Background: an optimization exercise with open tools, aiming at small area, a short achievable clock period and few clock cycles. Do not read the settings as production practice. Function was checked by simulation only, so behaviour that the tests miss may differ from the original. Not every run is shown, and edits may drop behaviour that the tests do not exercise. With no activity given, the tool overestimates toggling in this design, so its power and IR-drop figures are unreliable.

Run 1, layout detail:
Scale bar: 5 um. Region (305, 431) to (325, 451) um. Cells in gray, sequential cells in the stronger gray; small squares are vias.
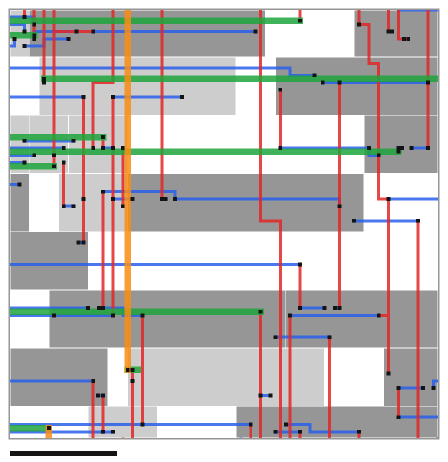
Run 1, IR drop over the die:
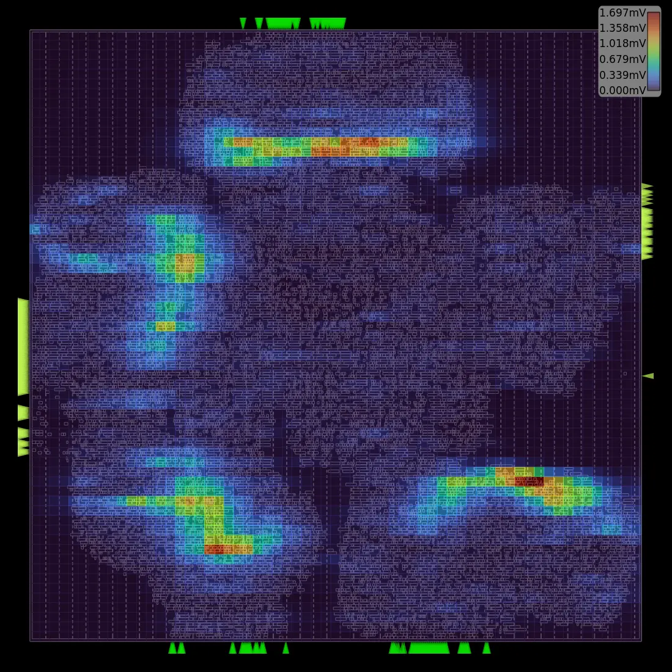
Run 1, signal wires by layer:
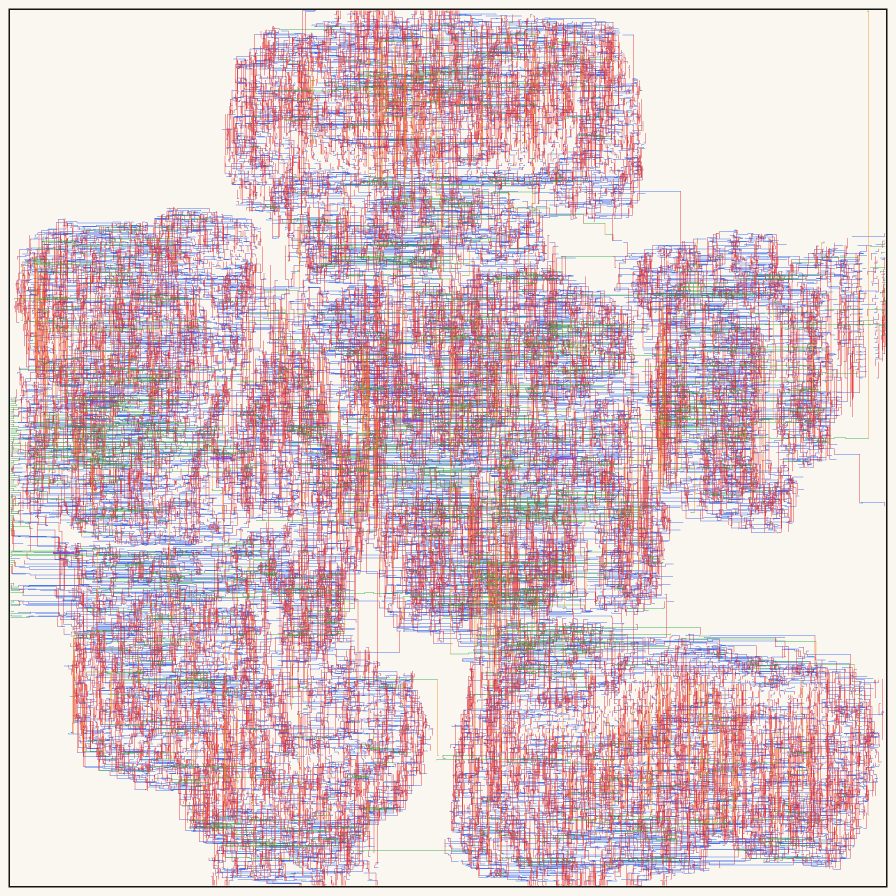
==> flow/design.v <==
`timescale 1ns / 1ps
module multiplier(
    input [31:0] x_data,
    input [31:0] y_data,
    input clk,
    input rst,
    input x_rdy,
    input y_rdy,
    output reg [31:0] z_data,
    output reg done
    );
    reg x_s, y_s, z_s;  
    reg [9:0] x_e, y_e, z_e;  
    reg [23:0] x_m, y_m, z_m;  
    reg [49:0] product;
    reg guard, sticky, round;
    reg [3:0] state;
    always @(posedge clk) begin
        if (rst) begin
            state <= 11;
            done <= 0;
        end else
        case(state)
            0:  
                begin
                    x_e <= x_data[30:23] - 127;
                    y_e <= y_data[30:23] - 127;
                    x_s <= x_data[31];
                    y_s <= y_data[31];
                    x_m <= x_data[22:0];
                    y_m <= y_data[22:0];
                    state <= 1;
                end
            1:  
                begin 
                   if ((x_data[30:0] == 0) || (y_data[30:0] == 0)) begin  
                        z_data[31] <= x_s ^ y_s;
                        z_data[30:23] <= 0;
                        z_data[22:0] <= 0;
                        state <= 10;  
                   end else begin
                        state <= 2;
                   end
                   if ($signed(x_e) == -127) begin
                        x_e <= -126;
                   end else begin
                        x_m[23] <= 1;
                   end
                   if ($signed(y_e) == -127) begin
                        y_e <= -126;
                   end else begin
                        y_m[23] <= 1;
                   end
                end
            2:  
                begin
                    if (x_m[23]) begin
                        state <= 3;
                    end else begin
                        x_m <= x_m << 1;
                        x_e <= x_e - 1;
                    end  
                end
            3:  
                begin
                    if (y_m[23]) begin
                        state <= 4;
                    end else begin
                        y_m <= y_m << 1;
                        y_e <= y_e - 1;
                    end
                end
            4:  
                begin
                    z_s <=  x_s ^ y_s;  
                    z_e <= x_e + y_e + 1;  
                    product <= x_m * y_m * 4;  
                    state <= 5;
                end
            5:
                begin
                  z_m <= product[49:26];
                  guard <= product[25];
                  round <= product[24];
                  sticky <= (product[23:0]!= 0);
                  state <= 6;
                end
            6:
                begin
                    if (z_m[23] == 0) begin
                        z_e <= z_e - 1;
                        z_m <= z_m << 1;
                        z_m[0] <= guard;
                        guard <= round;
                        round <= 0;
                     end else begin
                        state <= 7;
                     end
                end
            7:
                begin
                    if($signed(z_e) < -126) begin
                       z_e <= z_e + 1;
                       z_m <= z_m >> 1;
                       guard <= z_m[0];
                       round <= guard;
                       sticky <= sticky | round;
                    end else begin
                        state <= 8;
                    end
                end
            8: 
                begin
                    if (guard && (round | sticky | z_m[0])) begin
                        z_m <= z_m + 1;
                        if (z_m == 24'hffffff) begin
                            z_e <= z_e + 1;
                        end
                    end
                    state <= 9;
                end
            9: 
                begin
                    z_data[31] <= z_s;
                    z_data[30:23] <= z_e + 127;
                    z_data[22:0] <= z_m[22:0];
                    state <= 10;
                end
           10:  
                begin
                    done <= 1;
                    state <= 10;
                end
           11:  
                begin
                    if (x_rdy && y_rdy) begin
                        state <= 0;
                    end else begin
                        state <= 11;
                    end
                end
        endcase
    end
endmodule
`timescale 1ns / 1ps
module adder(
    input [31:0] x_data,
    input [31:0] y_data,
    input clk,
    input rst,
    input x_rdy,
    input y_rdy,
    output reg [31:0] z_data,
    output reg done
    );
    reg x_s, y_s, z_s;  
    reg [9:0] x_e, y_e, z_e;  
    reg [26:0] x_m, y_m, z_m;  
    reg guard, round, sticky;
    reg [27:0] sum;
    reg [3:0] state;
    always @(posedge clk) begin
        if (rst) begin
            state <= 0;
            done <= 0;
        end else
        case(state)
            0:  
                begin
                    if(x_rdy && y_rdy) begin
                        state <= 1;
                    end
                end
            1:  
                begin
                    x_s <= x_data[31];
                    y_s <= y_data[31];
                    x_e <= x_data[30:23] - 127;  
                    y_e <= y_data[30:23] - 127;
                    x_m <= {x_data[22:0], 3'b000};
                    y_m <= {y_data[22:0], 3'b000};
                    state <= 2;
                end
            2:  
                begin
                    if (x_data[30:0] == 0) begin  
                        z_data[31] <= y_data[31];
                        z_data[30:23] <= y_data[30:23];
                        z_data[22:0] <= y_data[22:0];
                        state <= 10;  
                    end else if (y_data[30:0] == 0) begin  
                        z_data[31] <= x_data[31];
                        z_data[30:23] <= x_data[30:23];
                        z_data[22:0] <= x_data[22:0];
                        state <= 10;  
                    end
                    if ($signed(x_e) == -127) begin
                        x_e <= -126;
                    end else begin
                        x_m[26] <= 1;
                    end
                    if ($signed(y_e) == -127) begin
                        y_e <= -126;
                    end else begin
                        y_m[26] <= 1;
                    end
                    state <= 3;
                end
            3:  
                begin
                    if ($signed(x_e) > $signed(y_e)) begin  
                        y_e <= y_e + 1;  
                        y_m <= y_m >> 1;  
                        y_m[0] <= y_m[0] | y_m[1];
                    end else if ($signed(y_e) > $signed(x_e)) begin  
                        x_e <= x_e + 1;
                        x_m <= x_m >> 1;
                        x_m[0] <= x_m[0] | x_m[1];
                    end else begin
                        state <= 4;  
                    end
                end
            4:  
                begin
                    z_e <= x_e;
                    if(x_s == y_s) begin  
                        sum <= x_m + y_m;
                        z_s <= x_s; 
                    end else begin  
                        if(x_m >= y_m) begin
                            sum <= x_m - y_m;
                            z_s <= x_s;
                        end else begin
                            sum <= y_m - x_m;
                            z_s <= y_s;
                        end
                    end
                    state <= 5;
                end
            5:
                begin
                    if(sum[27]) begin
                        z_m <= sum[27:4];
                        guard <= sum[3];
                        round <= sum[2];
                        sticky <= sum[1] | sum[0];
                        z_e <= z_e + 1;
                    end else begin
                        z_m <= sum[26:3];
                        guard <= sum[2];
                        round <= sum[1];
                        sticky <= sum[0];
                    end
                    state <= 6;
                end
            6:  
                begin
                    if (z_m[23] == 0 && $signed(z_e) > -126) begin
                        z_e <= z_e - 1;
                        z_m <= z_m << 1;
                        z_m[0] <= guard;
                        guard <= round;
                        round <= 0;
                    end else begin
                        state <= 7;
                    end
                end
            7:  
                begin
                    if ($signed(z_e) < -126) begin
                        z_e <= z_e + 1;
                        z_m <= z_m >> 1;
                        guard <= z_m[0];
                        round <= guard;
                        sticky <= sticky | round;
                    end else begin
                        state <= 8;
                    end
                end
            8:  
                begin
                    if (guard && (round | sticky | z_m[0])) begin
                        z_m <= z_m + 1;
                        if (z_m == 24'hffffff) begin
                            z_e <= z_e + 1;
                        end
                    end
                    state <= 9;
                end
            9:  
                begin
                    z_data[22:0] <= z_m[22:0];
                    z_data[30:23] <= z_e[7:0] + 127;
                    z_data[31] <= z_s;
                    if ($signed(z_e) == -126 && z_m[23] == 0) begin
                        z_data[30:23] <= 0;
                    end
                    state <= 10;
                end
            10:  
                begin
                    state <= 10;
                    done <= 1;
                end
        endcase
    end
endmodule
`timescale 1ns / 1ps
module relu(
    input [31:0] x_data,
    input clk,
    input rst,
    input deriv,
    input rdy,
    output reg [31:0] z_data,
    output reg done
    );
    reg zero;
    reg negative;
    reg [2:0] state;
    always @(posedge clk) begin
        if (rst) begin
            state <= 4;
            done <= 0;
        end else
        case(state)
            0:  
                begin
                    if (x_data[30:0] == 0) begin
                        zero <= 1;
                    end else begin
                        zero <= 0;
                    end    
                    if (x_data[31]) begin
                        negative <= 1;
                    end else begin
                        negative <= 0;
                    end
                    if (deriv) begin
                        state <= 2;
                    end else begin
                        state <= 1;
                    end
                end
            1:  
                begin
                    if (negative || zero) begin
                        z_data[31] <= x_data[31];
                        z_data[30:0] <= 0;
                        state <= 3;
                    end else begin
                        z_data <= x_data;
                        state <= 3;
                    end
                end 
            2:  
                begin
                    if(negative || zero) begin
                        z_data <= 32'h00000000;  
                    end else begin
                         z_data <= 32'h3f800000;  
                    end
                end
            3:  
                begin
                    state <= 3;
                    done <= 1;
                end
            4:  
                begin
                    if (rdy) begin
                        state <= 0;
                    end else begin
                        state <= 4;
                    end
                end
         endcase
    end
endmodule
`timescale 1ns / 1ps
module feedforward(
    input [31:0] x1, x2, x3, x4,
    input [31:0] w1, w2, w3, w4,
    input clk,
    input rst,
    output wire [31:0] result,
    output wire done
    );
    wire [32:0] T1, T2, T3, T4, T5, T6, T7;
    wire rdy1 = 1'b1;
    wire rdy2 = 1'b1;
    wire deriv = 1'b0;
    multiplier m1(
        .clk(clk),
        .rst(rst),
        .x_rdy(rdy1),
        .y_rdy(rdy2),
        .x_data(x1),
        .y_data(w1),
        .z_data(T1[32:1]),
        .done(T1[0])
    );
    multiplier m2(
        .clk(clk),
        .rst(rst),
        .x_rdy(rdy1),
        .y_rdy(rdy2),
        .x_data(x2),
        .y_data(w2),
        .z_data(T2[32:1]),
        .done(T2[0])
    );
    multiplier m3(
        .clk(clk),
        .rst(rst),
        .x_rdy(rdy1),
        .y_rdy(rdy2),
        .x_data(x3),
        .y_data(w3),
        .z_data(T3[32:1]),
        .done(T3[0])
    );
    multiplier m4(
        .clk(clk),
        .rst(rst),
        .x_rdy(rdy1),
        .y_rdy(rdy2),
        .x_data(x4),
        .y_data(w4),
        .z_data(T4[32:1]),
        .done(T4[0])
    );  
    adder a1(
        .clk(clk),
        .rst(rst),
        .x_rdy(T1[0]),
        .y_rdy(T2[0]),
        .x_data(T1[32:1]),
        .y_data(T2[32:1]),
        .z_data(T5[32:1]),
        .done(T5[0])
    );
    adder a2(
        .clk(clk),
        .rst(rst),
        .x_rdy(T3[0]),
        .y_rdy(T4[0]),
        .x_data(T3[32:1]),
        .y_data(T4[32:1]),
        .z_data(T6[32:1]),
        .done(T6[0])
    );
    adder a3(
        .clk(clk),
        .rst(rst),
        .x_rdy(T5[0]),
        .y_rdy(T6[0]),
        .x_data(T5[32:1]),
        .y_data(T6[32:1]),
        .z_data(T7[32:1]),
        .done(T7[0])
    );
    relu r1(
        .clk(clk),
        .rst(rst),
        .rdy(T7[0]),
        .x_data(T7[32:1]),
        .z_data(result),
        .deriv(deriv),
        .done(done)
    );
endmodule
==> flow/run.sh <==
#!/bin/bash
# synth_recipe.tcl (not shown) runs the flow's synth.tcl, then flattens the netlist and writes it again
# the make line also repeats each setting of config.mk as NAME=value (left out here)
make -C /OpenROAD-flow-scripts/flow DESIGN_CONFIG=/design/flow/config.mk WORK_HOME=/design/flow/orfs CLKGATE_MAP_FILE= SYNTH_SCRIPT=/design/flow/synth_recipe.tcl finish
==> flow/config.mk <==
export PLATFORM = sky130hd
export DESIGN_NAME = feedforward
export DESIGN_NICKNAME = feedforward
export VERILOG_FILES = /design/flow/design.v
export SDC_FILE = /design/flow/constraint.sdc
export NUM_CORES = 4
export LEC_CHECK = 0
export CAP_MARGIN = 20
export CORE_MARGIN = 2
export CORE_UTILIZATION = 40
export SLEW_MARGIN = 20
==> flow/constraint.sdc <==
create_clock -name core_clock -period 10.0 [get_ports {clk}]
set_input_delay 2.0000 -clock core_clock [delete_from_list [all_inputs] [get_ports {clk}]]
set_output_delay 2.0000 -clock core_clock [all_outputs]
set_load 0.01 [all_outputs]
==> metrics.md, run 1 <==
| Metric | Value |
|---|---|
| Startpoint Class | register |
| Simple-gate share of the synthesized area | roughly 17% |
| Level count of the clock H-tree | 4 |
| Starting Density | 40.1% |
| Violation count after the first detailed-routing iteration | around 11000 |
| GP Congestion | 0.936 |
| Fraction of final layout cells sized beyond drive strength 1 | 4.33% |
| Clock latency at the later pin of the worst-skew pair | a little over 0.9 ns |
| Slew at the pin with the worst max-slew slack | approximately 1.2 ns |
| Final hold violation count | 0 |
| Total negative slack | 0 ns |
| Average size of a mapped cell | 9.37 um2 |
| Post CTS Setup Buffer Count | 0 |
| Port Buffers | 290 |
| Reg-to-reg slack, setup | 1.57 ns |
| Remaining design rule violation count | 0 |
| Cell-by-cell listing of the critical path | nand2_1 -> fa_1 -> inv_1 -> fa_1 -> inv_1 -> fa_1 -> inv_1 -> fa_1 -> inv_1 -> fa_1 -> inv_1 -> fa_1 -> inv_1 -> fa_1 -> inv_1 -> ha_1 -> a211o_1 -> o31ai_1 -> a211oi_1 -> a41oi_1 -> o211a_1 -> o21bai_1 -> a21oi_1 -> xnor2_1 |
| Chip Height | 630 um |
| Top area cells in the synthesized netlist | sky130_fd_sc_hd__edfxtp_1, sky130_fd_sc_hd__fa_1, sky130_fd_sc_hd__ha_1 |
| Drt total wl | 451000 um |
| Wire length of the first global-routing pass | 710000 um |
| Reg-to-Reg Start | m4.y_m[3]$_DFFE_PP_ |
| Layout sequential cell count | 1356 |
| Placed cell count | 21600 |
| Area-dominant cell class after layout | multi-input gates |
| Final critical-path required period | 8.43 ns |
| Boundary pin count | 291 |
| Area of combinational cells with multiple inputs | 104000 um2 |
| Number of clock sinks | 1356 |
| Total vias in the final route | ~120k |
| Share of the final layout cell area in multi-input gates | 60.7% |
| R2R depth | 24 |
| Top cells by count, synth | sky130_fd_sc_hd__inv_1, sky130_fd_sc_hd__nand2_1, sky130_fd_sc_hd__fa_1 |
| Number of flops mapped to enable cells by yosys | 1317 |
| Total of fill cells in the finished design | around 38000 |
| Post-synthesis cell type with the largest combined area | sky130_fd_sc_hd__edfxtp_1 |
| Result of the run | timing/DRC/antenna clean |
| Instance area after placement | around 170000 um2 |
| Number of distinct library cells after synthesis | 93 |
| Root buf cell | sky130_fd_sc_hd__clkbuf_16 |
| Setup violation total in the final timing report | 0 |
| Arrival @ worst endpoint | 9.06 ns |
| CP max-delay cell | sky130_fd_sc_hd__edfxtp_1 |
| Met1 layer usage reported by global route | 31.8% |
| CTS-repair resized insts | 0 |
| Number of max-slew violations in the final report | 0 |
| Post-synthesis share of cell area spent on full adders, half adders and majority gates | 33.8% |
Testbench counts for the RTL of run 1, summed over its fixed seeds: cycles 68,208.
-- 'layout detail' (at the start) --
legend:
  red:
    layer: metal 2
  green:
    layer: metal 3
  blue:
    layer: metal 1
  orange:
    layer: metal 4
cells with their middle in the window: 12
sequential cells in the window: 6
most frequent: edfxtp_1 (6), xor2_1 (2), clkbuf_16 (2)
netlist names of flops here include: m4.z_data (4)

-- 'IR drop over the die' (at the start) --

-- 'signal wires by layer' (at the start) --
legend:
  red:
    layer: metal 2
    wire_length: 206 mm
  orange:
    layer: metal 4
    wire_length: 14100 um
  green:
    layer: metal 3
    wire_length: 31.8 mm
  blue:
    layer: metal 1
    wire_length: 199 mm
  purple:
    layer: metal 5
    wire_length: 72.7 um

## Run 2: files that changed since run 1, shown whole
==> flow/design.v <==
module fmul_core(
    input  [23:0]       mx,
    input  [23:0]       my,
    input  signed [9:0] ex,      
    input  signed [9:0] ey,
    output [23:0]       m,
    output              g,
    output              st,
    output signed [9:0] e
    );
    wire [47:0] p = mx * my;
    assign m  = p[47] ? p[47:24] : p[46:23];
    assign g  = p[47] ? p[23]    : p[22];
    assign st = p[47] ? (|p[22:0]) : (|p[21:0]);
    assign e  = ex + ey - 10'sd126 - {9'd0, ~p[47]};
endmodule
module fadd_front(
    input  [31:0] x,
    input  [31:0] y,
    output [27:0] sum,
    output [7:0]  eb,      
    output        sign
    );
    wire        swap = y[30:0] > x[30:0];
    wire [31:0] b    = swap ? y : x;
    wire [31:0] a    = swap ? x : y;
    wire        hb   = |b[30:23];
    wire        ha   = |a[30:23];
    wire [7:0]  ea   = ha ? a[30:23] : 8'd1;
    wire [7:0]  d    = eb - ea;
    wire [26:0] mb   = {hb, b[22:0], 3'b000};
    wire [26:0] ma   = {ha, a[22:0], 3'b000};
    assign eb = hb ? b[30:23] : 8'd1;
    reg  [26:0] sa;
    always @* begin
        if (d > 26)
            sa = {26'd0, |ma};
        else
            sa = (ma >> d[4:0]) | {26'd0, |(ma & ~({27{1'b1}} << d[4:0]))};
    end
    wire sub = x[31] ^ y[31];
    assign sum  = sub ? {1'b0, mb} - {1'b0, sa} : {1'b0, mb} + {1'b0, sa};
    assign sign = b[31];
endmodule
module fadd_back(
    input  [27:0] sum,
    input  [7:0]  eb,
    input         sign,
    output [31:0] z
    );
    wire [9:0]  e0  = {2'b00, eb} + {9'd0, sum[27]};
    wire [25:0] v   = sum[27] ? sum[27:2] : sum[26:1];
    wire        st  = sum[27] ? (sum[1] | sum[0]) : sum[0];
    reg [4:0] lz;
    integer i;
    always @* begin
        lz = 26;
        for (i = 0; i < 26; i = i + 1)
            if (v[i]) lz = 25 - i;
    end
    wire [9:0]  lim = e0 - 10'd1;
    wire [4:0]  k   = ({5'd0, lz} > lim) ? lim[4:0] : lz;
    wire [25:0] vn  = v << k;
    wire [9:0]  e1  = (v == 0) ? 10'd1 : e0 - {5'd0, k};
    wire [23:0] m   = vn[25:2];
    wire        g   = vn[1];
    wire        r   = vn[0];
    wire        up  = g & (r | st | m[0]);
    wire [24:0] mr  = {1'b0, m} + {24'd0, up};
    wire [9:0]  e2  = e1 + {9'd0, mr[24]};
    wire [7:0]  ef  = (e2 == 10'd1 && !mr[23]) ? 8'd0 : e2[7:0];
    assign z = {sign, ef, mr[22:0]};
endmodule
module fround(
    input         s,
    input  [9:0]  e,
    input  [23:0] m,
    input         g,
    input         st,
    output [31:0] z
    );
    wire        up = g & (st | m[0]);
    wire [24:0] mr = {1'b0, m} + {24'd0, up};
    wire [7:0]  ef = e[7:0] + {7'd0, mr[24]};
    assign z = {s, ef, mr[22:0]};
endmodule
module relu(
    input  [31:0] x,
    output [31:0] z
    );
    wire clip = x[31] | (x[30:0] == 0);
    assign z = clip ? {x[31], 31'd0} : x;
endmodule
module feedforward(
    input [31:0] x1, x2, x3, x4,
    input [31:0] w1, w2, w3, w4,
    input clk,
    input rst,
    output wire [31:0] result,
    output wire done
    );
    localparam D_SR = 2'd0, D_UA = 2'd1, D_UB = 2'd2, D_RES = 2'd3;
    function [7:0] order;
        input [3:0] n;
        case (n)
            4'd0:  order = 8'b00000000;
            4'd1:  order = 8'b00000000;
            4'd2:  order = 8'b00000001;
            4'd3:  order = 8'b00000100;
            4'd4:  order = 8'b00000010;
            4'd5:  order = 8'b00001000;
            4'd6:  order = 8'b00001001;
            4'd7:  order = 8'b00100100;
            4'd8:  order = 8'b00000011;
            4'd9:  order = 8'b00001100;
            4'd10: order = 8'b00001101;
            4'd11: order = 8'b00110100;
            4'd12: order = 8'b00001110;
            4'd13: order = 8'b00001110;
            4'd14: order = 8'b00011110;
            default: order = 8'b11100100;
        endcase
    endfunction
    wire [3:0] nin = {(x4[30:0] != 0) && (w4[30:0] != 0),
                      (x3[30:0] != 0) && (w3[30:0] != 0),
                      (x2[30:0] != 0) && (w2[30:0] != 0),
                      (x1[30:0] != 0) && (w1[30:0] != 0)};
    wire sgn1 = x1[31] ^ w1[31];
    reg [3:0] nz;        
    reg [3:0] t;         
    reg       fin;       
    reg       v1;        
    reg       d1;        
    reg       v3;        
    reg [1:0] d3;        
    wire [7:0] ordr = order(nz);
    wire [2:0] kk   = {2'b00, nz[0]} + {2'b00, nz[1]} + {2'b00, nz[2]} + {2'b00, nz[3]};
    wire       lf   = nz[0] & nz[1];
    wire s2_act = !fin && (((kk == 3'd4) && (t == 4'd3 || t == 4'd5 || t == 4'd7)) ||
                           ((kk == 3'd3) && (t == 4'd3 || t == 4'd5)) ||
                           ((kk == 3'd2) && (t == 4'd3)) ||
                           ((kk == 3'd1) && (t == 4'd2)));
    wire opa_sr   = (kk == 3'd4) && (t == 4'd7);
    wire opb_zero = (kk == 3'd1);
    wire [1:0] s2_dest = (kk == 3'd4) ? ((t == 4'd3) ? D_SR : (t == 4'd5) ? D_UB : D_RES) :
                         (kk == 3'd3) ? ((t == 4'd3) ? (lf ? D_UA : D_UB) : D_RES) : D_RES;
    wire d1_next = (t == 4'd2) ? ((kk == 3'd4) ? 1'b0 : lf) : 1'b1;
    reg [23:0] nx, ny;
    reg signed [9:0] ex, ey;
    reg        ps;
    reg        ua_s, ub_s;
    reg [9:0]  ua_e, ub_e;
    reg [23:0] ua_m, ub_m;
    reg        ua_g, ub_g, ua_st, ub_st, ua_t, ub_t;
    reg [27:0] as_sum;
    reg [7:0]  as_eb;
    reg        as_sign, as_za;
    reg [31:0] sr;
    wire stall_n = v1 & (~nx[23] | ~ny[23]);
    wire stall_t = s2_act & ((~opa_sr & ua_t) | (~opb_zero & ub_t));
    wire adv     = !fin && !(stall_n | stall_t);
    reg [1:0] sel;
    always @* begin
        if (rst)
            sel = order(nin) & 2'b11;
        else case (t[1:0])
            2'd1:    sel = ordr[3:2];
            2'd2:    sel = ordr[5:4];
            default: sel = ordr[7:6];
        endcase
    end
    reg [31:0] ox, ow;
    always @* begin
        case (sel)
            2'd0: begin ox = x1; ow = w1; end
            2'd1: begin ox = x2; ow = w2; end
            2'd2: begin ox = x3; ow = w3; end
            default: begin ox = x4; ow = w4; end
        endcase
    end
    wire hx = |ox[30:23];
    wire hw = |ow[30:23];
    wire [23:0] pm;
    wire        pg, pst;
    wire signed [9:0] pe;
    fmul_core mc(.mx(nx), .my(ny), .ex(ex), .ey(ey), .m(pm), .g(pg), .st(pst), .e(pe));
    wire ptiny = pe[9] | (pe == 10'd0);
    wire [31:0] ra, rb;
    fround fra(.s(ua_s), .e(ua_e), .m(ua_m), .g(ua_g), .st(ua_st), .z(ra));
    fround frb(.s(ub_s), .e(ub_e), .m(ub_m), .g(ub_g), .st(ub_st), .z(rb));
    wire [31:0] opa = opa_sr ? sr : ra;
    wire [31:0] opb = opb_zero ? 32'd0 : rb;
    wire [27:0] fsum;
    wire [7:0]  feb;
    wire        fsign;
    fadd_front ff(.x(opa), .y(opb), .sum(fsum), .eb(feb), .sign(fsign));
    wire [31:0] sz;
    fadd_back fb(.sum(as_sum), .eb(as_eb), .sign(as_sign), .z(sz));
    wire outz = (sz[30:0] == 0);
    wire ovr  = !nz[0] && outz && (!nz[1] || as_za);
    wire [31:0] rv;
    relu rl(.x({ovr ? sgn1 : sz[31], sz[30:0]}), .z(rv));
    wire w3a = adv && v3 && (d3 == D_UA);
    wire w3b = adv && v3 && (d3 == D_UB);
    wire w1a = adv && v1 && !d1;
    wire w1b = adv && v1 && d1;
    always @(posedge clk) begin
        if (rst) begin
            nz  <= nin;
            t   <= 4'd1;
            fin <= 1'b0;
            v1  <= |nin;
            d1  <= 1'b0;
            v3  <= 1'b0;
            d3  <= D_SR;
        end else if (adv) begin
            t  <= t + 4'd1;
            v1 <= ({1'b0, t} < {2'b00, kk});
            d1 <= d1_next;
            v3 <= s2_act;
            d3 <= s2_dest;
            if ((v3 && d3 == D_RES) || kk == 3'd0)
                fin <= 1'b1;
        end
    end
    always @(posedge clk) begin
        if (rst || adv) begin
            nx <= {hx, ox[22:0]};
            ny <= {hw, ow[22:0]};
            ex <= hx ? {2'b00, ox[30:23]} : 10'sd1;
            ey <= hw ? {2'b00, ow[30:23]} : 10'sd1;
            ps <= ox[31] ^ ow[31];
        end else if (stall_n) begin
            if (!nx[23]) begin
                nx <= nx << 1;
                ex <= ex - 10'sd1;
            end
            if (!ny[23]) begin
                ny <= ny << 1;
                ey <= ey - 10'sd1;
            end
        end
    end
    always @(posedge clk) begin
        if (w1a) begin
            ua_s <= ps; ua_e <= pe; ua_m <= pm; ua_g <= pg; ua_st <= pst; ua_t <= ptiny;
        end else if (w3a) begin
            ua_s <= sz[31]; ua_e <= {2'b00, sz[30:23]}; ua_m <= {1'b0, sz[22:0]};
            ua_g <= 1'b0; ua_st <= 1'b0; ua_t <= 1'b0;
        end else if (stall_t && !opa_sr && ua_t) begin
            ua_m <= ua_m >> 1; ua_g <= ua_m[0]; ua_st <= ua_st | ua_g;
            ua_e <= ua_e + 10'd1; ua_t <= ua_e[9];
        end
    end
    always @(posedge clk) begin
        if (w1b) begin
            ub_s <= ps; ub_e <= pe; ub_m <= pm; ub_g <= pg; ub_st <= pst; ub_t <= ptiny;
        end else if (w3b) begin
            ub_s <= sz[31]; ub_e <= {2'b00, sz[30:23]}; ub_m <= {1'b0, sz[22:0]};
            ub_g <= 1'b0; ub_st <= 1'b0; ub_t <= 1'b0;
        end else if (stall_t && !opb_zero && ub_t) begin
            ub_m <= ub_m >> 1; ub_g <= ub_m[0]; ub_st <= ub_st | ub_g;
            ub_e <= ub_e + 10'd1; ub_t <= ub_e[9];
        end
    end
    always @(posedge clk) begin
        if (adv) begin
            as_sum  <= fsum;
            as_eb   <= feb;
            as_sign <= fsign;
            as_za   <= (opa[30:0] == 0);
        end
    end
    always @(posedge clk) begin
        if (adv && v3 && d3 == D_SR)
            sr <= sz;
        else if (adv && v3 && d3 == D_RES)
            sr <= rv;
        else if (adv && kk == 3'd0)
            sr <= {sgn1, 31'd0};
    end
    assign result = sr;
    assign done   = fin;
endmodule
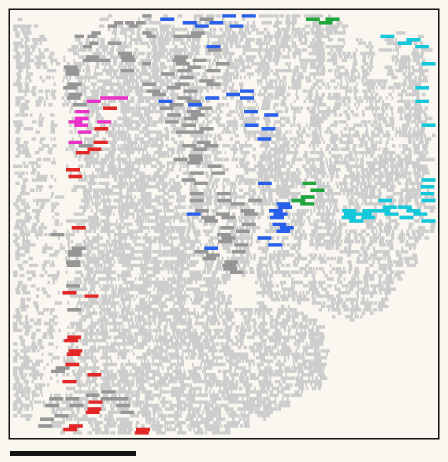
Run 2: where the registers sit
Scale bar: 100 um. Other sequential cells in the stronger gray, the rest of the logic in the fainter gray.
legend:
  blue:
    signal: sr
    placed_flops: 32
  cyan:
    signal: as_sum
    placed_flops: 28
  red:
    signal: ny
    placed_flops: 24
  green:
    signal: as_eb
    placed_flops: 8
  magenta:
    signal: ex
    placed_flops: 10
    where: upper left

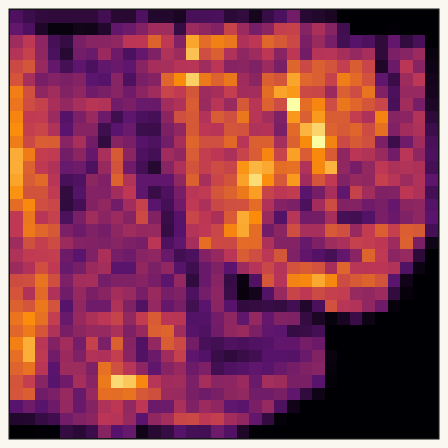
Run 2: routed metal per tile
The die is cut into 34 by 34 equal tiles; black is low, pale yellow is high, scaled to the fullest tile. Values are wire area over tile area, all layers added.
mean over tiles: 0.25
fullest tile: 0.69
emptiest ninth of the die: lower right
tiles over half the peak: 26%
nearly empty tiles: 11%

==> run 2 against run 1 <==
  * Now fails the layout checks on negative setup slack
  * Critical endpoint is now as_sum[25]$_DFFE_PP_
  * Setup slack worse by 1.7 ns
  * Non-clock buffer count up 637
  * Routed wire length down 61%
  * First-iteration DRC count down 69%
  * Area after synthesis down 71%
  * Synthesized cell count down 67%
  * Via count down 63%
==> metrics.md, run 2 <==
| Metric | Value |
|---|---|
| Result of the run | finished with violations |
| Layout Check Fail Reasons | negative setup slack |
| CTS-repair resized insts | 170 |
| Number of flops mapped to enable cells by yosys | 220 |
| CP max-delay cell | sky130_fd_sc_hd__fa_1 |
| Violation count after the first detailed-routing iteration | 3477 |
| Netlist Area Pre-Place | ~45000 um2 |
| Slew at the pin with the worst max-slew slack | 1.16 ns |
| Post-Syn Nets | 6542 |
| Level count of the clock H-tree | 1 |
| Area of combinational cells with multiple inputs | between 30000 and 40000 um2 |
| Routed met2 length | 84200 um |
| WL met3 | 10800 um |
| Met1 layer usage reported by global route | 37.2% |
| Predominant post-synthesis flop cell | sky130_fd_sc_hd__edfxtp_1 |
| Top cells by count, synth | sky130_fd_sc_hd__nand2_1, sky130_fd_sc_hd__inv_1, sky130_fd_sc_hd__fa_1 |
| Core Area | between 100000 and 150000 um2 |
| Largest net degree at the start of global routing | 94 |
| Proportion of cell area spent on the clock network | 1.87% |
| Count of plain and timing-repair buffers in the layout | 1171 |
| Nature of the critical path endpoint | register |
| Number of nets with antenna violations after detailed routing | 0 |
| Multiplexer share of the synthesized area | 7.15% |
| Worst setup startpoint | nz[3]$_DFFE_PP_ |
| Top delay family on crit path | compound AO/OA/AOI/OAI gates |
| Final hold violation count | 0 |
| Post CTS Setup Buffer Count | 77 |
| Seq/Total Area, Yosys | between 15 and 20% |
| Starting Density | approximately 40% |
| Number of clock sinks | 234 |
| Boundary pin count | 291 |
| Clock latency at the later pin of the worst-skew pair | roughly 0.67 ns |
| Post-synthesis cell type with the largest combined area | sky130_fd_sc_hd__fa_1 |
| Wire length of the first global-routing pass | 269000 um |
| Clock Path Buffers | 3 |
| Reg-to-Reg Start | nz[3]$_DFFE_PP_ |
| Total negative slack | -1.08 ns |
| Setup violation total in the final timing report | 10 |
| Area-dominant cell class after layout | multi-input gates |
| Placed cell count | slightly below 8000 |
| GP Congestion | approximately 1.0 |
| RSZ-0062 raised after global routing | yes |
| Number of search-and-repair iterations in the first detailed-routing pass | 6 |
| Chip Height | 341 um |
| Arrival @ worst endpoint | around 11 ns |
| Number of multi-input combinational cells in the layout | 4274 |
| R2R depth | 50 |
| Top area cells in the synthesized netlist | sky130_fd_sc_hd__fa_1, sky130_fd_sc_hd__edfxtp_1, sky130_fd_sc_hd__ha_1 |
| Layout sequential cell count | around 230 |
| Flip-flop and latch area | 6890 um2 |
| Count of placed standard cells in the final layout, fillers left out | 7896 |
| Root buf cell | sky130_fd_sc_hd__clkbuf_16 |
| Number of max-slew violations in the final report | 0 |
| Met3 layer usage reported by global route | 3.87% |
| Critical setup path kind | reg -> reg |
| Share of the final layout cell area in multi-input gates | 61.6% |
| Capture endpoint of the worst hold path | d1$_SDFFE_PP0P_ |
| Startpoint Class | register |
| Worst slack at placement | -1.06 ns |
| Average size of a mapped cell | between 8 and 9 um2 |
| CTS tree | done |
| Port Buffers | 290 |
| Final WS setup | -0.166 ns |
| Total vias in the final route | 44000 |
| Number of buffers inserted by hold repair at cts | 0 |
| Remaining design rule violation count | 0 |
| Instance area after placement | 55500 um2 |
| Number of distinct library cells after synthesis | 106 |
| Clock-pin transition on the worst setup and hold timing paths | 0.06 ns |
| Max-Slew Margin vs Limit | 22.7% |
| Final critical-path required period | 10.17 ns |
| Proportion of register bits with asynchronous set or reset after synthesis | 0% |
| Reg-to-reg slack, setup | -0.17 ns |
| Simple-gate share of the synthesized area | 20.7% |
| Origin of the worst min-delay path | d1$_SDFFE_PP0P_ |
| Total of fill cells in the finished design | 10600 |
| Post-synthesis share of cell area spent on full adders, half adders and majority gates | a little under a third |
| Library cell with the highest instance count after synthesis | sky130_fd_sc_hd__nand2_1 |
| Met2 GRT Util | 51.2% |
Testbench counts for the RTL of run 2, summed over its fixed seeds: cycles 3,567.
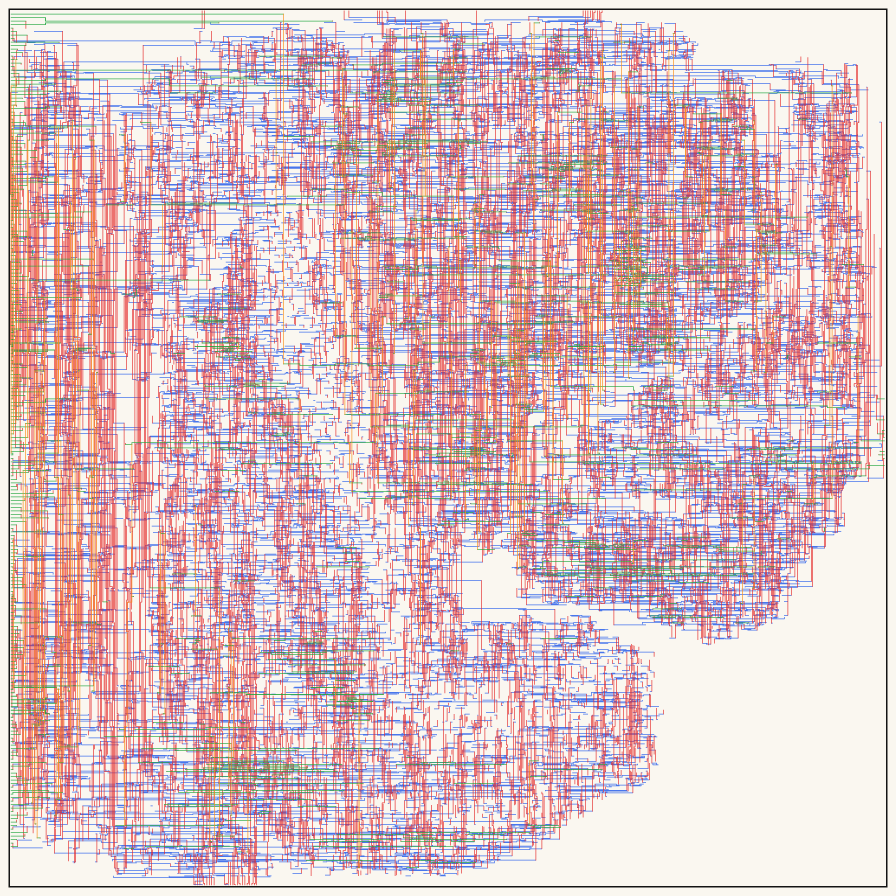
Run 2: signal wires by layer
legend:
  blue:
    layer: metal 1
    wire_length: 71.3 mm
  orange:
    layer: metal 4
    wire_length: 10200 um
  green:
    layer: metal 3
    wire_length: 10800 um
  red:
    layer: metal 2
    wire_length: 84.2 mm
wire per inst: 22.4 um
drt total wl: 177000 um
global-route usage over all layers: 29.9%

==> inputs of run 3 (changes only) <==
--- a/flow/design.v
+++ b/flow/design.v
@@ -2,16 +2,56 @@
     input  [23:0]       mx,
     input  [23:0]       my,
-    input  signed [9:0] ex,      
-    input  signed [9:0] ey,
+    input  signed [9:0] es,      
     output [23:0]       m,
     output              g,
     output              st,
-    output signed [9:0] e
+    output signed [9:0] e,
+    output              tiny     
     );
-    wire [47:0] p = mx * my;
+    wire [26:0] yy = {3'b000, my};    
+    wire [12:0] one, two, neg;
+    genvar i;
+    generate
+        for (i = 0; i < 13; i = i + 1) begin : dig
+            wire y2 = yy[2*i+1];
+            wire y1 = yy[2*i];
+            wire y0;
+            if (i == 0) begin : lo
+                assign y0 = 1'b0;
+            end else begin : hi
+                assign y0 = yy[2*i-1];
+            end
+            assign one[i] = y1 ^ y0;
+            assign two[i] = (y2 & ~y1 & ~y0) | (~y2 & y1 & y0);
+            assign neg[i] = y2;
+        end
+    endgenerate
+    wire [47:0] row [0:12];
+    generate
+        for (i = 0; i < 13; i = i + 1) begin : pp
+            wire [24:0] a = one[i] ? {1'b0, mx} : (two[i] ? {mx, 1'b0} : 25'd0);
+            wire [25:0] r = {~neg[i], a ^ {25{neg[i]}}};
+            assign row[i] = {22'd0, r} << (2 * i);
+        end
+    endgenerate
+    wire [47:0] negs;
+    generate
+        for (i = 0; i < 48; i = i + 1) begin : nb
+            if (i % 2 == 0 && i / 2 < 13) begin : on
+                assign negs[i] = neg[i/2];
+            end else begin : off
+                assign negs[i] = 1'b0;
+            end
+        end
+    endgenerate
+    wire [47:0] p = row[0] + row[1] + row[2] + row[3] + row[4] + row[5] + row[6] +
+                    row[7] + row[8] + row[9] + row[10] + row[11] + row[12] +
+                    negs + 48'h555556000000;
     assign m  = p[47] ? p[47:24] : p[46:23];
     assign g  = p[47] ? p[23]    : p[22];
     assign st = p[47] ? (|p[22:0]) : (|p[21:0]);
-    assign e  = ex + ey - 10'sd126 - {9'd0, ~p[47]};
+    wire signed [9:0] es1 = es - 10'sd1;
+    assign e    = p[47] ? es : es1;
+    assign tiny = p[47] ? (es < 10'sd1) : (es < 10'sd2);
 endmodule
 module fadd_front(
@@ -20,5 +60,7 @@
     output [27:0] sum,
     output [7:0]  eb,      
-    output        sign
+    output        sign,
+    output [4:0]  lim,     
+    output        nolim    
     );
     wire        swap = y[30:0] > x[30:0];
@@ -32,4 +74,7 @@
     wire [26:0] ma   = {ha, a[22:0], 3'b000};
     assign eb = hb ? b[30:23] : 8'd1;
+    wire [7:0] ebm1 = eb - 8'd1;
+    assign lim   = ebm1[4:0];
+    assign nolim = ebm1 > 8'd25;
     reg  [26:0] sa;
     always @* begin
@@ -47,4 +92,6 @@
     input  [7:0]  eb,
     input         sign,
+    input  [4:0]  lim,
+    input         nolim,
     output [31:0] z
     );
@@ -59,6 +106,5 @@
             if (v[i]) lz = 25 - i;
     end
-    wire [9:0]  lim = e0 - 10'd1;
-    wire [4:0]  k   = ({5'd0, lz} > lim) ? lim[4:0] : lz;
+    wire [4:0]  k   = (!nolim && lz > lim) ? lim : lz;
     wire [25:0] vn  = v << k;
     wire [9:0]  e1  = (v == 0) ? 10'd1 : e0 - {5'd0, k};
@@ -137,15 +183,29 @@
     wire [2:0] kk   = {2'b00, nz[0]} + {2'b00, nz[1]} + {2'b00, nz[2]} + {2'b00, nz[3]};
     wire       lf   = nz[0] & nz[1];
-    wire s2_act = !fin && (((kk == 3'd4) && (t == 4'd3 || t == 4'd5 || t == 4'd7)) ||
-                           ((kk == 3'd3) && (t == 4'd3 || t == 4'd5)) ||
-                           ((kk == 3'd2) && (t == 4'd3)) ||
-                           ((kk == 3'd1) && (t == 4'd2)));
-    wire opa_sr   = (kk == 3'd4) && (t == 4'd7);
-    wire opb_zero = (kk == 3'd1);
-    wire [1:0] s2_dest = (kk == 3'd4) ? ((t == 4'd3) ? D_SR : (t == 4'd5) ? D_UB : D_RES) :
-                         (kk == 3'd3) ? ((t == 4'd3) ? (lf ? D_UA : D_UB) : D_RES) : D_RES;
+    function [4:0] ctl;
+        input [3:0] n;
+        input [3:0] tt;
+        reg [2:0] k;
+        reg act, asr, bz;
+        reg [1:0] dst;
+        begin
+            k   = {2'b00, n[0]} + {2'b00, n[1]} + {2'b00, n[2]} + {2'b00, n[3]};
+            act = ((k == 3'd4) && (tt == 4'd3 || tt == 4'd5 || tt == 4'd7)) ||
+                  ((k == 3'd3) && (tt == 4'd3 || tt == 4'd5)) ||
+                  ((k == 3'd2) && (tt == 4'd3)) ||
+                  ((k == 3'd1) && (tt == 4'd2));
+            asr = (k == 3'd4) && (tt == 4'd7);
+            bz  = (k == 3'd1);
+            dst = (k == 3'd4) ? ((tt == 4'd3) ? D_SR : (tt == 4'd5) ? D_UB : D_RES) :
+                  (k == 3'd3) ? ((tt == 4'd3) ? ((n[0] & n[1]) ? D_UA : D_UB) : D_RES) : D_RES;
+            ctl = {act, asr, bz, dst};
+        end
+    endfunction
+    reg       s2_act, opa_sr, opb_zero;
+    reg [1:0] s2_dest;
+    wire [4:0] ctl_next = rst ? ctl(nin, 4'd1) : ctl(nz, t + 4'd1);
     wire d1_next = (t == 4'd2) ? ((kk == 3'd4) ? 1'b0 : lf) : 1'b1;
     reg [23:0] nx, ny;
-    reg signed [9:0] ex, ey;
+    reg signed [9:0] es;    
     reg        ps;
     reg        ua_s, ub_s;
@@ -156,4 +216,6 @@
     reg [7:0]  as_eb;
     reg        as_sign, as_za;
+    reg [4:0]  as_lim;
+    reg        as_nolim;
     reg [31:0] sr;
     wire stall_n = v1 & (~nx[23] | ~ny[23]);
@@ -181,9 +243,10 @@
     wire hx = |ox[30:23];
     wire hw = |ow[30:23];
+    wire [9:0] es_in = (hx ? {2'b00, ox[30:23]} : 10'd1) + (hw ? {2'b00, ow[30:23]} : 10'd1) - 10'd126;
     wire [23:0] pm;
     wire        pg, pst;
     wire signed [9:0] pe;
-    fmul_core mc(.mx(nx), .my(ny), .ex(ex), .ey(ey), .m(pm), .g(pg), .st(pst), .e(pe));
-    wire ptiny = pe[9] | (pe == 10'd0);
+    wire        ptiny;
+    fmul_core mc(.mx(nx), .my(ny), .es(es), .m(pm), .g(pg), .st(pst), .e(pe), .tiny(ptiny));
     wire [31:0] ra, rb;
     fround fra(.s(ua_s), .e(ua_e), .m(ua_m), .g(ua_g), .st(ua_st), .z(ra));
@@ -194,7 +257,9 @@
     wire [7:0]  feb;
     wire        fsign;
-    fadd_front ff(.x(opa), .y(opb), .sum(fsum), .eb(feb), .sign(fsign));
+    wire [4:0]  flim;
+    wire        fnolim;
+    fadd_front ff(.x(opa), .y(opb), .sum(fsum), .eb(feb), .sign(fsign), .lim(flim), .nolim(fnolim));
     wire [31:0] sz;
-    fadd_back fb(.sum(as_sum), .eb(as_eb), .sign(as_sign), .z(sz));
+    fadd_back fb(.sum(as_sum), .eb(as_eb), .sign(as_sign), .lim(as_lim), .nolim(as_nolim), .z(sz));
     wire outz = (sz[30:0] == 0);
     wire ovr  = !nz[0] && outz && (!nz[1] || as_za);
@@ -214,5 +279,7 @@
             v3  <= 1'b0;
             d3  <= D_SR;
+            {s2_act, opa_sr, opb_zero, s2_dest} <= ctl_next;
         end else if (adv) begin
+            {s2_act, opa_sr, opb_zero, s2_dest} <= ctl_next;
             t  <= t + 4'd1;
             v1 <= ({1'b0, t} < {2'b00, kk});
@@ -228,16 +295,10 @@
             nx <= {hx, ox[22:0]};
             ny <= {hw, ow[22:0]};
-            ex <= hx ? {2'b00, ox[30:23]} : 10'sd1;
-            ey <= hw ? {2'b00, ow[30:23]} : 10'sd1;
+            es <= es_in;
             ps <= ox[31] ^ ow[31];
         end else if (stall_n) begin
-            if (!nx[23]) begin
-                nx <= nx << 1;
-                ex <= ex - 10'sd1;
-            end
-            if (!ny[23]) begin
-                ny <= ny << 1;
-                ey <= ey - 10'sd1;
-            end
+            if (!nx[23]) nx <= nx << 1;
+            if (!ny[23]) ny <= ny << 1;
+            es <= es - {9'd0, ~nx[23]} - {9'd0, ~ny[23]};
         end
     end
@@ -270,4 +331,6 @@
             as_sign <= fsign;
             as_za   <= (opa[30:0] == 0);
+            as_lim  <= flim;
+            as_nolim <= fnolim;
         end
     end
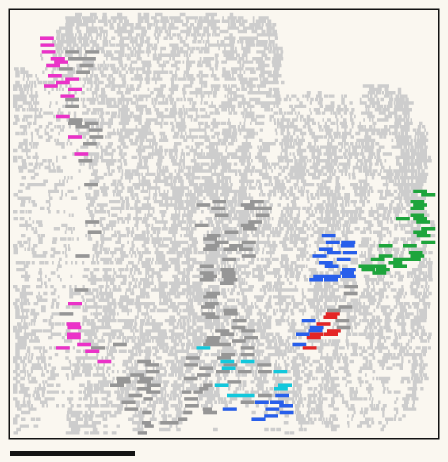
Run 3: where the registers sit
Scale bar: 100 um. Other sequential cells in the stronger gray, the rest of the logic in the fainter gray.
legend:
  magenta:
    signal: ny
    placed_flops: 24
  red:
    signal: as_eb
    placed_flops: 8
    where: lower right
  blue:
    signal: sr
    placed_flops: 32
  cyan:
    signal: ua_e
    placed_flops: 10
    where: bottom center
  green:
    signal: as_sum
    placed_flops: 28
    where: middle right

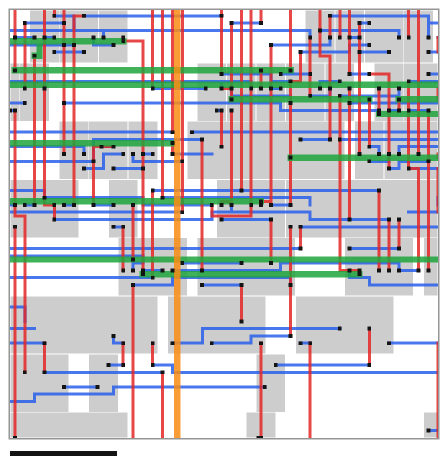
Run 3: layout detail
Scale bar: 5 um. Region (161, 230) to (181, 250) um. Cells in gray, sequential cells in the stronger gray; small squares are vias.
legend:
  red:
    layer: metal 2
  blue:
    layer: metal 1
  orange:
    layer: metal 4
  green:
    layer: metal 3
sequential cells in the window: 0
most frequent: nand2_1 (10), a21oi_1 (5), a221oi_1 (5)
cells with their middle in the window: 33

==> run 3 against run 2 <==
  * Critical path depth increased by 9
  * Global-route usage grew 2.5 points
  * Count of clock-buffer cells in the layout is 13 higher
  * Setup slack lost 0.27 ns
  * Synthesized cell count increased by 15%
  * Cell count grew 5.5%
  * The layout still fails its checks (negative setup slack)
  * Utilization shrank 2.5 points
  * Non-clock buffer count decreased by 189
  * Routed wire length up 12%
==> metrics.md, run 3 <==
| Metric | Value |
|---|---|
| CP max-delay cell | sky130_fd_sc_hd__or4_4 |
| Final WS setup | -0.433 ns |
| RSZ-0062 raised after global routing | yes |
| Violation count after the first detailed-routing iteration | 5700 |
| Number of distinct library cells after synthesis | 113 |
| Final hold violation count | 0 |
| Slew at the pin with the worst max-slew slack | around 1.1 ns |
| Capture endpoint of the worst hold path | d3[0]$_SDFFE_PP0P_ |
| Arrival @ worst endpoint | 10.81 ns |
| Seq/Total Area, Yosys | 15.1% |
| Reg-to-reg slack, setup | -0.43 ns |
| Port Buffers | 290 |
| Area of the die | roughly 120000 um2 |
| GP Congestion | 1.05 |
| Worst slack at placement | -0.529 ns |
| Top delay family on crit path | simple AND/OR/NAND/NOR gates |
| Max-Slew Margin vs Limit | 23.1% |
| Remaining design rule violation count | 0 |
| Synth warn | 4 |
| Chip Height | approximately 340 um |
| Average size of a mapped cell | 7.24 um2 |
| Layout sequential cell count | 235 |
| Setup violation total in the final timing report | 9 |
| Met2 GRT Util | ~53% |
| Worst path most repeated cell | sky130_fd_sc_hd__buf_4 |
| Largest net degree at the start of global routing | between 90 and 100 |
| Flip-flop and latch area | 6920 um2 |
| Routed met2 length | approximately 91000 um |
| Predominant post-synthesis flop cell | sky130_fd_sc_hd__edfxtp_1 |
| Number of buffers inserted by hold repair at cts | 0 |
| Achievable frequency | 0.0958 GHz |
| Largest driver fanout on the critical path | 7 |
| Clock latency at the later pin of the worst-skew pair | between 0.6 and 0.7 ns |
| Result of the run | finished with violations |
| Reg-to-Reg Start | ua_m[0]$_DFFE_PP_ |
| Total of fill cells in the finished design | 11000 |
| Core Area | 114000 um2 |
| Placed cell count | 8185 |
| Proportion of register bits with asynchronous set or reset after synthesis | 0% |
| Clock-pin transition on the worst setup and hold timing paths | 0.06 ns |
| Post CTS Setup Buffer Count | 55 |
| Top area cells in the synthesized netlist | sky130_fd_sc_hd__edfxtp_1, sky130_fd_sc_hd__fa_1, sky130_fd_sc_hd__nand2_1 |
| Wire per inst | 23.7 um |
| Area of combinational cells with multiple inputs | between 30000 and 40000 um2 |
| Startpoint Class | register |
| WL met3 | 15600 um |
| Layout Check Fail Reasons | negative setup slack |
| Number of clock sinks | 235 |
| R2R depth | 59 |
| Level count of the clock H-tree | 1 |
| Number of multi-input combinational cells in the layout | 5215 |
| Met3 layer usage reported by global route | between 4 and 5% |
| Share of the final layout cell area in multi-input gates | 65.6% |
| Post-Syn Nets | 7122 |
| Number of max-slew violations in the final report | 0 |
| Top cells by count, synth | sky130_fd_sc_hd__nand2_1, sky130_fd_sc_hd__a21oi_1, sky130_fd_sc_hd__o21ai_0 |
| Number of nets with antenna violations after detailed routing | 0 |
| Worst min-delay path class | reg -> reg |
| CTS-repair resized insts | a little under 80 |
| Xor and xnor fraction of the mapped netlist area | 4.23% |
| Wire length of the first global-routing pass | 295000 um |
| Total negative slack | -2.31 ns |
| Count of placed standard cells in the final layout, fillers left out | 8329 |
| Post-synthesis cell type with the largest combined area | sky130_fd_sc_hd__edfxtp_1 |
| Met1 layer usage reported by global route | between 40% and 50% |
| Largest stage delay, worst path | 0.54 ns |
| Multiplexer share of the synthesized area | 4.74% |
| Number of flops mapped to enable cells by yosys | 221 |
| Nature of the critical path endpoint | register |
| Library cell with the highest instance count after synthesis | sky130_fd_sc_hd__nand2_1 |
| CTS tree | done |
| Clock Path Buffers | 3 |
| Share of the synthesized area in the top cell type | 14.5% |
| Number of search-and-repair iterations in the first detailed-routing pass | 8 |
| Starting Density | 40.2% |
Testbench counts for the RTL of run 3, summed over its fixed seeds: cycles 3,567.
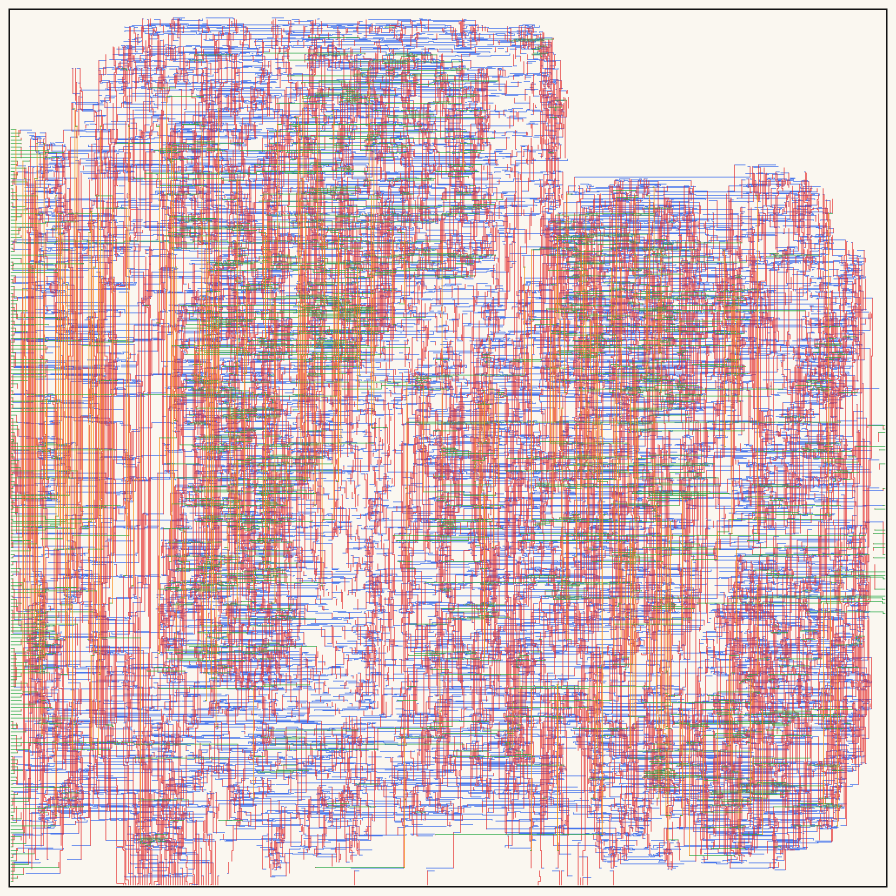
Run 3: signal wires by layer
total vias in the final route: 50800
drt total wl: 197000 um

==> inputs of run 4 (changes only) <==
--- a/flow/design.v
+++ b/flow/design.v
@@ -50,12 +50,45 @@
     assign m  = p[47] ? p[47:24] : p[46:23];
     assign g  = p[47] ? p[23]    : p[22];
-    assign st = p[47] ? (|p[22:0]) : (|p[21:0]);
+    reg [4:0] tx, ty;
+    integer j;
+    always @* begin
+        tx = 0;
+        ty = 0;
+        for (j = 23; j >= 0; j = j - 1) begin
+            if (mx[j]) tx = j;
+            if (my[j]) ty = j;
+        end
+    end
+    wire [5:0] tz = {1'b0, tx} + {1'b0, ty};
+    assign st = p[47] ? (tz <= 6'd22) : (tz <= 6'd21);
     wire signed [9:0] es1 = es - 10'sd1;
     assign e    = p[47] ? es : es1;
     assign tiny = p[47] ? (es < 10'sd1) : (es < 10'sd2);
 endmodule
+module finc #(parameter W = 24) (
+    input  [W-1:0] x,
+    input          c,
+    output [W:0]   z
+    );
+    genvar i;
+    generate
+        for (i = 0; i <= W; i = i + 1) begin : b
+            if (i == 0) begin : l
+                assign z[i] = x[0] ^ c;
+            end else if (i == W) begin : t
+                assign z[i] = c & (&x);
+            end else begin : m
+                assign z[i] = x[i] ^ (c & (&x[i-1:0]));
+            end
+        end
+    endgenerate
+endmodule
 module fadd_front(
-    input  [31:0] x,
-    input  [31:0] y,
+    input         xs,
+    input  [30:0] xa,
+    input         xu,
+    input         ys,
+    input  [30:0] ya,
+    input         yu,
     output [27:0] sum,
     output [7:0]  eb,      
@@ -64,14 +97,28 @@
     output        nolim    
     );
-    wire        swap = y[30:0] > x[30:0];
-    wire [31:0] b    = swap ? y : x;
-    wire [31:0] a    = swap ? x : y;
-    wire        hb   = |b[30:23];
-    wire        ha   = |a[30:23];
-    wire [7:0]  ea   = ha ? a[30:23] : 8'd1;
-    wire [7:0]  d    = eb - ea;
-    wire [26:0] mb   = {hb, b[22:0], 3'b000};
-    wire [26:0] ma   = {ha, a[22:0], 3'b000};
-    assign eb = hb ? b[30:23] : 8'd1;
+    wire [31:0] px, py;
+    finc #(31) ix(.x(xa), .c(xu), .z(px));
+    finc #(31) iy(.x(ya), .c(yu), .z(py));
+    wire ovx = px[31];
+    wire ovy = py[31];
+    wire [31:0] xa1 = {1'b0, xa} + 32'd1;
+    wire gt  = ya > xa;
+    wire eq  = ya == xa;
+    wire eq1 = {1'b0, ya} == xa1;
+    wire sw0 = (gt & ~(eq1 & xu & ~yu)) | (eq & yu & ~xu);
+    wire swap = ovy ? 1'b0 : ovx ? ((|ya) | yu) : sw0;
+    wire [30:0] rx = px[30:0];
+    wire [30:0] ry = py[30:0];
+    wire hx = |rx[30:23];
+    wire hy = |ry[30:23];
+    wire [7:0] ex = hx ? rx[30:23] : 8'd1;
+    wire [7:0] ey = hy ? ry[30:23] : 8'd1;
+    wire [7:0] dxy = ex - ey;
+    wire [7:0] dyx = ey - ex;
+    wire [7:0] d = swap ? dyx : dxy;
+    wire [26:0] mb = swap ? {hy, ry[22:0], 3'b000} : {hx, rx[22:0], 3'b000};
+    wire [26:0] ma = swap ? {hx, rx[22:0], 3'b000} : {hy, ry[22:0], 3'b000};
+    assign eb   = swap ? ey : ex;
+    assign sign = swap ? ys : xs;
     wire [7:0] ebm1 = eb - 8'd1;
     assign lim   = ebm1[4:0];
@@ -84,7 +131,6 @@
             sa = (ma >> d[4:0]) | {26'd0, |(ma & ~({27{1'b1}} << d[4:0]))};
     end
-    wire sub = x[31] ^ y[31];
-    assign sum  = sub ? {1'b0, mb} - {1'b0, sa} : {1'b0, mb} + {1'b0, sa};
-    assign sign = b[31];
+    wire sub = xs ^ ys;
+    assign sum = sub ? {1'b0, mb} - {1'b0, sa} : {1'b0, mb} + {1'b0, sa};
 endmodule
 module fadd_back(
@@ -113,22 +159,10 @@
     wire        r   = vn[0];
     wire        up  = g & (r | st | m[0]);
-    wire [24:0] mr  = {1'b0, m} + {24'd0, up};
+    wire [24:0] mr;
+    finc #(24) im(.x(m), .c(up), .z(mr));
     wire [9:0]  e2  = e1 + {9'd0, mr[24]};
     wire [7:0]  ef  = (e2 == 10'd1 && !mr[23]) ? 8'd0 : e2[7:0];
     assign z = {sign, ef, mr[22:0]};
 endmodule
-module fround(
-    input         s,
-    input  [9:0]  e,
-    input  [23:0] m,
-    input         g,
-    input         st,
-    output [31:0] z
-    );
-    wire        up = g & (st | m[0]);
-    wire [24:0] mr = {1'b0, m} + {24'd0, up};
-    wire [7:0]  ef = e[7:0] + {7'd0, mr[24]};
-    assign z = {s, ef, mr[22:0]};
-endmodule
 module relu(
     input  [31:0] x,
@@ -220,5 +254,5 @@
     reg [31:0] sr;
     wire stall_n = v1 & (~nx[23] | ~ny[23]);
-    wire stall_t = s2_act & ((~opa_sr & ua_t) | (~opb_zero & ub_t));
+    wire stall_t = s2_act & ((~opa_sr & (ua_t | qa)) | (~opb_zero & (ub_t | qb)));
     wire adv     = !fin && !(stall_n | stall_t);
     reg [1:0] sel;
@@ -249,9 +283,14 @@
     wire        ptiny;
     fmul_core mc(.mx(nx), .my(ny), .es(es), .m(pm), .g(pg), .st(pst), .e(pe), .tiny(ptiny));
-    wire [31:0] ra, rb;
-    fround fra(.s(ua_s), .e(ua_e), .m(ua_m), .g(ua_g), .st(ua_st), .z(ra));
-    fround frb(.s(ub_s), .e(ub_e), .m(ub_m), .g(ub_g), .st(ub_st), .z(rb));
-    wire [31:0] opa = opa_sr ? sr : ra;
-    wire [31:0] opb = opb_zero ? 32'd0 : rb;
+    wire ua_u = ua_g & (ua_st | ua_m[0]);
+    wire ub_u = ub_g & (ub_st | ub_m[0]);
+    wire qa = ~ua_m[23] & (&ua_m[22:0]) & ua_g;
+    wire qb = ~ub_m[23] & (&ub_m[22:0]) & ub_g;
+    wire        oas = opa_sr ? sr[31] : ua_s;
+    wire [30:0] oaa = opa_sr ? sr[30:0] : {ua_e[7:0], ua_m[22:0]};
+    wire        oau = opa_sr ? 1'b0 : ua_u;
+    wire        obs = opb_zero ? 1'b0 : ub_s;
+    wire [30:0] oba = opb_zero ? 31'd0 : {ub_e[7:0], ub_m[22:0]};
+    wire        obu = opb_zero ? 1'b0 : ub_u;
     wire [27:0] fsum;
     wire [7:0]  feb;
@@ -259,5 +298,7 @@
     wire [4:0]  flim;
     wire        fnolim;
-    fadd_front ff(.x(opa), .y(opb), .sum(fsum), .eb(feb), .sign(fsign), .lim(flim), .nolim(fnolim));
+    fadd_front ff(.xs(oas), .xa(oaa), .xu(oau), .ys(obs), .ya(oba), .yu(obu),
+                  .sum(fsum), .eb(feb), .sign(fsign), .lim(flim), .nolim(fnolim));
+    wire opa_zero = ((oaa == 31'd0) & ~oau) | ((&oaa) & oau);
     wire [31:0] sz;
     fadd_back fb(.sum(as_sum), .eb(as_eb), .sign(as_sign), .lim(as_lim), .nolim(as_nolim), .z(sz));
@@ -312,4 +353,6 @@
             ua_m <= ua_m >> 1; ua_g <= ua_m[0]; ua_st <= ua_st | ua_g;
             ua_e <= ua_e + 10'd1; ua_t <= ua_e[9];
+        end else if (stall_t && !opa_sr && qa) begin
+            ua_m <= 24'h800000; ua_g <= 1'b0; ua_st <= 1'b0;
         end
     end
@@ -323,4 +366,6 @@
             ub_m <= ub_m >> 1; ub_g <= ub_m[0]; ub_st <= ub_st | ub_g;
             ub_e <= ub_e + 10'd1; ub_t <= ub_e[9];
+        end else if (stall_t && !opb_zero && qb) begin
+            ub_m <= 24'h800000; ub_g <= 1'b0; ub_st <= 1'b0;
         end
     end
@@ -330,5 +375,5 @@
             as_eb   <= feb;
             as_sign <= fsign;
-            as_za   <= (opa[30:0] == 0);
+            as_za   <= opa_zero;
             as_lim  <= flim;
             as_nolim <= fnolim;
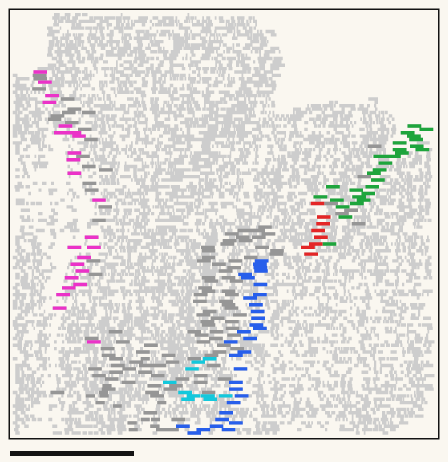
Run 4: where the registers sit
Scale bar: 100 um. Other sequential cells in the stronger gray, the rest of the logic in the fainter gray.
legend:
  cyan:
    signal: ua_e
    placed_flops: 10
    where: bottom center
  red:
    signal: as_eb
    placed_flops: 8
    where: middle right
  green:
    signal: as_sum
    placed_flops: 28
  blue:
    signal: sr
    placed_flops: 32
  magenta:
    signal: ny
    placed_flops: 24
final core utilization: 48.9%
flip-flop and latch area: 6920 um2
fraction of area in registers: 12.2%

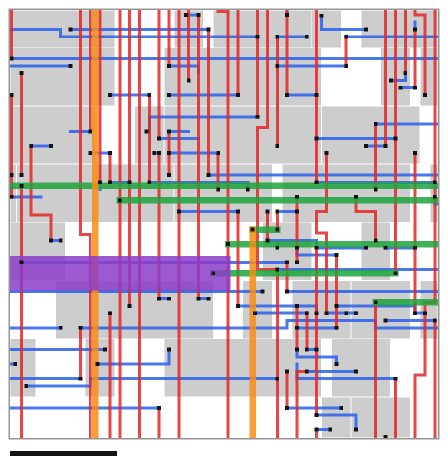
Run 4: layout detail
Scale bar: 5 um. Region (163, 232) to (183, 252) um. Cells in gray, sequential cells in the stronger gray; small squares are vias.

==> run 4 against run 3 <==
  * The layout still fails its checks (negative setup slack)
  * Hold slack worse by 0.0047 ns
  * Non-clock buffer count is 35 lower
  * Area after synthesis is 1.7% higher
  * Largest cell class unchanged
  * Sequential cell count stayed put
  * Die area is 1.7% higher
  * Critical endpoint is now ua_m[20]$_DFFE_PP_
  * Critical path depth is 14 lower
  * Via count hardly changed
  * Global-route usage is 0.98 points higher
  * Highest routed layer is now met5
==> metrics.md, run 4 <==
| Metric | Value |
|---|---|
| Result of the run | finished with violations |
| Layout Check Fail Reasons | negative setup slack |
| Worst slack at placement | -0.478 ns |
| Area of the die | 119000 um2 |
| Xor and xnor fraction of the mapped netlist area | around 5.6% |
| Area of combinational cells with multiple inputs | 37300 um2 |
| Proportion of register bits with asynchronous set or reset after synthesis | 0% |
| Arrival @ worst endpoint | around 11 ns |
| Wire per inst | between 20 and 30 um |
| Clock Path Buffers | 3 |
| Met3 layer usage reported by global route | 4.99% |
| Chip Height | about 350 um |
| Setup violation total in the final timing report | 68 |
| Critical setup path kind | reg -> reg |
| RSZ-0062 raised after global routing | yes |
| Number of distinct library cells after synthesis | between 100 and 150 |
| Met2 GRT Util | 55.2% |
| Placed cell count | 8071 |
| Top area cells in the synthesized netlist | sky130_fd_sc_hd__edfxtp_1, sky130_fd_sc_hd__fa_1, sky130_fd_sc_hd__ha_1 |
| Origin of the worst min-delay path | s2_dest[0]$_SDFFCE_PP1N_ |
| Seq/Total Area, Yosys | 14.9% |
| Post-Syn Nets | roughly 7000 |
| Number of max-slew violations in the final report | 0 |
| Level count of the clock H-tree | 1 |
| Global-route usage over all layers | 33.3% |
| Drt total wl | 206000 um |
| Number of buffers inserted by hold repair at cts | 0 |
| CTS-repair resized insts | 104 |
| Core Area | between 100000 and 150000 um2 |
| Clock-pin transition on the worst setup and hold timing paths | around 0.060 ns |
| Nature of the critical path endpoint | register |
| Largest stage delay, worst path | 0.58 ns |
| Final WS setup | -0.390 ns |
| Library cell with the highest instance count after synthesis | sky130_fd_sc_hd__nand2_1 |
| Worst setup startpoint | ny[1]$_DFFE_PP_ |
| Violation count after the first detailed-routing iteration | 5755 |
| Predominant post-synthesis flop cell | sky130_fd_sc_hd__edfxtp_1 |
| CP max-delay cell | sky130_fd_sc_hd__fa_2 |
| Total negative slack | -15.77 ns |
| CTS tree | done |
| Largest net degree at the start of global routing | 93 |
| Reg-to-reg slack, setup | -0.39 ns |
| Area-dominant cell class after layout | multi-input gates |
| Number of search-and-repair iterations in the first detailed-routing pass | 6 |
| Startpoint Class | register |
| Slew at the pin with the worst max-slew slack | 1.22 ns |
| R2R depth | 45 |
| Clock latency at the later pin of the worst-skew pair | 0.64 ns |
| Post-synthesis share of cell area spent on full adders, half adders and majority gates | 18.0% |
| Simple-gate share of the synthesized area | a little over a fifth |
| Instance area after placement | 54300 um2 |
| Largest driver fanout on the critical path | 6 |
| Wire length of the first global-routing pass | a little over 300000 um |
| Post CTS Setup Buffer Count | 15 |
| Port Buffers | between 200 and 300 |
| Final hold violation count | 0 |
| Number of multi-input combinational cells in the layout | 5080 |
| Top delay family on crit path | compound AO/OA/AOI/OAI gates |
| Average size of a mapped cell | 7.53 um2 |
| Boundary pin count | 291 |
| Routed met2 length | about 95000 um |
| Number of flops mapped to enable cells by yosys | approximately 220 |
| Share of the synthesized area in the top cell type | 14.3% |
| Worst path most repeated cell | sky130_fd_sc_hd__a21oi_2 |
| Total vias in the final route | 50800 |
| Reg-to-Reg Start | ny[1]$_DFFE_PP_ |
| Met1 layer usage reported by global route | approximately two fifths |
| Post-synthesis cell type with the largest combined area | sky130_fd_sc_hd__edfxtp_1 |
| Final critical-path required period | a little over 10 ns |
| Proportion of cell area spent on the clock network | 1.83% |
| Synth warn | 4 |
| Netlist Area Pre-Place | 46500 um2 |
| Total of fill cells in the finished design | 11400 |
| Starting Density | 40.2% |
| Share of the final layout cell area in multi-input gates | 66.0% |
| Max-Slew Margin vs Limit | 18.1% |
| Top cells by count, synth | sky130_fd_sc_hd__nand2_1, sky130_fd_sc_hd__nor2_1, sky130_fd_sc_hd__a21oi_1 |
| Multiplexer share of the synthesized area | 7.38% |
Testbench counts for the RTL of run 4, summed over its fixed seeds: cycles 3,567.
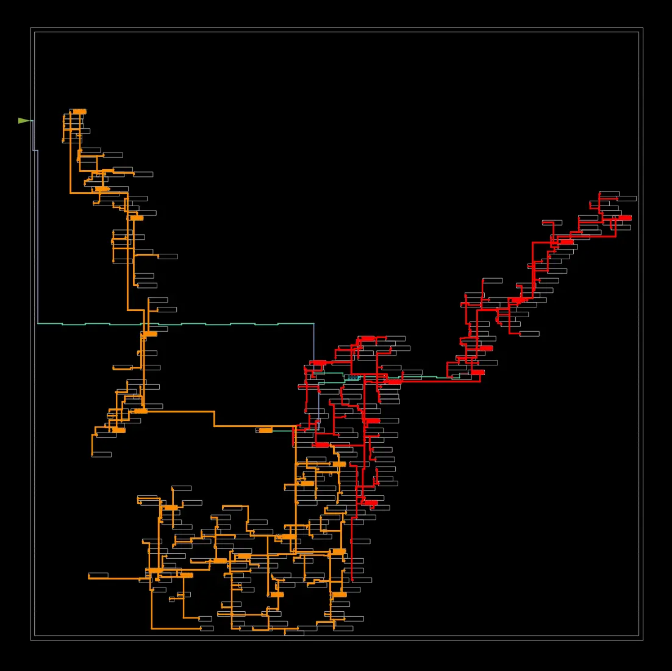
Run 4: clock tree after CTS
layout sequential cell count: 235
root buf cell: sky130_fd_sc_hd__clkbuf_16
number of clock sinks: 235

==> run 5: too many edits to list; what changed since run 4 <==
flow/design.v: 392 -> 1133 lines; modules unchanged: 2
  fmul_core: edited, 67 -> 785 lines
  fadd_front: edited, 50 -> 55 lines
  fadd_back: edited, 31 -> 32 lines
  feedforward: edited, 219 -> 197 lines
  ff_order: new, 25 lines
  ff_ctl: new, 14 lines
==> module fadd_front as of run 5 <==
module fadd_front(
    input         xs,
    input  [30:0] xa,
    input         xu,
    input         ys,
    input  [30:0] ya,
    input         yu,
    output [27:0] sum,
    output [7:0]  eb,      
    output        sign,
    output [4:0]  lim,     
    output        nolim    
    );
    wire [31:0] px, py;
    finc #(31) ix(.x(xa), .c(xu), .z(px));
    finc #(31) iy(.x(ya), .c(yu), .z(py));
    wire ovx = px[31];
    wire ovy = py[31];
    wire [31:0] xa1 = {1'b0, xa} + 32'd1;
    wire gt  = ya > xa;
    wire eq  = ya == xa;
    wire eq1 = {1'b0, ya} == xa1;
    wire sw0 = (gt & ~(eq1 & xu & ~yu)) | (eq & yu & ~xu);
    wire swap = ovy ? 1'b0 : ovx ? ((|ya) | yu) : sw0;
    wire [30:0] rx = px[30:0];
    wire [30:0] ry = py[30:0];
    wire hx = |rx[30:23];
    wire hy = |ry[30:23];
    wire [7:0] ex = hx ? rx[30:23] : 8'd1;
    wire [7:0] ey = hy ? ry[30:23] : 8'd1;
    wire [8:0] dxy = {1'b0, ex} - {1'b0, ey};
    wire [7:0] dyx = ey - ex;
    wire       ygt = dxy[8];
    wire       expeq = (ex == ey);
    wire [7:0] d = ygt ? dyx : dxy[7:0];
    wire [26:0] mx = {hx, rx[22:0], 3'b000};
    wire [26:0] my = {hy, ry[22:0], 3'b000};
    wire [26:0] ms = ygt ? mx : my;
    reg  [26:0] sh;
    always @* begin
        if (d > 26)
            sh = {26'd0, |ms};
        else
            sh = (ms >> d[4:0]) | {26'd0, |(ms & ~({27{1'b1}} << d[4:0]))};
    end
    wire [26:0] sa = expeq ? (swap ? mx : my) : sh;
    wire [26:0] mb = swap ? my : mx;
    assign eb   = swap ? ey : ex;
    assign sign = swap ? ys : xs;
    wire [7:0] ebm1 = eb - 8'd1;
    assign lim   = ebm1[4:0];
    assign nolim = ebm1 > 8'd25;
    wire sub = xs ^ ys;
    assign sum = sub ? {1'b0, mb} - {1'b0, sa} : {1'b0, mb} + {1'b0, sa};
endmodule
==> module ff_ctl as of run 5 <==
module ff_ctl(
    input  [3:0] n,
    input  [3:0] tt,
    output [2:0] c
    );
    wire [2:0] k = {2'b00, n[0]} + {2'b00, n[1]} + {2'b00, n[2]} + {2'b00, n[3]};
    wire act = ((k == 3'd4) && (tt == 4'd3 || tt == 4'd5 || tt == 4'd7)) ||
               ((k == 3'd3) && (tt == 4'd3 || tt == 4'd5)) ||
               ((k == 3'd2) && (tt == 4'd3)) ||
               ((k == 3'd1) && (tt == 4'd2));
    wire [1:0] dst = (k == 3'd4) ? ((tt == 4'd3) ? 2'd0 : (tt == 4'd5) ? 2'd2 : 2'd3) :
                     (k == 3'd3) ? ((tt == 4'd3) ? ((n[0] & n[1]) ? 2'd1 : 2'd2) : 2'd3) : 2'd3;
    assign c = {act, dst};
endmodule
==> module ff_order as of run 5 <==
module ff_order(
    input      [3:0] n,
    output reg [7:0] o
    );
    always @* begin
        case (n)
            4'd0:  o = 8'b00000000;
            4'd1:  o = 8'b00000000;
            4'd2:  o = 8'b00000001;
            4'd3:  o = 8'b00000100;
            4'd4:  o = 8'b00000010;
            4'd5:  o = 8'b00001000;
            4'd6:  o = 8'b00001001;
            4'd7:  o = 8'b00100100;
            4'd8:  o = 8'b00000011;
            4'd9:  o = 8'b00001100;
            4'd10: o = 8'b00001101;
            4'd11: o = 8'b00110100;
            4'd12: o = 8'b00001110;
            4'd13: o = 8'b00001110;
            4'd14: o = 8'b00011110;
            default: o = 8'b11100100;
        endcase
    end
endmodule
==> module feedforward as of run 5 <==
module feedforward(
    input [31:0] x1, x2, x3, x4,
    input [31:0] w1, w2, w3, w4,
    input clk,
    input rst,
    output wire [31:0] result,
    output wire done
    );
    localparam D_SR = 2'd0, D_UA = 2'd1, D_UB = 2'd2, D_RES = 2'd3;
    wire [3:0] nin = {(x4[30:0] != 0) && (w4[30:0] != 0),
                      (x3[30:0] != 0) && (w3[30:0] != 0),
                      (x2[30:0] != 0) && (w2[30:0] != 0),
                      (x1[30:0] != 0) && (w1[30:0] != 0)};
    wire sgn1 = x1[31] ^ w1[31];
    reg [3:0] nz;        
    reg [3:0] t;         
    reg       fin;       
    reg       v1;        
    reg       d1;        
    reg       v3;        
    reg [1:0] d3;        
    wire [7:0] ordr, ordi;
    ff_order oz(.n(nz), .o(ordr));
    ff_order oi(.n(nin), .o(ordi));
    wire [2:0] kk   = {2'b00, nz[0]} + {2'b00, nz[1]} + {2'b00, nz[2]} + {2'b00, nz[3]};
    wire       lf   = nz[0] & nz[1];
    reg       s2_act;
    reg [1:0] s2_dest;
    wire [2:0] ctl_z, ctl_i;
    ff_ctl cz(.n(nz), .tt(t + 4'd1), .c(ctl_z));
    ff_ctl ci(.n(nin), .tt(4'd1), .c(ctl_i));
    wire [2:0] ctl_next = rst ? ctl_i : ctl_z;
    wire d1_next = (t == 4'd2) ? ((kk == 3'd4) ? 1'b0 : lf) : 1'b1;
    wire cpy = (kk == 3'd4) && (t == 4'd6);
    wire clr = (kk == 3'd1) && (t == 4'd1);
    reg [23:0] nx, ny;
    reg signed [9:0] ex, ey;    
    reg        ps;
    reg        ua_s, ub_s;
    reg [9:0]  ua_e, ub_e;
    reg [23:0] ua_m, ub_m;
    reg        ua_g, ub_g, ua_st, ub_st, ua_t, ub_t;
    reg [27:0] as_sum;
    reg [7:0]  as_eb;
    reg        as_sign, as_za;
    reg [4:0]  as_lim;
    reg        as_nolim;
    reg [31:0] sr;
    reg        sg1;      
    reg        za_fin;   
    wire qa = ~ua_m[23] & (&ua_m[22:0]) & ua_g;
    wire qb = ~ub_m[23] & (&ub_m[22:0]) & ub_g;
    wire stall_n = v1 & (~nx[23] | ~ny[23]);
    wire stall_t = s2_act & (ua_t | qa | ub_t | qb);
    wire adv     = !fin && !(stall_n | stall_t);
    reg [1:0] sel;
    always @* begin
        if (rst)
            sel = ordi[1:0];
        else case (t[1:0])
            2'd1:    sel = ordr[3:2];
            2'd2:    sel = ordr[5:4];
            default: sel = ordr[7:6];
        endcase
    end
    reg [31:0] ox, ow;
    always @* begin
        case (sel)
            2'd0: begin ox = x1; ow = w1; end
            2'd1: begin ox = x2; ow = w2; end
            2'd2: begin ox = x3; ow = w3; end
            default: begin ox = x4; ow = w4; end
        endcase
    end
    wire hx = |ox[30:23];
    wire hw = |ow[30:23];
    wire [23:0] pm;
    wire        pg, pst;
    wire signed [9:0] pe;
    wire        ptiny;
    fmul_core mc(.mx(nx), .my(ny), .ex(ex), .ey(ey), .m(pm), .g(pg), .st(pst), .e(pe), .tiny(ptiny));
    wire ua_u = ua_g & (ua_st | ua_m[0]);
    wire ub_u = ub_g & (ub_st | ub_m[0]);
    wire [30:0] oaa = {ua_e[7:0], ua_m[22:0]};
    wire [30:0] oba = {ub_e[7:0], ub_m[22:0]};
    wire [27:0] fsum;
    wire [7:0]  feb;
    wire        fsign;
    wire [4:0]  flim;
    wire        fnolim;
    fadd_front ff(.xs(ua_s), .xa(oaa), .xu(ua_u), .ys(ub_s), .ya(oba), .yu(ub_u),
                  .sum(fsum), .eb(feb), .sign(fsign), .lim(flim), .nolim(fnolim));
    wire opa_zero = ((oaa == 31'd0) & ~ua_u) | ((&oaa) & ua_u);
    wire [31:0] sz;
    fadd_back fb(.sum(as_sum), .eb(as_eb), .sign(as_sign), .lim(as_lim), .nolim(as_nolim), .z(sz));
    wire outz = (sr[30:0] == 0);
    wire ovr  = !nz[0] && outz && (!nz[1] || za_fin);
    relu rl(.x({ovr ? sg1 : sr[31], sr[30:0]}), .z(result));
    wire w1a = adv && v1 && !d1;
    wire w1b = adv && v1 && d1;
    wire w3a = adv && v3 && (d3 == D_UA);
    wire w3b = adv && v3 && (d3 == D_UB);
    wire wca = adv && cpy;
    wire wcb = adv && clr;
    wire sha = stall_t && ua_t;
    wire shb = stall_t && ub_t;
    wire fxa = stall_t && !ua_t && qa;
    wire fxb = stall_t && !ub_t && qb;
    wire [31:0] pka = w3a ? sz : sr;
    wire [31:0] pkb = w3b ? sz : 32'd0;
    always @(posedge clk) begin
        if (rst) begin
            nz  <= nin;
            t   <= 4'd1;
            fin <= 1'b0;
            v1  <= |nin;
            d1  <= 1'b0;
            v3  <= 1'b0;
            d3  <= D_SR;
            {s2_act, s2_dest} <= ctl_next;
            sg1 <= sgn1;
            za_fin <= 1'b0;
        end else if (adv) begin
            {s2_act, s2_dest} <= ctl_next;
            if (v3 && d3 == D_RES)
                za_fin <= as_za;
            t  <= t + 4'd1;
            v1 <= ({1'b0, t} < {2'b00, kk});
            d1 <= d1_next;
            v3 <= s2_act;
            d3 <= s2_dest;
            if ((v3 && d3 == D_RES) || kk == 3'd0)
                fin <= 1'b1;
        end
    end
    always @(posedge clk) begin
        if (rst || adv) begin
            nx <= {hx, ox[22:0]};
            ny <= {hw, ow[22:0]};
            ex <= hx ? {2'b00, ox[30:23]} : 10'sd1;
            ey <= hw ? {2'b00, ow[30:23]} : 10'sd1;
            ps <= ox[31] ^ ow[31];
        end else if (stall_n) begin
            if (!nx[23]) begin
                nx <= nx << 1;
                ex <= ex - 10'sd1;
            end
            if (!ny[23]) begin
                ny <= ny << 1;
                ey <= ey - 10'sd1;
            end
        end
    end
    always @(posedge clk) begin
        if (w1a) begin
            ua_s <= ps; ua_e <= pe; ua_m <= pm; ua_g <= pg; ua_st <= pst; ua_t <= ptiny;
        end else if (w3a || wca) begin
            ua_s <= pka[31]; ua_e <= {2'b00, pka[30:23]}; ua_m <= {1'b0, pka[22:0]};
            ua_g <= 1'b0; ua_st <= 1'b0; ua_t <= 1'b0;
        end else if (sha) begin
            ua_m <= ua_m >> 1; ua_g <= ua_m[0]; ua_st <= ua_st | ua_g;
            ua_e <= ua_e + 10'd1; ua_t <= ua_e[9];
        end else if (fxa) begin
            ua_m <= 24'h800000; ua_g <= 1'b0; ua_st <= 1'b0;
        end
    end
    always @(posedge clk) begin
        if (w1b) begin
            ub_s <= ps; ub_e <= pe; ub_m <= pm; ub_g <= pg; ub_st <= pst; ub_t <= ptiny;
        end else if (w3b || wcb) begin
            ub_s <= pkb[31]; ub_e <= {2'b00, pkb[30:23]}; ub_m <= {1'b0, pkb[22:0]};
            ub_g <= 1'b0; ub_st <= 1'b0; ub_t <= 1'b0;
        end else if (shb) begin
            ub_m <= ub_m >> 1; ub_g <= ub_m[0]; ub_st <= ub_st | ub_g;
            ub_e <= ub_e + 10'd1; ub_t <= ub_e[9];
        end else if (fxb) begin
            ub_m <= 24'h800000; ub_g <= 1'b0; ub_st <= 1'b0;
        end
    end
    always @(posedge clk) begin
        if (adv) begin
            as_sum   <= fsum;
            as_eb    <= feb;
            as_sign  <= fsign;
            as_za    <= opa_zero;
            as_lim   <= flim;
            as_nolim <= fnolim;
        end
    end
    always @(posedge clk) begin
        if (adv && v3 && (d3 == D_SR || d3 == D_RES))
            sr <= sz;
        else if (adv && kk == 3'd0)
            sr <= 32'd0;
    end
    assign done = fin;
endmodule
==> module fadd_back as of run 5 <==
module fadd_back(
    input  [27:0] sum,
    input  [7:0]  eb,
    input         sign,
    input  [4:0]  lim,
    input         nolim,
    output [31:0] z
    );
    wire [9:0]  e0  = {2'b00, eb} + {9'd0, sum[27]};
    wire [25:0] v   = sum[27] ? sum[27:2] : sum[26:1];
    wire        st  = sum[27] ? (sum[1] | sum[0]) : sum[0];
    wire [25:0] cap = nolim ? 26'd0 : (26'h2000000 >> lim);
    wire [25:0] vm  = v | cap;
    reg [4:0] k;
    integer i;
    always @* begin
        k = 0;
        for (i = 0; i < 26; i = i + 1)
            if (vm[i]) k = 25 - i;
    end
    wire [25:0] vn  = v << k;
    wire [9:0]  e1  = (v == 0) ? 10'd1 : e0 - {5'd0, k};
    wire [23:0] m   = vn[25:2];
    wire        g   = vn[1];
    wire        r   = vn[0];
    wire        up  = g & (r | st | m[0]);
    wire [24:0] mr;
    finc #(24) im(.x(m), .c(up), .z(mr));
    wire [9:0]  e2  = e1 + {9'd0, mr[24]};
    wire [7:0]  ef  = (e2 == 10'd1 && !mr[23]) ? 8'd0 : e2[7:0];
    assign z = {sign, ef, mr[22:0]};
endmodule
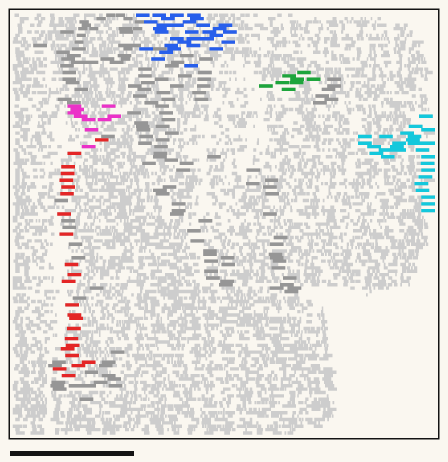
Run 5: where the registers sit
Scale bar: 100 um. Other sequential cells in the stronger gray, the rest of the logic in the fainter gray.
legend:
  magenta:
    signal: ex
    placed_flops: 10
    where: upper left
  red:
    signal: ny
    placed_flops: 24
  cyan:
    signal: as_sum
    placed_flops: 28
  green:
    signal: as_eb
    placed_flops: 8
  blue:
    signal: sr
    placed_flops: 32
    where: top center
not colored: 143
final core utilization: 45.9%
flip-flop and latch area: 7210 um2

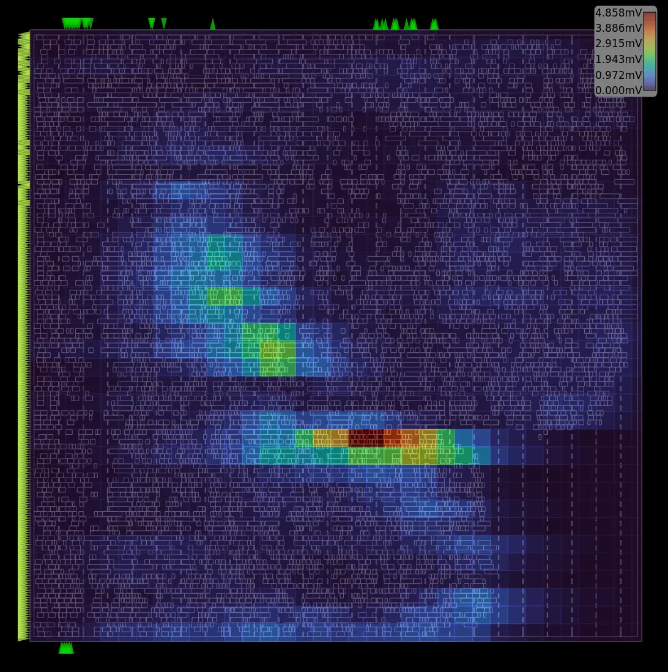
Run 5: IR drop over the die

==> run 5 against run 4 <==
  * Now clean on timing, DRC and antenna
  * Critical path depth shrank 18
  * Utilization shrank 3.0 points
  * Sequential cell count grew 10
==> metrics.md, run 5 <==
| Metric | Value |
|---|---|
| Number of multi-input combinational cells in the layout | 5044 |
| Largest driver fanout on the critical path | 18 |
| Reg-to-Reg Start | ny[9]$_DFFE_PP_ |
| Count of placed standard cells in the final layout, fillers left out | approximately 8000 |
| Area of the die | 119000 um2 |
| Worst min-delay path class | reg -> reg |
| Total vias in the final route | 50900 |
| Largest net degree at the start of global routing | 129 |
| Startpoint Class | register |
| Met3 layer usage reported by global route | 7.93% |
| Synth warn | 5 |
| Worst path most repeated cell | sky130_fd_sc_hd__fa_1 |
| Final WS setup | approximately 0.60 ns |
| Worst slack at placement | 0.243 ns |
| Multiplexer share of the synthesized area | 6.73% |
| Max-Slew Margin vs Limit | ~17% |
| Core Area | roughly 120000 um2 |
| Starting Density | approximately two fifths |
| Result of the run | timing/DRC/antenna clean |
| RSZ-0062 raised after global routing | no |
| Predominant post-synthesis flop cell | sky130_fd_sc_hd__edfxtp_1 |
| Top cells by count, synth | sky130_fd_sc_hd__nand2_1, sky130_fd_sc_hd__nor2_1, sky130_fd_sc_hd__clkbuf_1 |
| Root buf cell | sky130_fd_sc_hd__clkbuf_16 |
| Origin of the worst min-delay path | s2_dest[0]$_SDFFCE_PP1N_ |
| Number of buffers inserted by hold repair at cts | 0 |
| Post-synthesis cell type with the largest combined area | sky130_fd_sc_hd__edfxtp_1 |
| Proportion of register bits with asynchronous set or reset after synthesis | 0% |
| Global-route usage over all layers | 35.3% |
| Met1 layer usage reported by global route | 46.2% |
| Share of the final layout cell area in multi-input gates | between 60% and 70% |
| Final hold violation count | 0 |
| Met2 GRT Util | around 54% |
| Total of fill cells in the finished design | 11600 |
| Number of flops mapped to enable cells by yosys | 230 |
| Number of max-slew violations in the final report | 0 |
| Simple-gate share of the synthesized area | around a fifth |
| Wire length of the first global-routing pass | around 320000 um |
| Placed cell count | 7734 |
| Average size of a mapped cell | around 7.5 um2 |
| Library cell with the highest instance count after synthesis | sky130_fd_sc_hd__nand2_1 |
| Top delay family on crit path | adder cells |
| WL met3 | 23900 um |
| CTS tree | done |
| R2R depth | 27 |
| Chip Height | roughly 350 um |
| Slew at the pin with the worst max-slew slack | between 1 and 1.5 ns |
| Arrival @ worst endpoint | 9.70 ns |
| Xor and xnor fraction of the mapped netlist area | 5.29% |
| Nature of the critical path endpoint | register |
| Number of search-and-repair iterations in the first detailed-routing pass | 9 |
| Wire per inst | 28.1 um |
| Worst setup startpoint | ny[9]$_DFFE_PP_ |
| Routed met2 length | 94500 um |
| GP Congestion | 1.10 |
| Proportion of cell area spent on the clock network | 2.23% |
| Area-dominant cell class after layout | multi-input gates |
| Reg-to-reg slack, setup | 0.60 ns |
| CP max-delay cell | sky130_fd_sc_hd__edfxtp_1 |
| Post-Syn Nets | 6943 |
| Share of the synthesized area in the top cell type | between 10% and 20% |
| Count of plain and timing-repair buffers in the layout | 612 |
| Netlist Area Pre-Place | 46700 um2 |
| CTS-repair resized insts | 0 |
| Violation count after the first detailed-routing iteration | between 6000 and 7000 |
| Final critical-path required period | 9.40 ns |
| Area of combinational cells with multiple inputs | approximately 36000 um2 |
| Drt total wl | 220000 um |
| Final nets | 6989 |
| Largest stage delay, worst path | 0.69 ns |
| Fraction of final layout cells sized beyond drive strength 1 | 9.28% |
| Remaining design rule violation count | 0 |
| Capture endpoint of the worst hold path | d3[0]$_SDFFE_PP0P_ |
| Port Buffers | 290 |
| Critical setup path kind | reg -> reg |
| Clock-pin transition on the worst setup and hold timing paths | 0.06 ns |
| Post CTS Setup Buffer Count | 0 |
| Fraction of area in registers | between 10% and 20% |
| Clock Path Buffers | 3 |
| Instance area after placement | 51800 um2 |
Testbench counts for the RTL of run 5, summed over its fixed seeds: cycles 3,567.
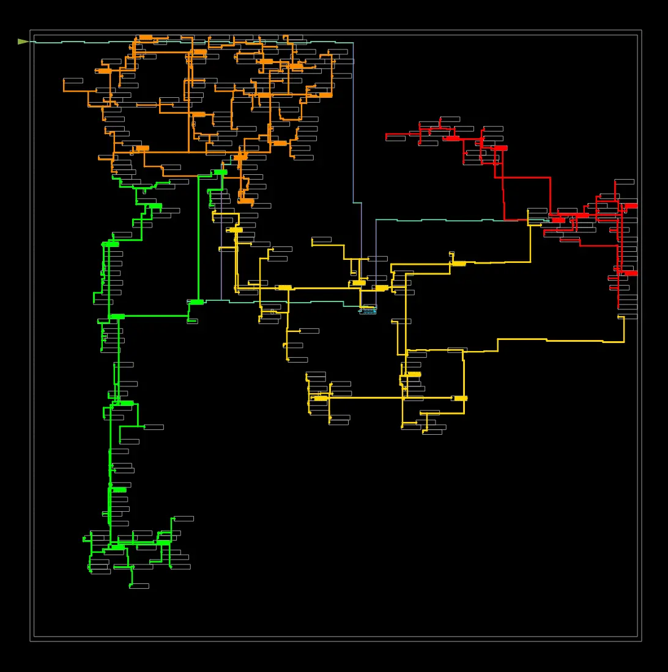
Run 5: clock tree after CTS
number of clock sinks: 245
level count of the clock H-tree: 2
layout sequential cell count: 245
total clock buffers created by CTS: 36

==> inputs of run 6 (changes only) <==
--- a/flow/config.mk
+++ b/flow/config.mk
@@ -8,4 +8,5 @@
 export CAP_MARGIN = 20
 export CORE_MARGIN = 2
-export CORE_UTILIZATION = 40
+export CORE_UTILIZATION = 55
+export SETUP_SLACK_MARGIN = 0.6
 export SLEW_MARGIN = 20
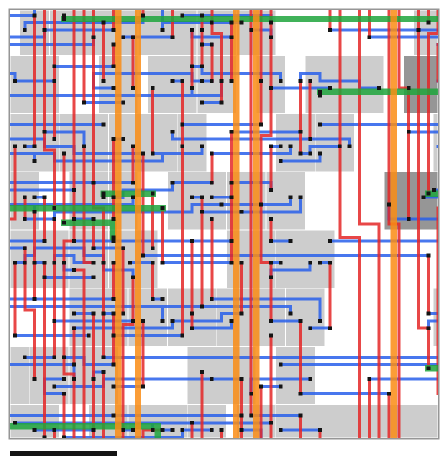
Run 6: layout detail
Scale bar: 5 um. Region (138, 197) to (158, 217) um. Cells in gray, sequential cells in the stronger gray; small squares are vias.
legend:
  blue:
    layer: metal 1
  orange:
    layer: metal 4
  green:
    layer: metal 3
  red:
    layer: metal 2
cells with their middle in the window: 44
sequential cells in the window: 0
most frequent: a21oi_1 (8), o21ai_0 (5)

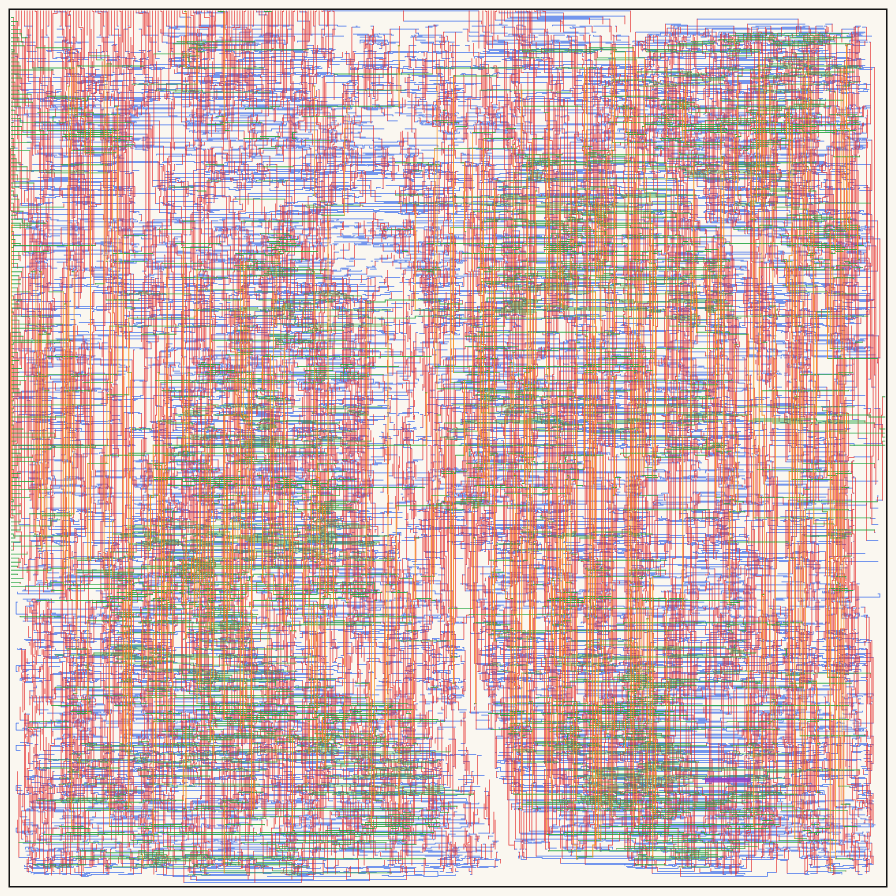
Run 6: signal wires by layer
legend:
  green:
    layer: metal 3
    wire_length: 21.7 mm
  blue:
    layer: metal 1
    wire_length: 70.9 mm
  purple:
    layer: metal 5
    wire_length: 13.8 um
  red:
    layer: metal 2
    wire_length: 88.9 mm
  orange:
    layer: metal 4
    wire_length: 17500 um

==> run 6 against run 5 <==
  * Synthesized cell count is the same
  * Clock skew shrank 0.031 ns
  * Global-route usage rose by 9.0 points
  * Design area shrank 1.1%
  * Critical path type unchanged
  * Critical endpoint is now ua_st$_DFFE_PP_
==> metrics.md, run 6 <==
| Metric | Value |
|---|---|
| Result of the run | timing/DRC/antenna clean |
| Clock latency at the later pin of the worst-skew pair | 0.61 ns |
| Area of combinational cells with multiple inputs | roughly 36000 um2 |
| Final critical-path required period | between 9 and 10 ns |
| CP max-delay cell | sky130_fd_sc_hd__edfxtp_1 |
| Proportion of register bits with asynchronous set or reset after synthesis | 0% |
| Remaining design rule violation count | 0 |
| RSZ-0062 raised after global routing | yes |
| Reg-to-reg slack, setup | approximately 0.75 ns |
| R2r endpoint | ua_st$_DFFE_PP_ |
| Arrival @ worst endpoint | 9.54 ns |
| Slew at the pin with the worst max-slew slack | 1.29 ns |
| Violation count after the first detailed-routing iteration | slightly above 7000 |
| Critical setup path kind | reg -> reg |
| Simple-gate share of the synthesized area | 20.6% |
| Average size of a mapped cell | 7.50 um2 |
| Root buf cell | sky130_fd_sc_hd__clkbuf_16 |
| Fraction of final layout cells sized beyond drive strength 1 | 9.45% |
| Origin of the worst min-delay path | s2_dest[1]$_SDFFCE_PP1N_ |
| Global-route usage over all layers | 44.2% |
| Total vias in the final route | between 50000 and 60000 |
| Number of nets with antenna violations after detailed routing | 0 |
| R2R depth | 29 |
| Total of flip-flops plus latches after synthesis | 245 |
| Fraction of area in registers | a little over an eighth |
| Library cell with the highest instance count after synthesis | sky130_fd_sc_hd__nand2_1 |
| Flip-flop and latch area | roughly 7000 um2 |
| Predominant post-synthesis flop cell | sky130_fd_sc_hd__edfxtp_1 |
| Drt total wl | ~200000 um |
| Met1 layer usage reported by global route | 52.7% |
| Share of the synthesized area in the top cell type | 14.8% |
| Area-dominant cell class after layout | multi-input gates |
| Number of search-and-repair iterations in the first detailed-routing pass | 9 |
| Worst min-delay path class | reg -> reg |
| GP Congestion | between 1 and 1.5 |
| Data required time at the worst endpoint | slightly above 10 ns |
| Proportion of cell area spent on the clock network | 1.79% |
| Core Area | between 80000 and 90000 um2 |
| Achievable frequency | 0.108 GHz |
| Met2 GRT Util | a little over two thirds |
| CTS-repair resized insts | 10 |
| Wire length of the first global-routing pass | 297000 um |
| Netlist Area Pre-Place | ~47000 um2 |
| Total of fill cells in the finished design | 7639 |
| Count of plain and timing-repair buffers in the layout | 607 |
| Number of buffers inserted by hold repair at cts | 0 |
| Reg-to-Reg Start | ny[9]$_DFFE_PP_ |
| Synth warn | 5 |
| Top delay family on crit path | adder cells |
| Boundary pin count | 291 |
| Post-synthesis share of cell area spent on full adders, half adders and majority gates | 17.0% |
| Setup violation total in the final timing report | 0 |
| CTS tree | done |
| Port Buffers | 290 |
| Met3 layer usage reported by global route | 9.82% |
| Worst slack at placement | ~0.018 ns |
| Largest net degree at the start of global routing | 129 |
| Count of placed standard cells in the final layout, fillers left out | 7413 |
| Number of multi-input combinational cells in the layout | 5045 |
| Nature of the critical path endpoint | register |
| Top area cells in the synthesized netlist | sky130_fd_sc_hd__edfxtp_1, sky130_fd_sc_hd__fa_1, sky130_fd_sc_hd__ha_1 |
| Final core utilization | 62.7% |
| Instance area after placement | 51000 um2 |
| Starting Density | 55.7% |
| Largest stage delay, worst path | 0.59 ns |
| Max-Slew Margin vs Limit | 13.1% |
| Capture endpoint of the worst hold path | d3[1]$_SDFFE_PP0P_ |
| Post-Syn Nets | 6943 |
| Number of max-slew violations in the final report | 0 |
| WL met3 | 21700 um |
| Placed cell count | between 7000 and 8000 |
| Clock-pin transition on the worst setup and hold timing paths | approximately 0.060 ns |
| Number of flops mapped to enable cells by yosys | 230 |
| Multiplexer share of the synthesized area | 6.73% |
| Seq/Total Area, Yosys | around 15% |
| Final nets | 6977 |
| Startpoint Class | register |
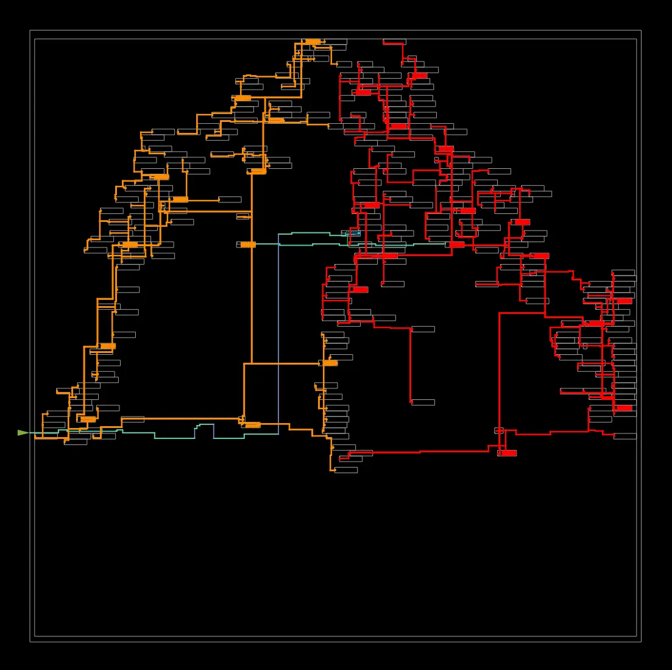
Run 6: clock tree after CTS
total clock buffers created by CTS: 28
level count of the clock H-tree: 1

==> inputs of run 7 (changes only) <==
--- a/flow/design.v
+++ b/flow/design.v
@@ -818,35 +818,57 @@
     finc #(31) ix(.x(xa), .c(xu), .z(px));
     finc #(31) iy(.x(ya), .c(yu), .z(py));
-    wire ovx = px[31];
-    wire ovy = py[31];
+    wire [30:0] rx = px[30:0];
+    wire [30:0] ry = py[30:0];
     wire [31:0] xa1 = {1'b0, xa} + 32'd1;
     wire gt  = ya > xa;
     wire eq  = ya == xa;
     wire eq1 = {1'b0, ya} == xa1;
-    wire sw0 = (gt & ~(eq1 & xu & ~yu)) | (eq & yu & ~xu);
-    wire swap = ovy ? 1'b0 : ovx ? ((|ya) | yu) : sw0;
-    wire [30:0] rx = px[30:0];
-    wire [30:0] ry = py[30:0];
-    wire hx = |rx[30:23];
-    wire hy = |ry[30:23];
-    wire [7:0] ex = hx ? rx[30:23] : 8'd1;
-    wire [7:0] ey = hy ? ry[30:23] : 8'd1;
-    wire [8:0] dxy = {1'b0, ex} - {1'b0, ey};
-    wire [7:0] dyx = ey - ex;
+    wire swap = (gt & ~(eq1 & xu & ~yu)) | (eq & yu & ~xu);
+    wire [7:0] fx  = xa[30:23];
+    wire [7:0] fy  = ya[30:23];
+    wire       fxz = (fx == 8'd0);
+    wire       fyz = (fy == 8'd0);
+    wire [7:0] fx0 = fxz ? 8'd1 : fx;
+    wire [7:0] fy0 = fyz ? 8'd1 : fy;
+    wire       cx  = xu & (&xa[22:0]);
+    wire       cy  = yu & (&ya[22:0]);
+    wire       icx = cx & ~fxz;
+    wire       icy = cy & ~fyz;
+    wire [7:0] ex  = fx0 + {7'd0, icx};
+    wire [7:0] ey  = fy0 + {7'd0, icy};
+    wire [8:0] dxy0 = {1'b0, fx0} - {1'b0, fy0};
+    wire [8:0] dxyp = {1'b0, fx0} - {1'b0, fy0} + 9'd1;
+    wire [8:0] dxym = {1'b0, fx0} - {1'b0, fy0} - 9'd1;
+    wire [8:0] dyx0 = {1'b0, fy0} - {1'b0, fx0};
+    wire [8:0] dyxp = {1'b0, fy0} - {1'b0, fx0} + 9'd1;
+    wire [8:0] dyxm = {1'b0, fy0} - {1'b0, fx0} - 9'd1;
+    wire [8:0] dxy = (icx == icy) ? dxy0 : (icx ? dxyp : dxym);
+    wire [8:0] dyx = (icx == icy) ? dyx0 : (icy ? dyxp : dyxm);
     wire       ygt = dxy[8];
-    wire       expeq = (ex == ey);
-    wire [7:0] d = ygt ? dyx : dxy[7:0];
-    wire [26:0] mx = {hx, rx[22:0], 3'b000};
-    wire [26:0] my = {hy, ry[22:0], 3'b000};
-    wire [26:0] ms = ygt ? mx : my;
-    reg  [26:0] sh;
+    wire       expeq = (dxy == 9'd0);
+    wire [7:0] d = ygt ? dyx[7:0] : dxy[7:0];
+    wire        hx = ~fxz | cx;
+    wire        hy = ~fyz | cy;
+    wire [23:0] nx = {hx, rx[22:0]};
+    wire [23:0] ny = {hy, ry[22:0]};
+    reg  [4:0]  tx, ty;
+    integer j;
     always @* begin
-        if (d > 26)
-            sh = {26'd0, |ms};
-        else
-            sh = (ms >> d[4:0]) | {26'd0, |(ms & ~({27{1'b1}} << d[4:0]))};
+        tx = 0;
+        ty = 0;
+        for (j = 23; j >= 0; j = j - 1) begin
+            if (nx[j]) tx = j;
+            if (ny[j]) ty = j;
+        end
     end
-    wire [26:0] sa = expeq ? (swap ? mx : my) : sh;
-    wire [26:0] mb = swap ? my : mx;
+    wire [26:0] mx = {nx, 3'b000};
+    wire [26:0] my = {ny, 3'b000};
+    wire [26:0] ms = ygt ? mx : my;
+    wire        msz = ygt ? (nx == 24'd0) : (ny == 24'd0);
+    wire [5:0]  tms = (ygt ? {1'b0, tx} : {1'b0, ty}) + 6'd3;
+    wire        stk = ~msz & ({2'b00, tms} < d);
+    wire [26:0] sh  = ((d > 8'd26) ? 27'd0 : (ms >> d[4:0])) | {26'd0, stk};
+    wire [26:0] sa  = expeq ? (swap ? mx : my) : sh;
+    wire [26:0] mb  = swap ? my : mx;
     assign eb   = swap ? ey : ex;
     assign sign = swap ? ys : xs;
@@ -948,6 +970,8 @@
     wire qa = ~ua_m[23] & (&ua_m[22:0]) & ua_g;
     wire qb = ~ub_m[23] & (&ub_m[22:0]) & ub_g;
+    wire oa = (&ua_e[7:0]) & (&ua_m[22:0]) & ua_g & (ua_st | ua_m[0]);
+    wire ob = (&ub_e[7:0]) & (&ub_m[22:0]) & ub_g & (ub_st | ub_m[0]);
     wire stall_n = v1 & (~nx[23] | ~ny[23]);
-    wire stall_t = s2_act & (ua_t | qa | ub_t | qb);
+    wire stall_t = s2_act & (ua_t | qa | oa | ub_t | qb | ob);
     wire adv     = !fin && !(stall_n | stall_t);
     reg [1:0] sel;
@@ -1004,4 +1028,6 @@
     wire fxa = stall_t && !ua_t && qa;
     wire fxb = stall_t && !ub_t && qb;
+    wire fza = stall_t && !ua_t && oa;
+    wire fzb = stall_t && !ub_t && ob;
     wire [31:0] pka = w3a ? sz : sr;
     wire [31:0] pkb = w3b ? sz : 32'd0;
@@ -1060,4 +1086,6 @@
         end else if (fxa) begin
             ua_m <= 24'h800000; ua_g <= 1'b0; ua_st <= 1'b0;
+        end else if (fza) begin
+            ua_e <= 10'd0; ua_m <= 24'd0; ua_g <= 1'b0; ua_st <= 1'b0;
         end
     end
@@ -1073,4 +1101,6 @@
         end else if (fxb) begin
             ub_m <= 24'h800000; ub_g <= 1'b0; ub_st <= 1'b0;
+        end else if (fzb) begin
+            ub_e <= 10'd0; ub_m <= 24'd0; ub_g <= 1'b0; ub_st <= 1'b0;
         end
     end
--- a/flow/config.mk
+++ b/flow/config.mk
@@ -8,5 +8,4 @@
 export CAP_MARGIN = 20
 export CORE_MARGIN = 2
-export CORE_UTILIZATION = 55
-export SETUP_SLACK_MARGIN = 0.6
+export CORE_UTILIZATION = 40
 export SLEW_MARGIN = 20
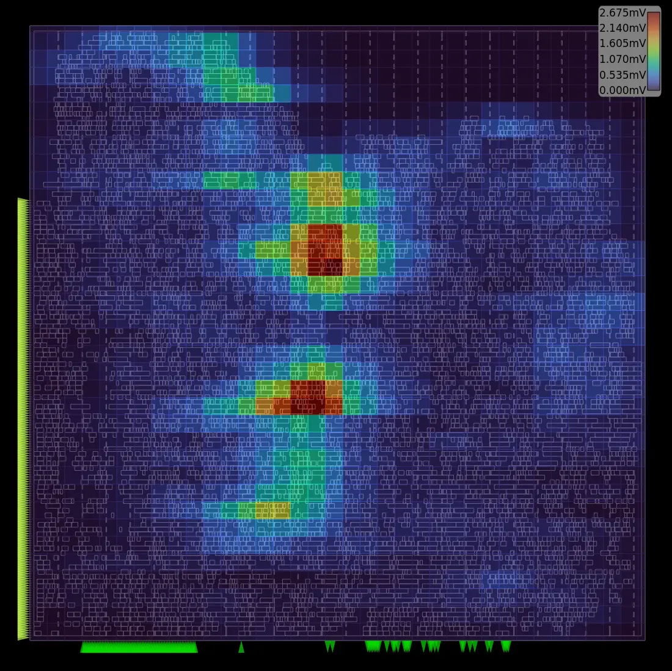
Run 7: IR drop over the die

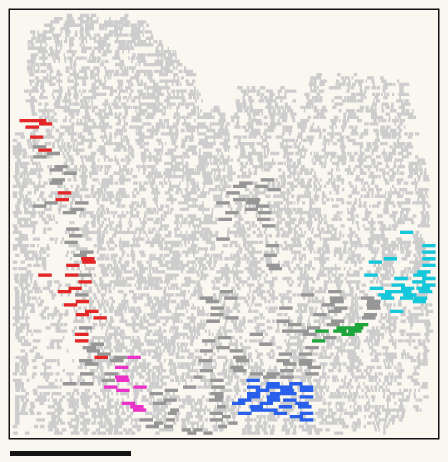
Run 7: where the registers sit
Scale bar: 100 um. Other sequential cells in the stronger gray, the rest of the logic in the fainter gray.
legend:
  cyan:
    signal: as_sum
    placed_flops: 28
  blue:
    signal: sr
    placed_flops: 32
  magenta:
    signal: ex
    placed_flops: 10
    where: lower left
  green:
    signal: as_eb
    placed_flops: 8
    where: lower right
  red:
    signal: ny
    placed_flops: 24
not colored: 143
fraction of area in registers: 13.1%
final core utilization: 45.4%

==> run 7 against run 6 <==
  * Fmax is 3.4% lower
  * Global-route usage is 12 points lower
  * Area after synthesis is 5.0% higher
  * Die area is 44% higher
  * Design area is 5.1% higher
  * Register-to-register slack worse by 0.32 ns
  * Setup slack worse by 0.32 ns
  * Count of clock-buffer cells in the layout is 9 higher
  * Synthesized cell count is 3.8% higher
  * Sequential share of layout area is 0.66 points lower
==> metrics.md, run 7 <==
| Metric | Value |
|---|---|
| Result of the run | timing/DRC/antenna clean |
| Number of search-and-repair iterations in the first detailed-routing pass | 7 |
| Worst path most repeated cell | sky130_fd_sc_hd__ha_1 |
| Predominant post-synthesis flop cell | sky130_fd_sc_hd__edfxtp_1 |
| Largest stage delay, worst path | 0.53 ns |
| Number of max-slew violations in the final report | 0 |
| Worst slack at placement | about 0.16 ns |
| Netlist Area Pre-Place | roughly 49000 um2 |
| Multiplexer share of the synthesized area | 7.59% |
| Chip Height | roughly 350 um |
| Area of combinational cells with multiple inputs | 38300 um2 |
| Met1 layer usage reported by global route | 40.2% |
| Root buf cell | sky130_fd_sc_hd__clkbuf_16 |
| Met2 GRT Util | between 50% and 60% |
| Share of the synthesized area in the top cell type | about 14% |
| Post CTS Setup Buffer Count | 0 |
| Number of multi-input combinational cells in the layout | between 5000 and 6000 |
| Violation count after the first detailed-routing iteration | 6189 |
| Largest driver fanout on the critical path | 7 |
| Average size of a mapped cell | 7.59 um2 |
| Number of clock sinks | roughly 250 |
| Number of nets with antenna violations after detailed routing | 0 |
| Max-Slew Margin vs Limit | 15.8% |
| Number of distinct library cells after synthesis | 130 |
| Total negative slack | 0 ns |
| Starting Density | 40.3% |
| Slew at the pin with the worst max-slew slack | 1.25 ns |
| Arrival @ worst endpoint | 9.92 ns |
| Data required time at the worst endpoint | ~10 ns |
| Number of flops mapped to enable cells by yosys | between 200 and 250 |
| Top area cells in the synthesized netlist | sky130_fd_sc_hd__edfxtp_1, sky130_fd_sc_hd__fa_1, sky130_fd_sc_hd__ha_1 |
| Final WS setup | 0.432 ns |
| Worst min-delay path class | reg -> reg |
| Final hold violation count | 0 |
| Reg-to-reg slack, setup | roughly 0.43 ns |
| GP Congestion | 1.03 |
Testbench counts for the RTL of run 7, summed over its fixed seeds: cycles 3,567.
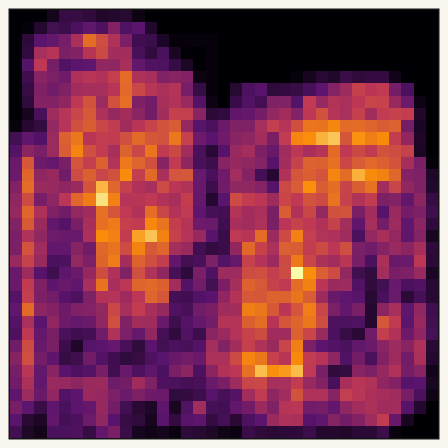
Run 7: routed metal per tile
The die is cut into 35 by 35 equal tiles; black is low, pale yellow is high, scaled to the fullest tile. Values are wire area over tile area, all layers added.
densest ninth of the die: middle left
fullest tile: 0.87
emptiest ninth of the die: top center
mean over tiles: 0.29
nearly empty tiles: 12%
tiles over half the peak: 23%

==> inputs of run 8 (changes only) <==
--- a/flow/config.mk
+++ b/flow/config.mk
@@ -8,4 +8,5 @@
 export CAP_MARGIN = 20
 export CORE_MARGIN = 2
-export CORE_UTILIZATION = 40
+export CORE_UTILIZATION = 60
+export SETUP_SLACK_MARGIN = 1.2
 export SLEW_MARGIN = 20
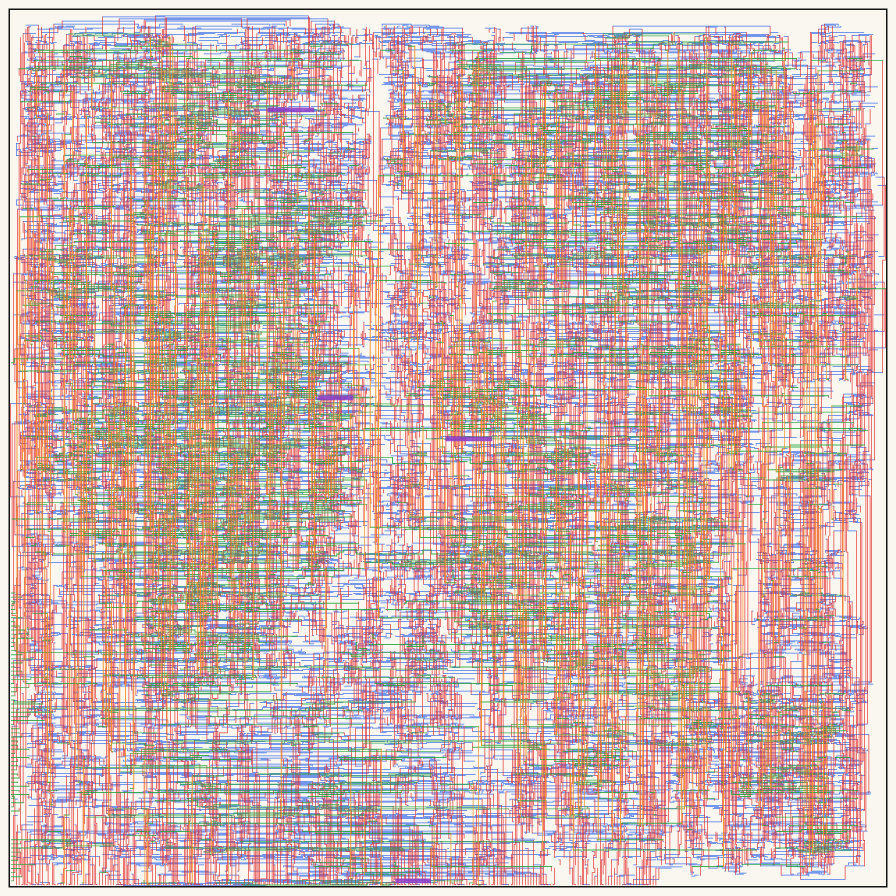
Run 8: signal wires by layer
total vias in the final route: 54900
global-route usage over all layers: 48.7%
drt total wl: 213000 um
wire per inst: 27.9 um

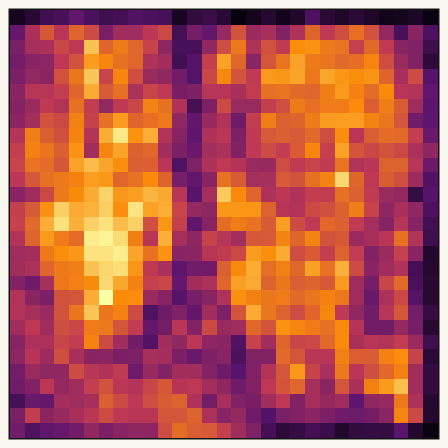
Run 8: routed metal per tile
The die is cut into 29 by 29 equal tiles; black is low, pale yellow is high, scaled to the fullest tile. Values are wire area over tile area, all layers added.
densest ninth of the die: middle left
fullest tile: 0.91
mean over tiles: 0.47

==> run 8 against run 7 <==
  * Still clean on timing, DRC and antenna
  * Routed wire length is essentially flat
  * Sequential cell count unchanged
  * First-iteration DRC count up 36%
  * Hold slack improved by 0.016 ns
  * Cell count is 6.1% lower
  * Critical endpoint is now as_sum[27]$_DFFE_PP_
  * Largest cell class unchanged
  * Highest routed layer unchanged
==> metrics.md, run 8 <==
| Metric | Value |
|---|---|
| Result of the run | timing/DRC/antenna clean |
| Proportion of cell area spent on the clock network | a little under 2% |
| Total negative slack | 0 ns |
| Number of multi-input combinational cells in the layout | about 5300 |
| Area of the die | between 80000 and 90000 um2 |
| Seq/Total Area, Yosys | 14.7% |
| Nature of the critical path endpoint | register |
| Share of the final layout cell area in multi-input gates | between 60% and 70% |
| CP max-delay cell | sky130_fd_sc_hd__or4_4 |
| Final nets | 7306 |
| Number of max-slew violations in the final report | 0 |
| Final hold violation count | 0 |
| R2r endpoint | as_sum[27]$_DFFE_PP_ |
| Level count of the clock H-tree | 1 |
| Met1 layer usage reported by global route | 59.0% |
| CTS tree | done |
| Number of buffers inserted by hold repair at cts | 0 |
| Proportion of register bits with asynchronous set or reset after synthesis | 0% |
| Multiplexer share of the synthesized area | 7.59% |
| CTS-repair resized insts | 51 |
| Remaining design rule violation count | 0 |
| Post-synthesis share of cell area spent on full adders, half adders and majority gates | 16.9% |
| Worst slack at placement | 0.268 ns |
| Layout sequential cell count | 245 |
| Reg-to-reg slack, setup | roughly 0.6 ns |
| Data required time at the worst endpoint | 10.38 ns |
| Boundary pin count | just under 300 |
| Fraction of final layout cells sized beyond drive strength 1 | 12.5% |
| Worst setup startpoint | ua_e[7]$_DFFE_PP_ |
| Largest driver fanout on the critical path | 6 |
| Final WS setup | around 0.6 ns |
| Predominant post-synthesis flop cell | sky130_fd_sc_hd__edfxtp_1 |
| Simple-gate share of the synthesized area | 21.0% |
| Clock-pin transition on the worst setup and hold timing paths | 0.07 ns |
| Instance area after placement | 53200 um2 |
| Number of nets with antenna violations after detailed routing | 0 |
| Xor and xnor fraction of the mapped netlist area | 5.66% |
| Average size of a mapped cell | 7.59 um2 |
| Violation count after the first detailed-routing iteration | about 8400 |
| Placed cell count | 7482 |
| Area-dominant cell class after layout | multi-input gates |
| Share of the synthesized area in the top cell type | 14.1% |
| Worst min-delay path class | reg -> reg |
| Reg-to-Reg Start | ua_e[7]$_DFFE_PP_ |
| Largest stage delay, worst path | 0.54 ns |
| Number of distinct library cells after synthesis | 130 |
| Slew at the pin with the worst max-slew slack | roughly 1.2 ns |
| Final core utilization | slightly below 70% |
| Clock latency at the later pin of the worst-skew pair | 0.63 ns |
| Netlist Area Pre-Place | 49000 um2 |
| Routed met2 length | 91200 um |
| Capture endpoint of the worst hold path | za_fin$_SDFFE_PP0P_ |
| Top area cells in the synthesized netlist | sky130_fd_sc_hd__edfxtp_1, sky130_fd_sc_hd__fa_1, sky130_fd_sc_hd__ha_1 |
| Met2 GRT Util | 75.2% |
| Area of combinational cells with multiple inputs | 39000 um2 |
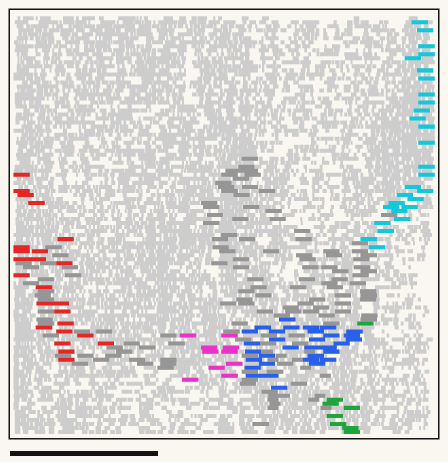
Run 8: where the registers sit
Scale bar: 100 um. Other sequential cells in the stronger gray, the rest of the logic in the fainter gray.
legend:
  red:
    signal: ny
    placed_flops: 24
  blue:
    signal: sr
    placed_flops: 32
  green:
    signal: as_eb
    placed_flops: 8
    where: lower right
  magenta:
    signal: ex
    placed_flops: 10
    where: bottom center
  cyan:
    signal: as_sum
    placed_flops: 28
not colored: 143


==> screenshots <==
Routed metal per tile.
shot_01.png
The die is cut into 35 by 35 equal tiles; black is low, pale yellow is high, scaled to the fullest tile. Values are wire area over tile area, all layers added.
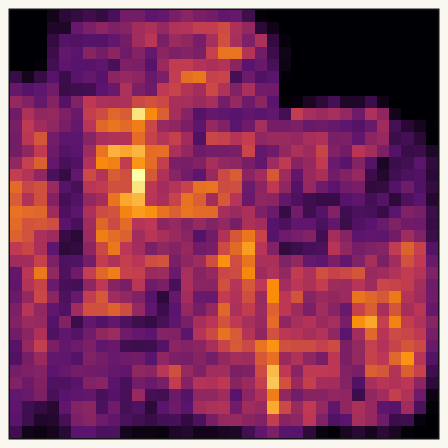
shot_02.png
The die is cut into 32 by 32 equal tiles; black is low, pale yellow is high, scaled to the fullest tile. Values are wire area over tile area, all layers added.
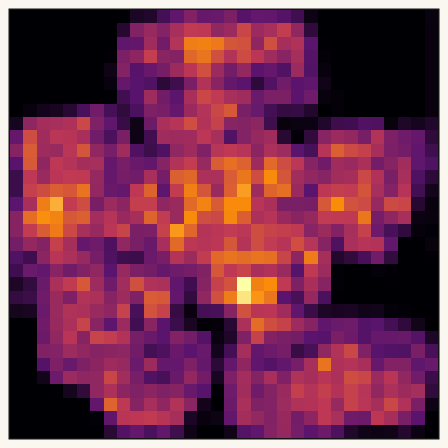
shot_03.png
The die is cut into 30 by 30 equal tiles; black is low, pale yellow is high, scaled to the fullest tile. Values are wire area over tile area, all layers added.
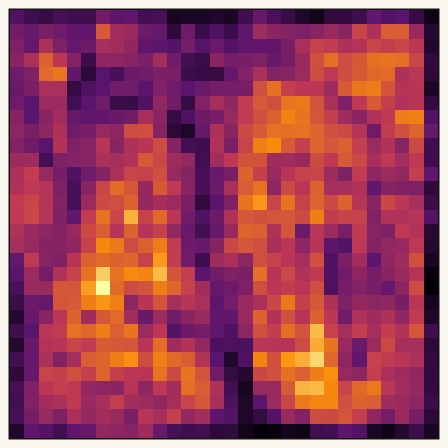
shot_04.png
The die is cut into 35 by 35 equal tiles; black is low, pale yellow is high, scaled to the fullest tile. Values are wire area over tile area, all layers added.
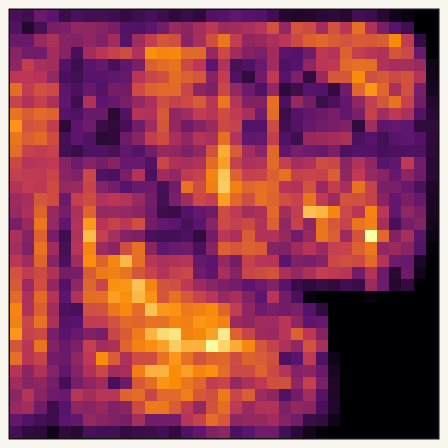
shot_05.png
The die is cut into 34 by 34 equal tiles; black is low, pale yellow is high, scaled to the fullest tile. Values are wire area over tile area, all layers added.
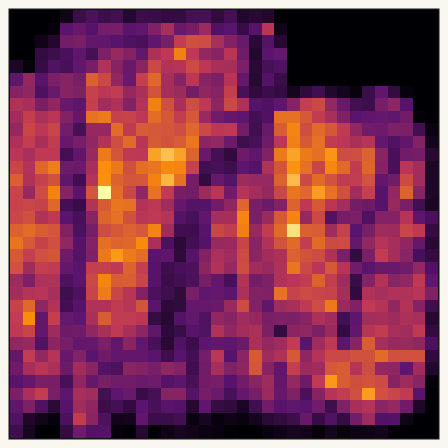
| picture | from |
|---|---|
| shot_04.png | run 5 |
| shot_05.png | run 3 |
| shot_02.png | run 1 |
| shot_01.png | run 4 |
| shot_03.png | run 6 |

Key to shot_04.png:
tiles over half the peak: 33%
densest ninth of the die: bottom center
fullest tile: 0.82
mean over tiles: 0.32


==> layout pictures side by side <==
IR drop over the die.
(a)
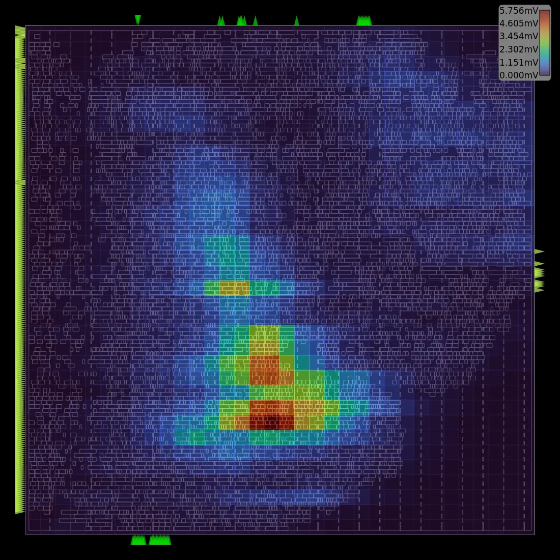
(b)
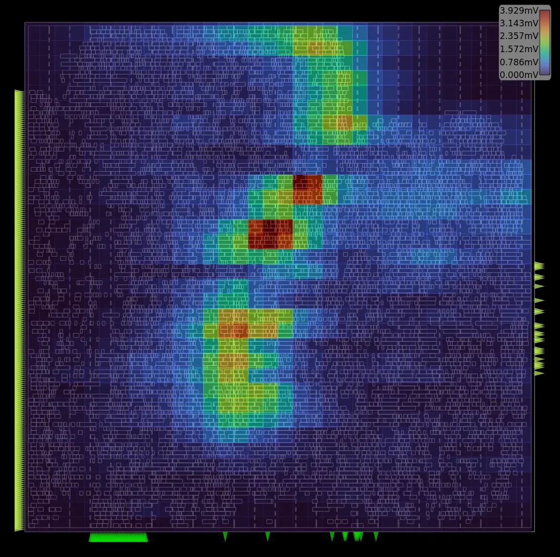
(c)
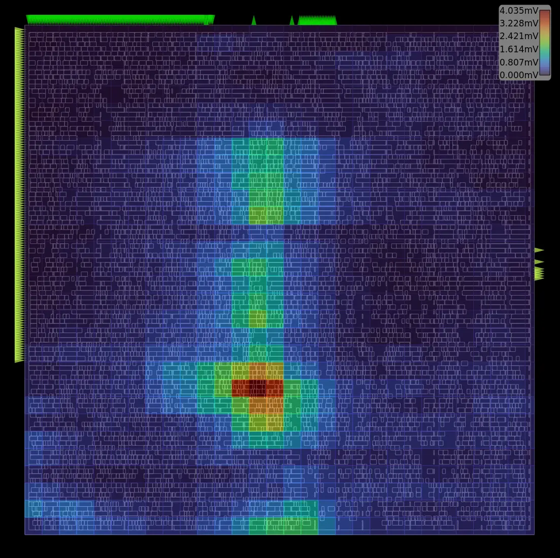
(d)
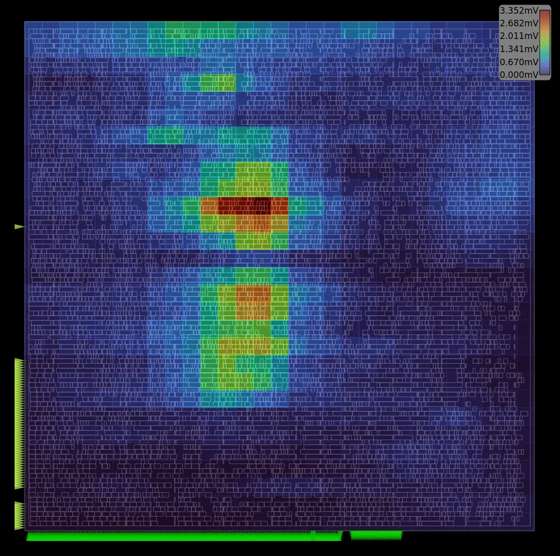
(a): run 2
(b): run 3
(d): run 8
(c): run 6

-- port drivers added, routing unchanged --
No port has a modelled driver above. Below, the same layouts with a new extraction and two added sets of constraints.
Step 1, drivers: a clkbuf_16 drives clk and a buf_2 each remaining input, both assumed.
Step 2 moves the port delays by t, midway between the first and last clock arrival at a register: inputs arrive t later, outputs are due t later. That takes back most of the time a late clock gives input paths.
Slacks: ideal / step 1 / step 2; pairs: ideal / step 1.
run	shift t [ns]	setup WS [ns]	worst hold slack (ns)	latest minus earliest clock arrival (ns)	worst data-port slew with drivers (ns)
run 1	1.000	1.566 / 1.566 / 1.566	0.450 / 0.450 / 0.450	0.067 / 0.066	0.16
run 5	0.664	0.603 / 0.603 / 0.603	0.488 / 0.488 / 0.488	0.073 / 0.074	0.11
run 6	0.670	0.755 / 0.755 / 0.755	0.498 / 0.498 / 0.498	0.042 / 0.042	0.13
run 7	0.680	0.432 / 0.432 / 0.432	0.479 / 0.479 / 0.479	0.029 / 0.029	0.08
run 8	0.684	0.609 / 0.609 / 0.609	0.496 / 0.496 / 0.496	0.022 / 0.022	0.13
After both steps setup and hold are still met in every run listed.
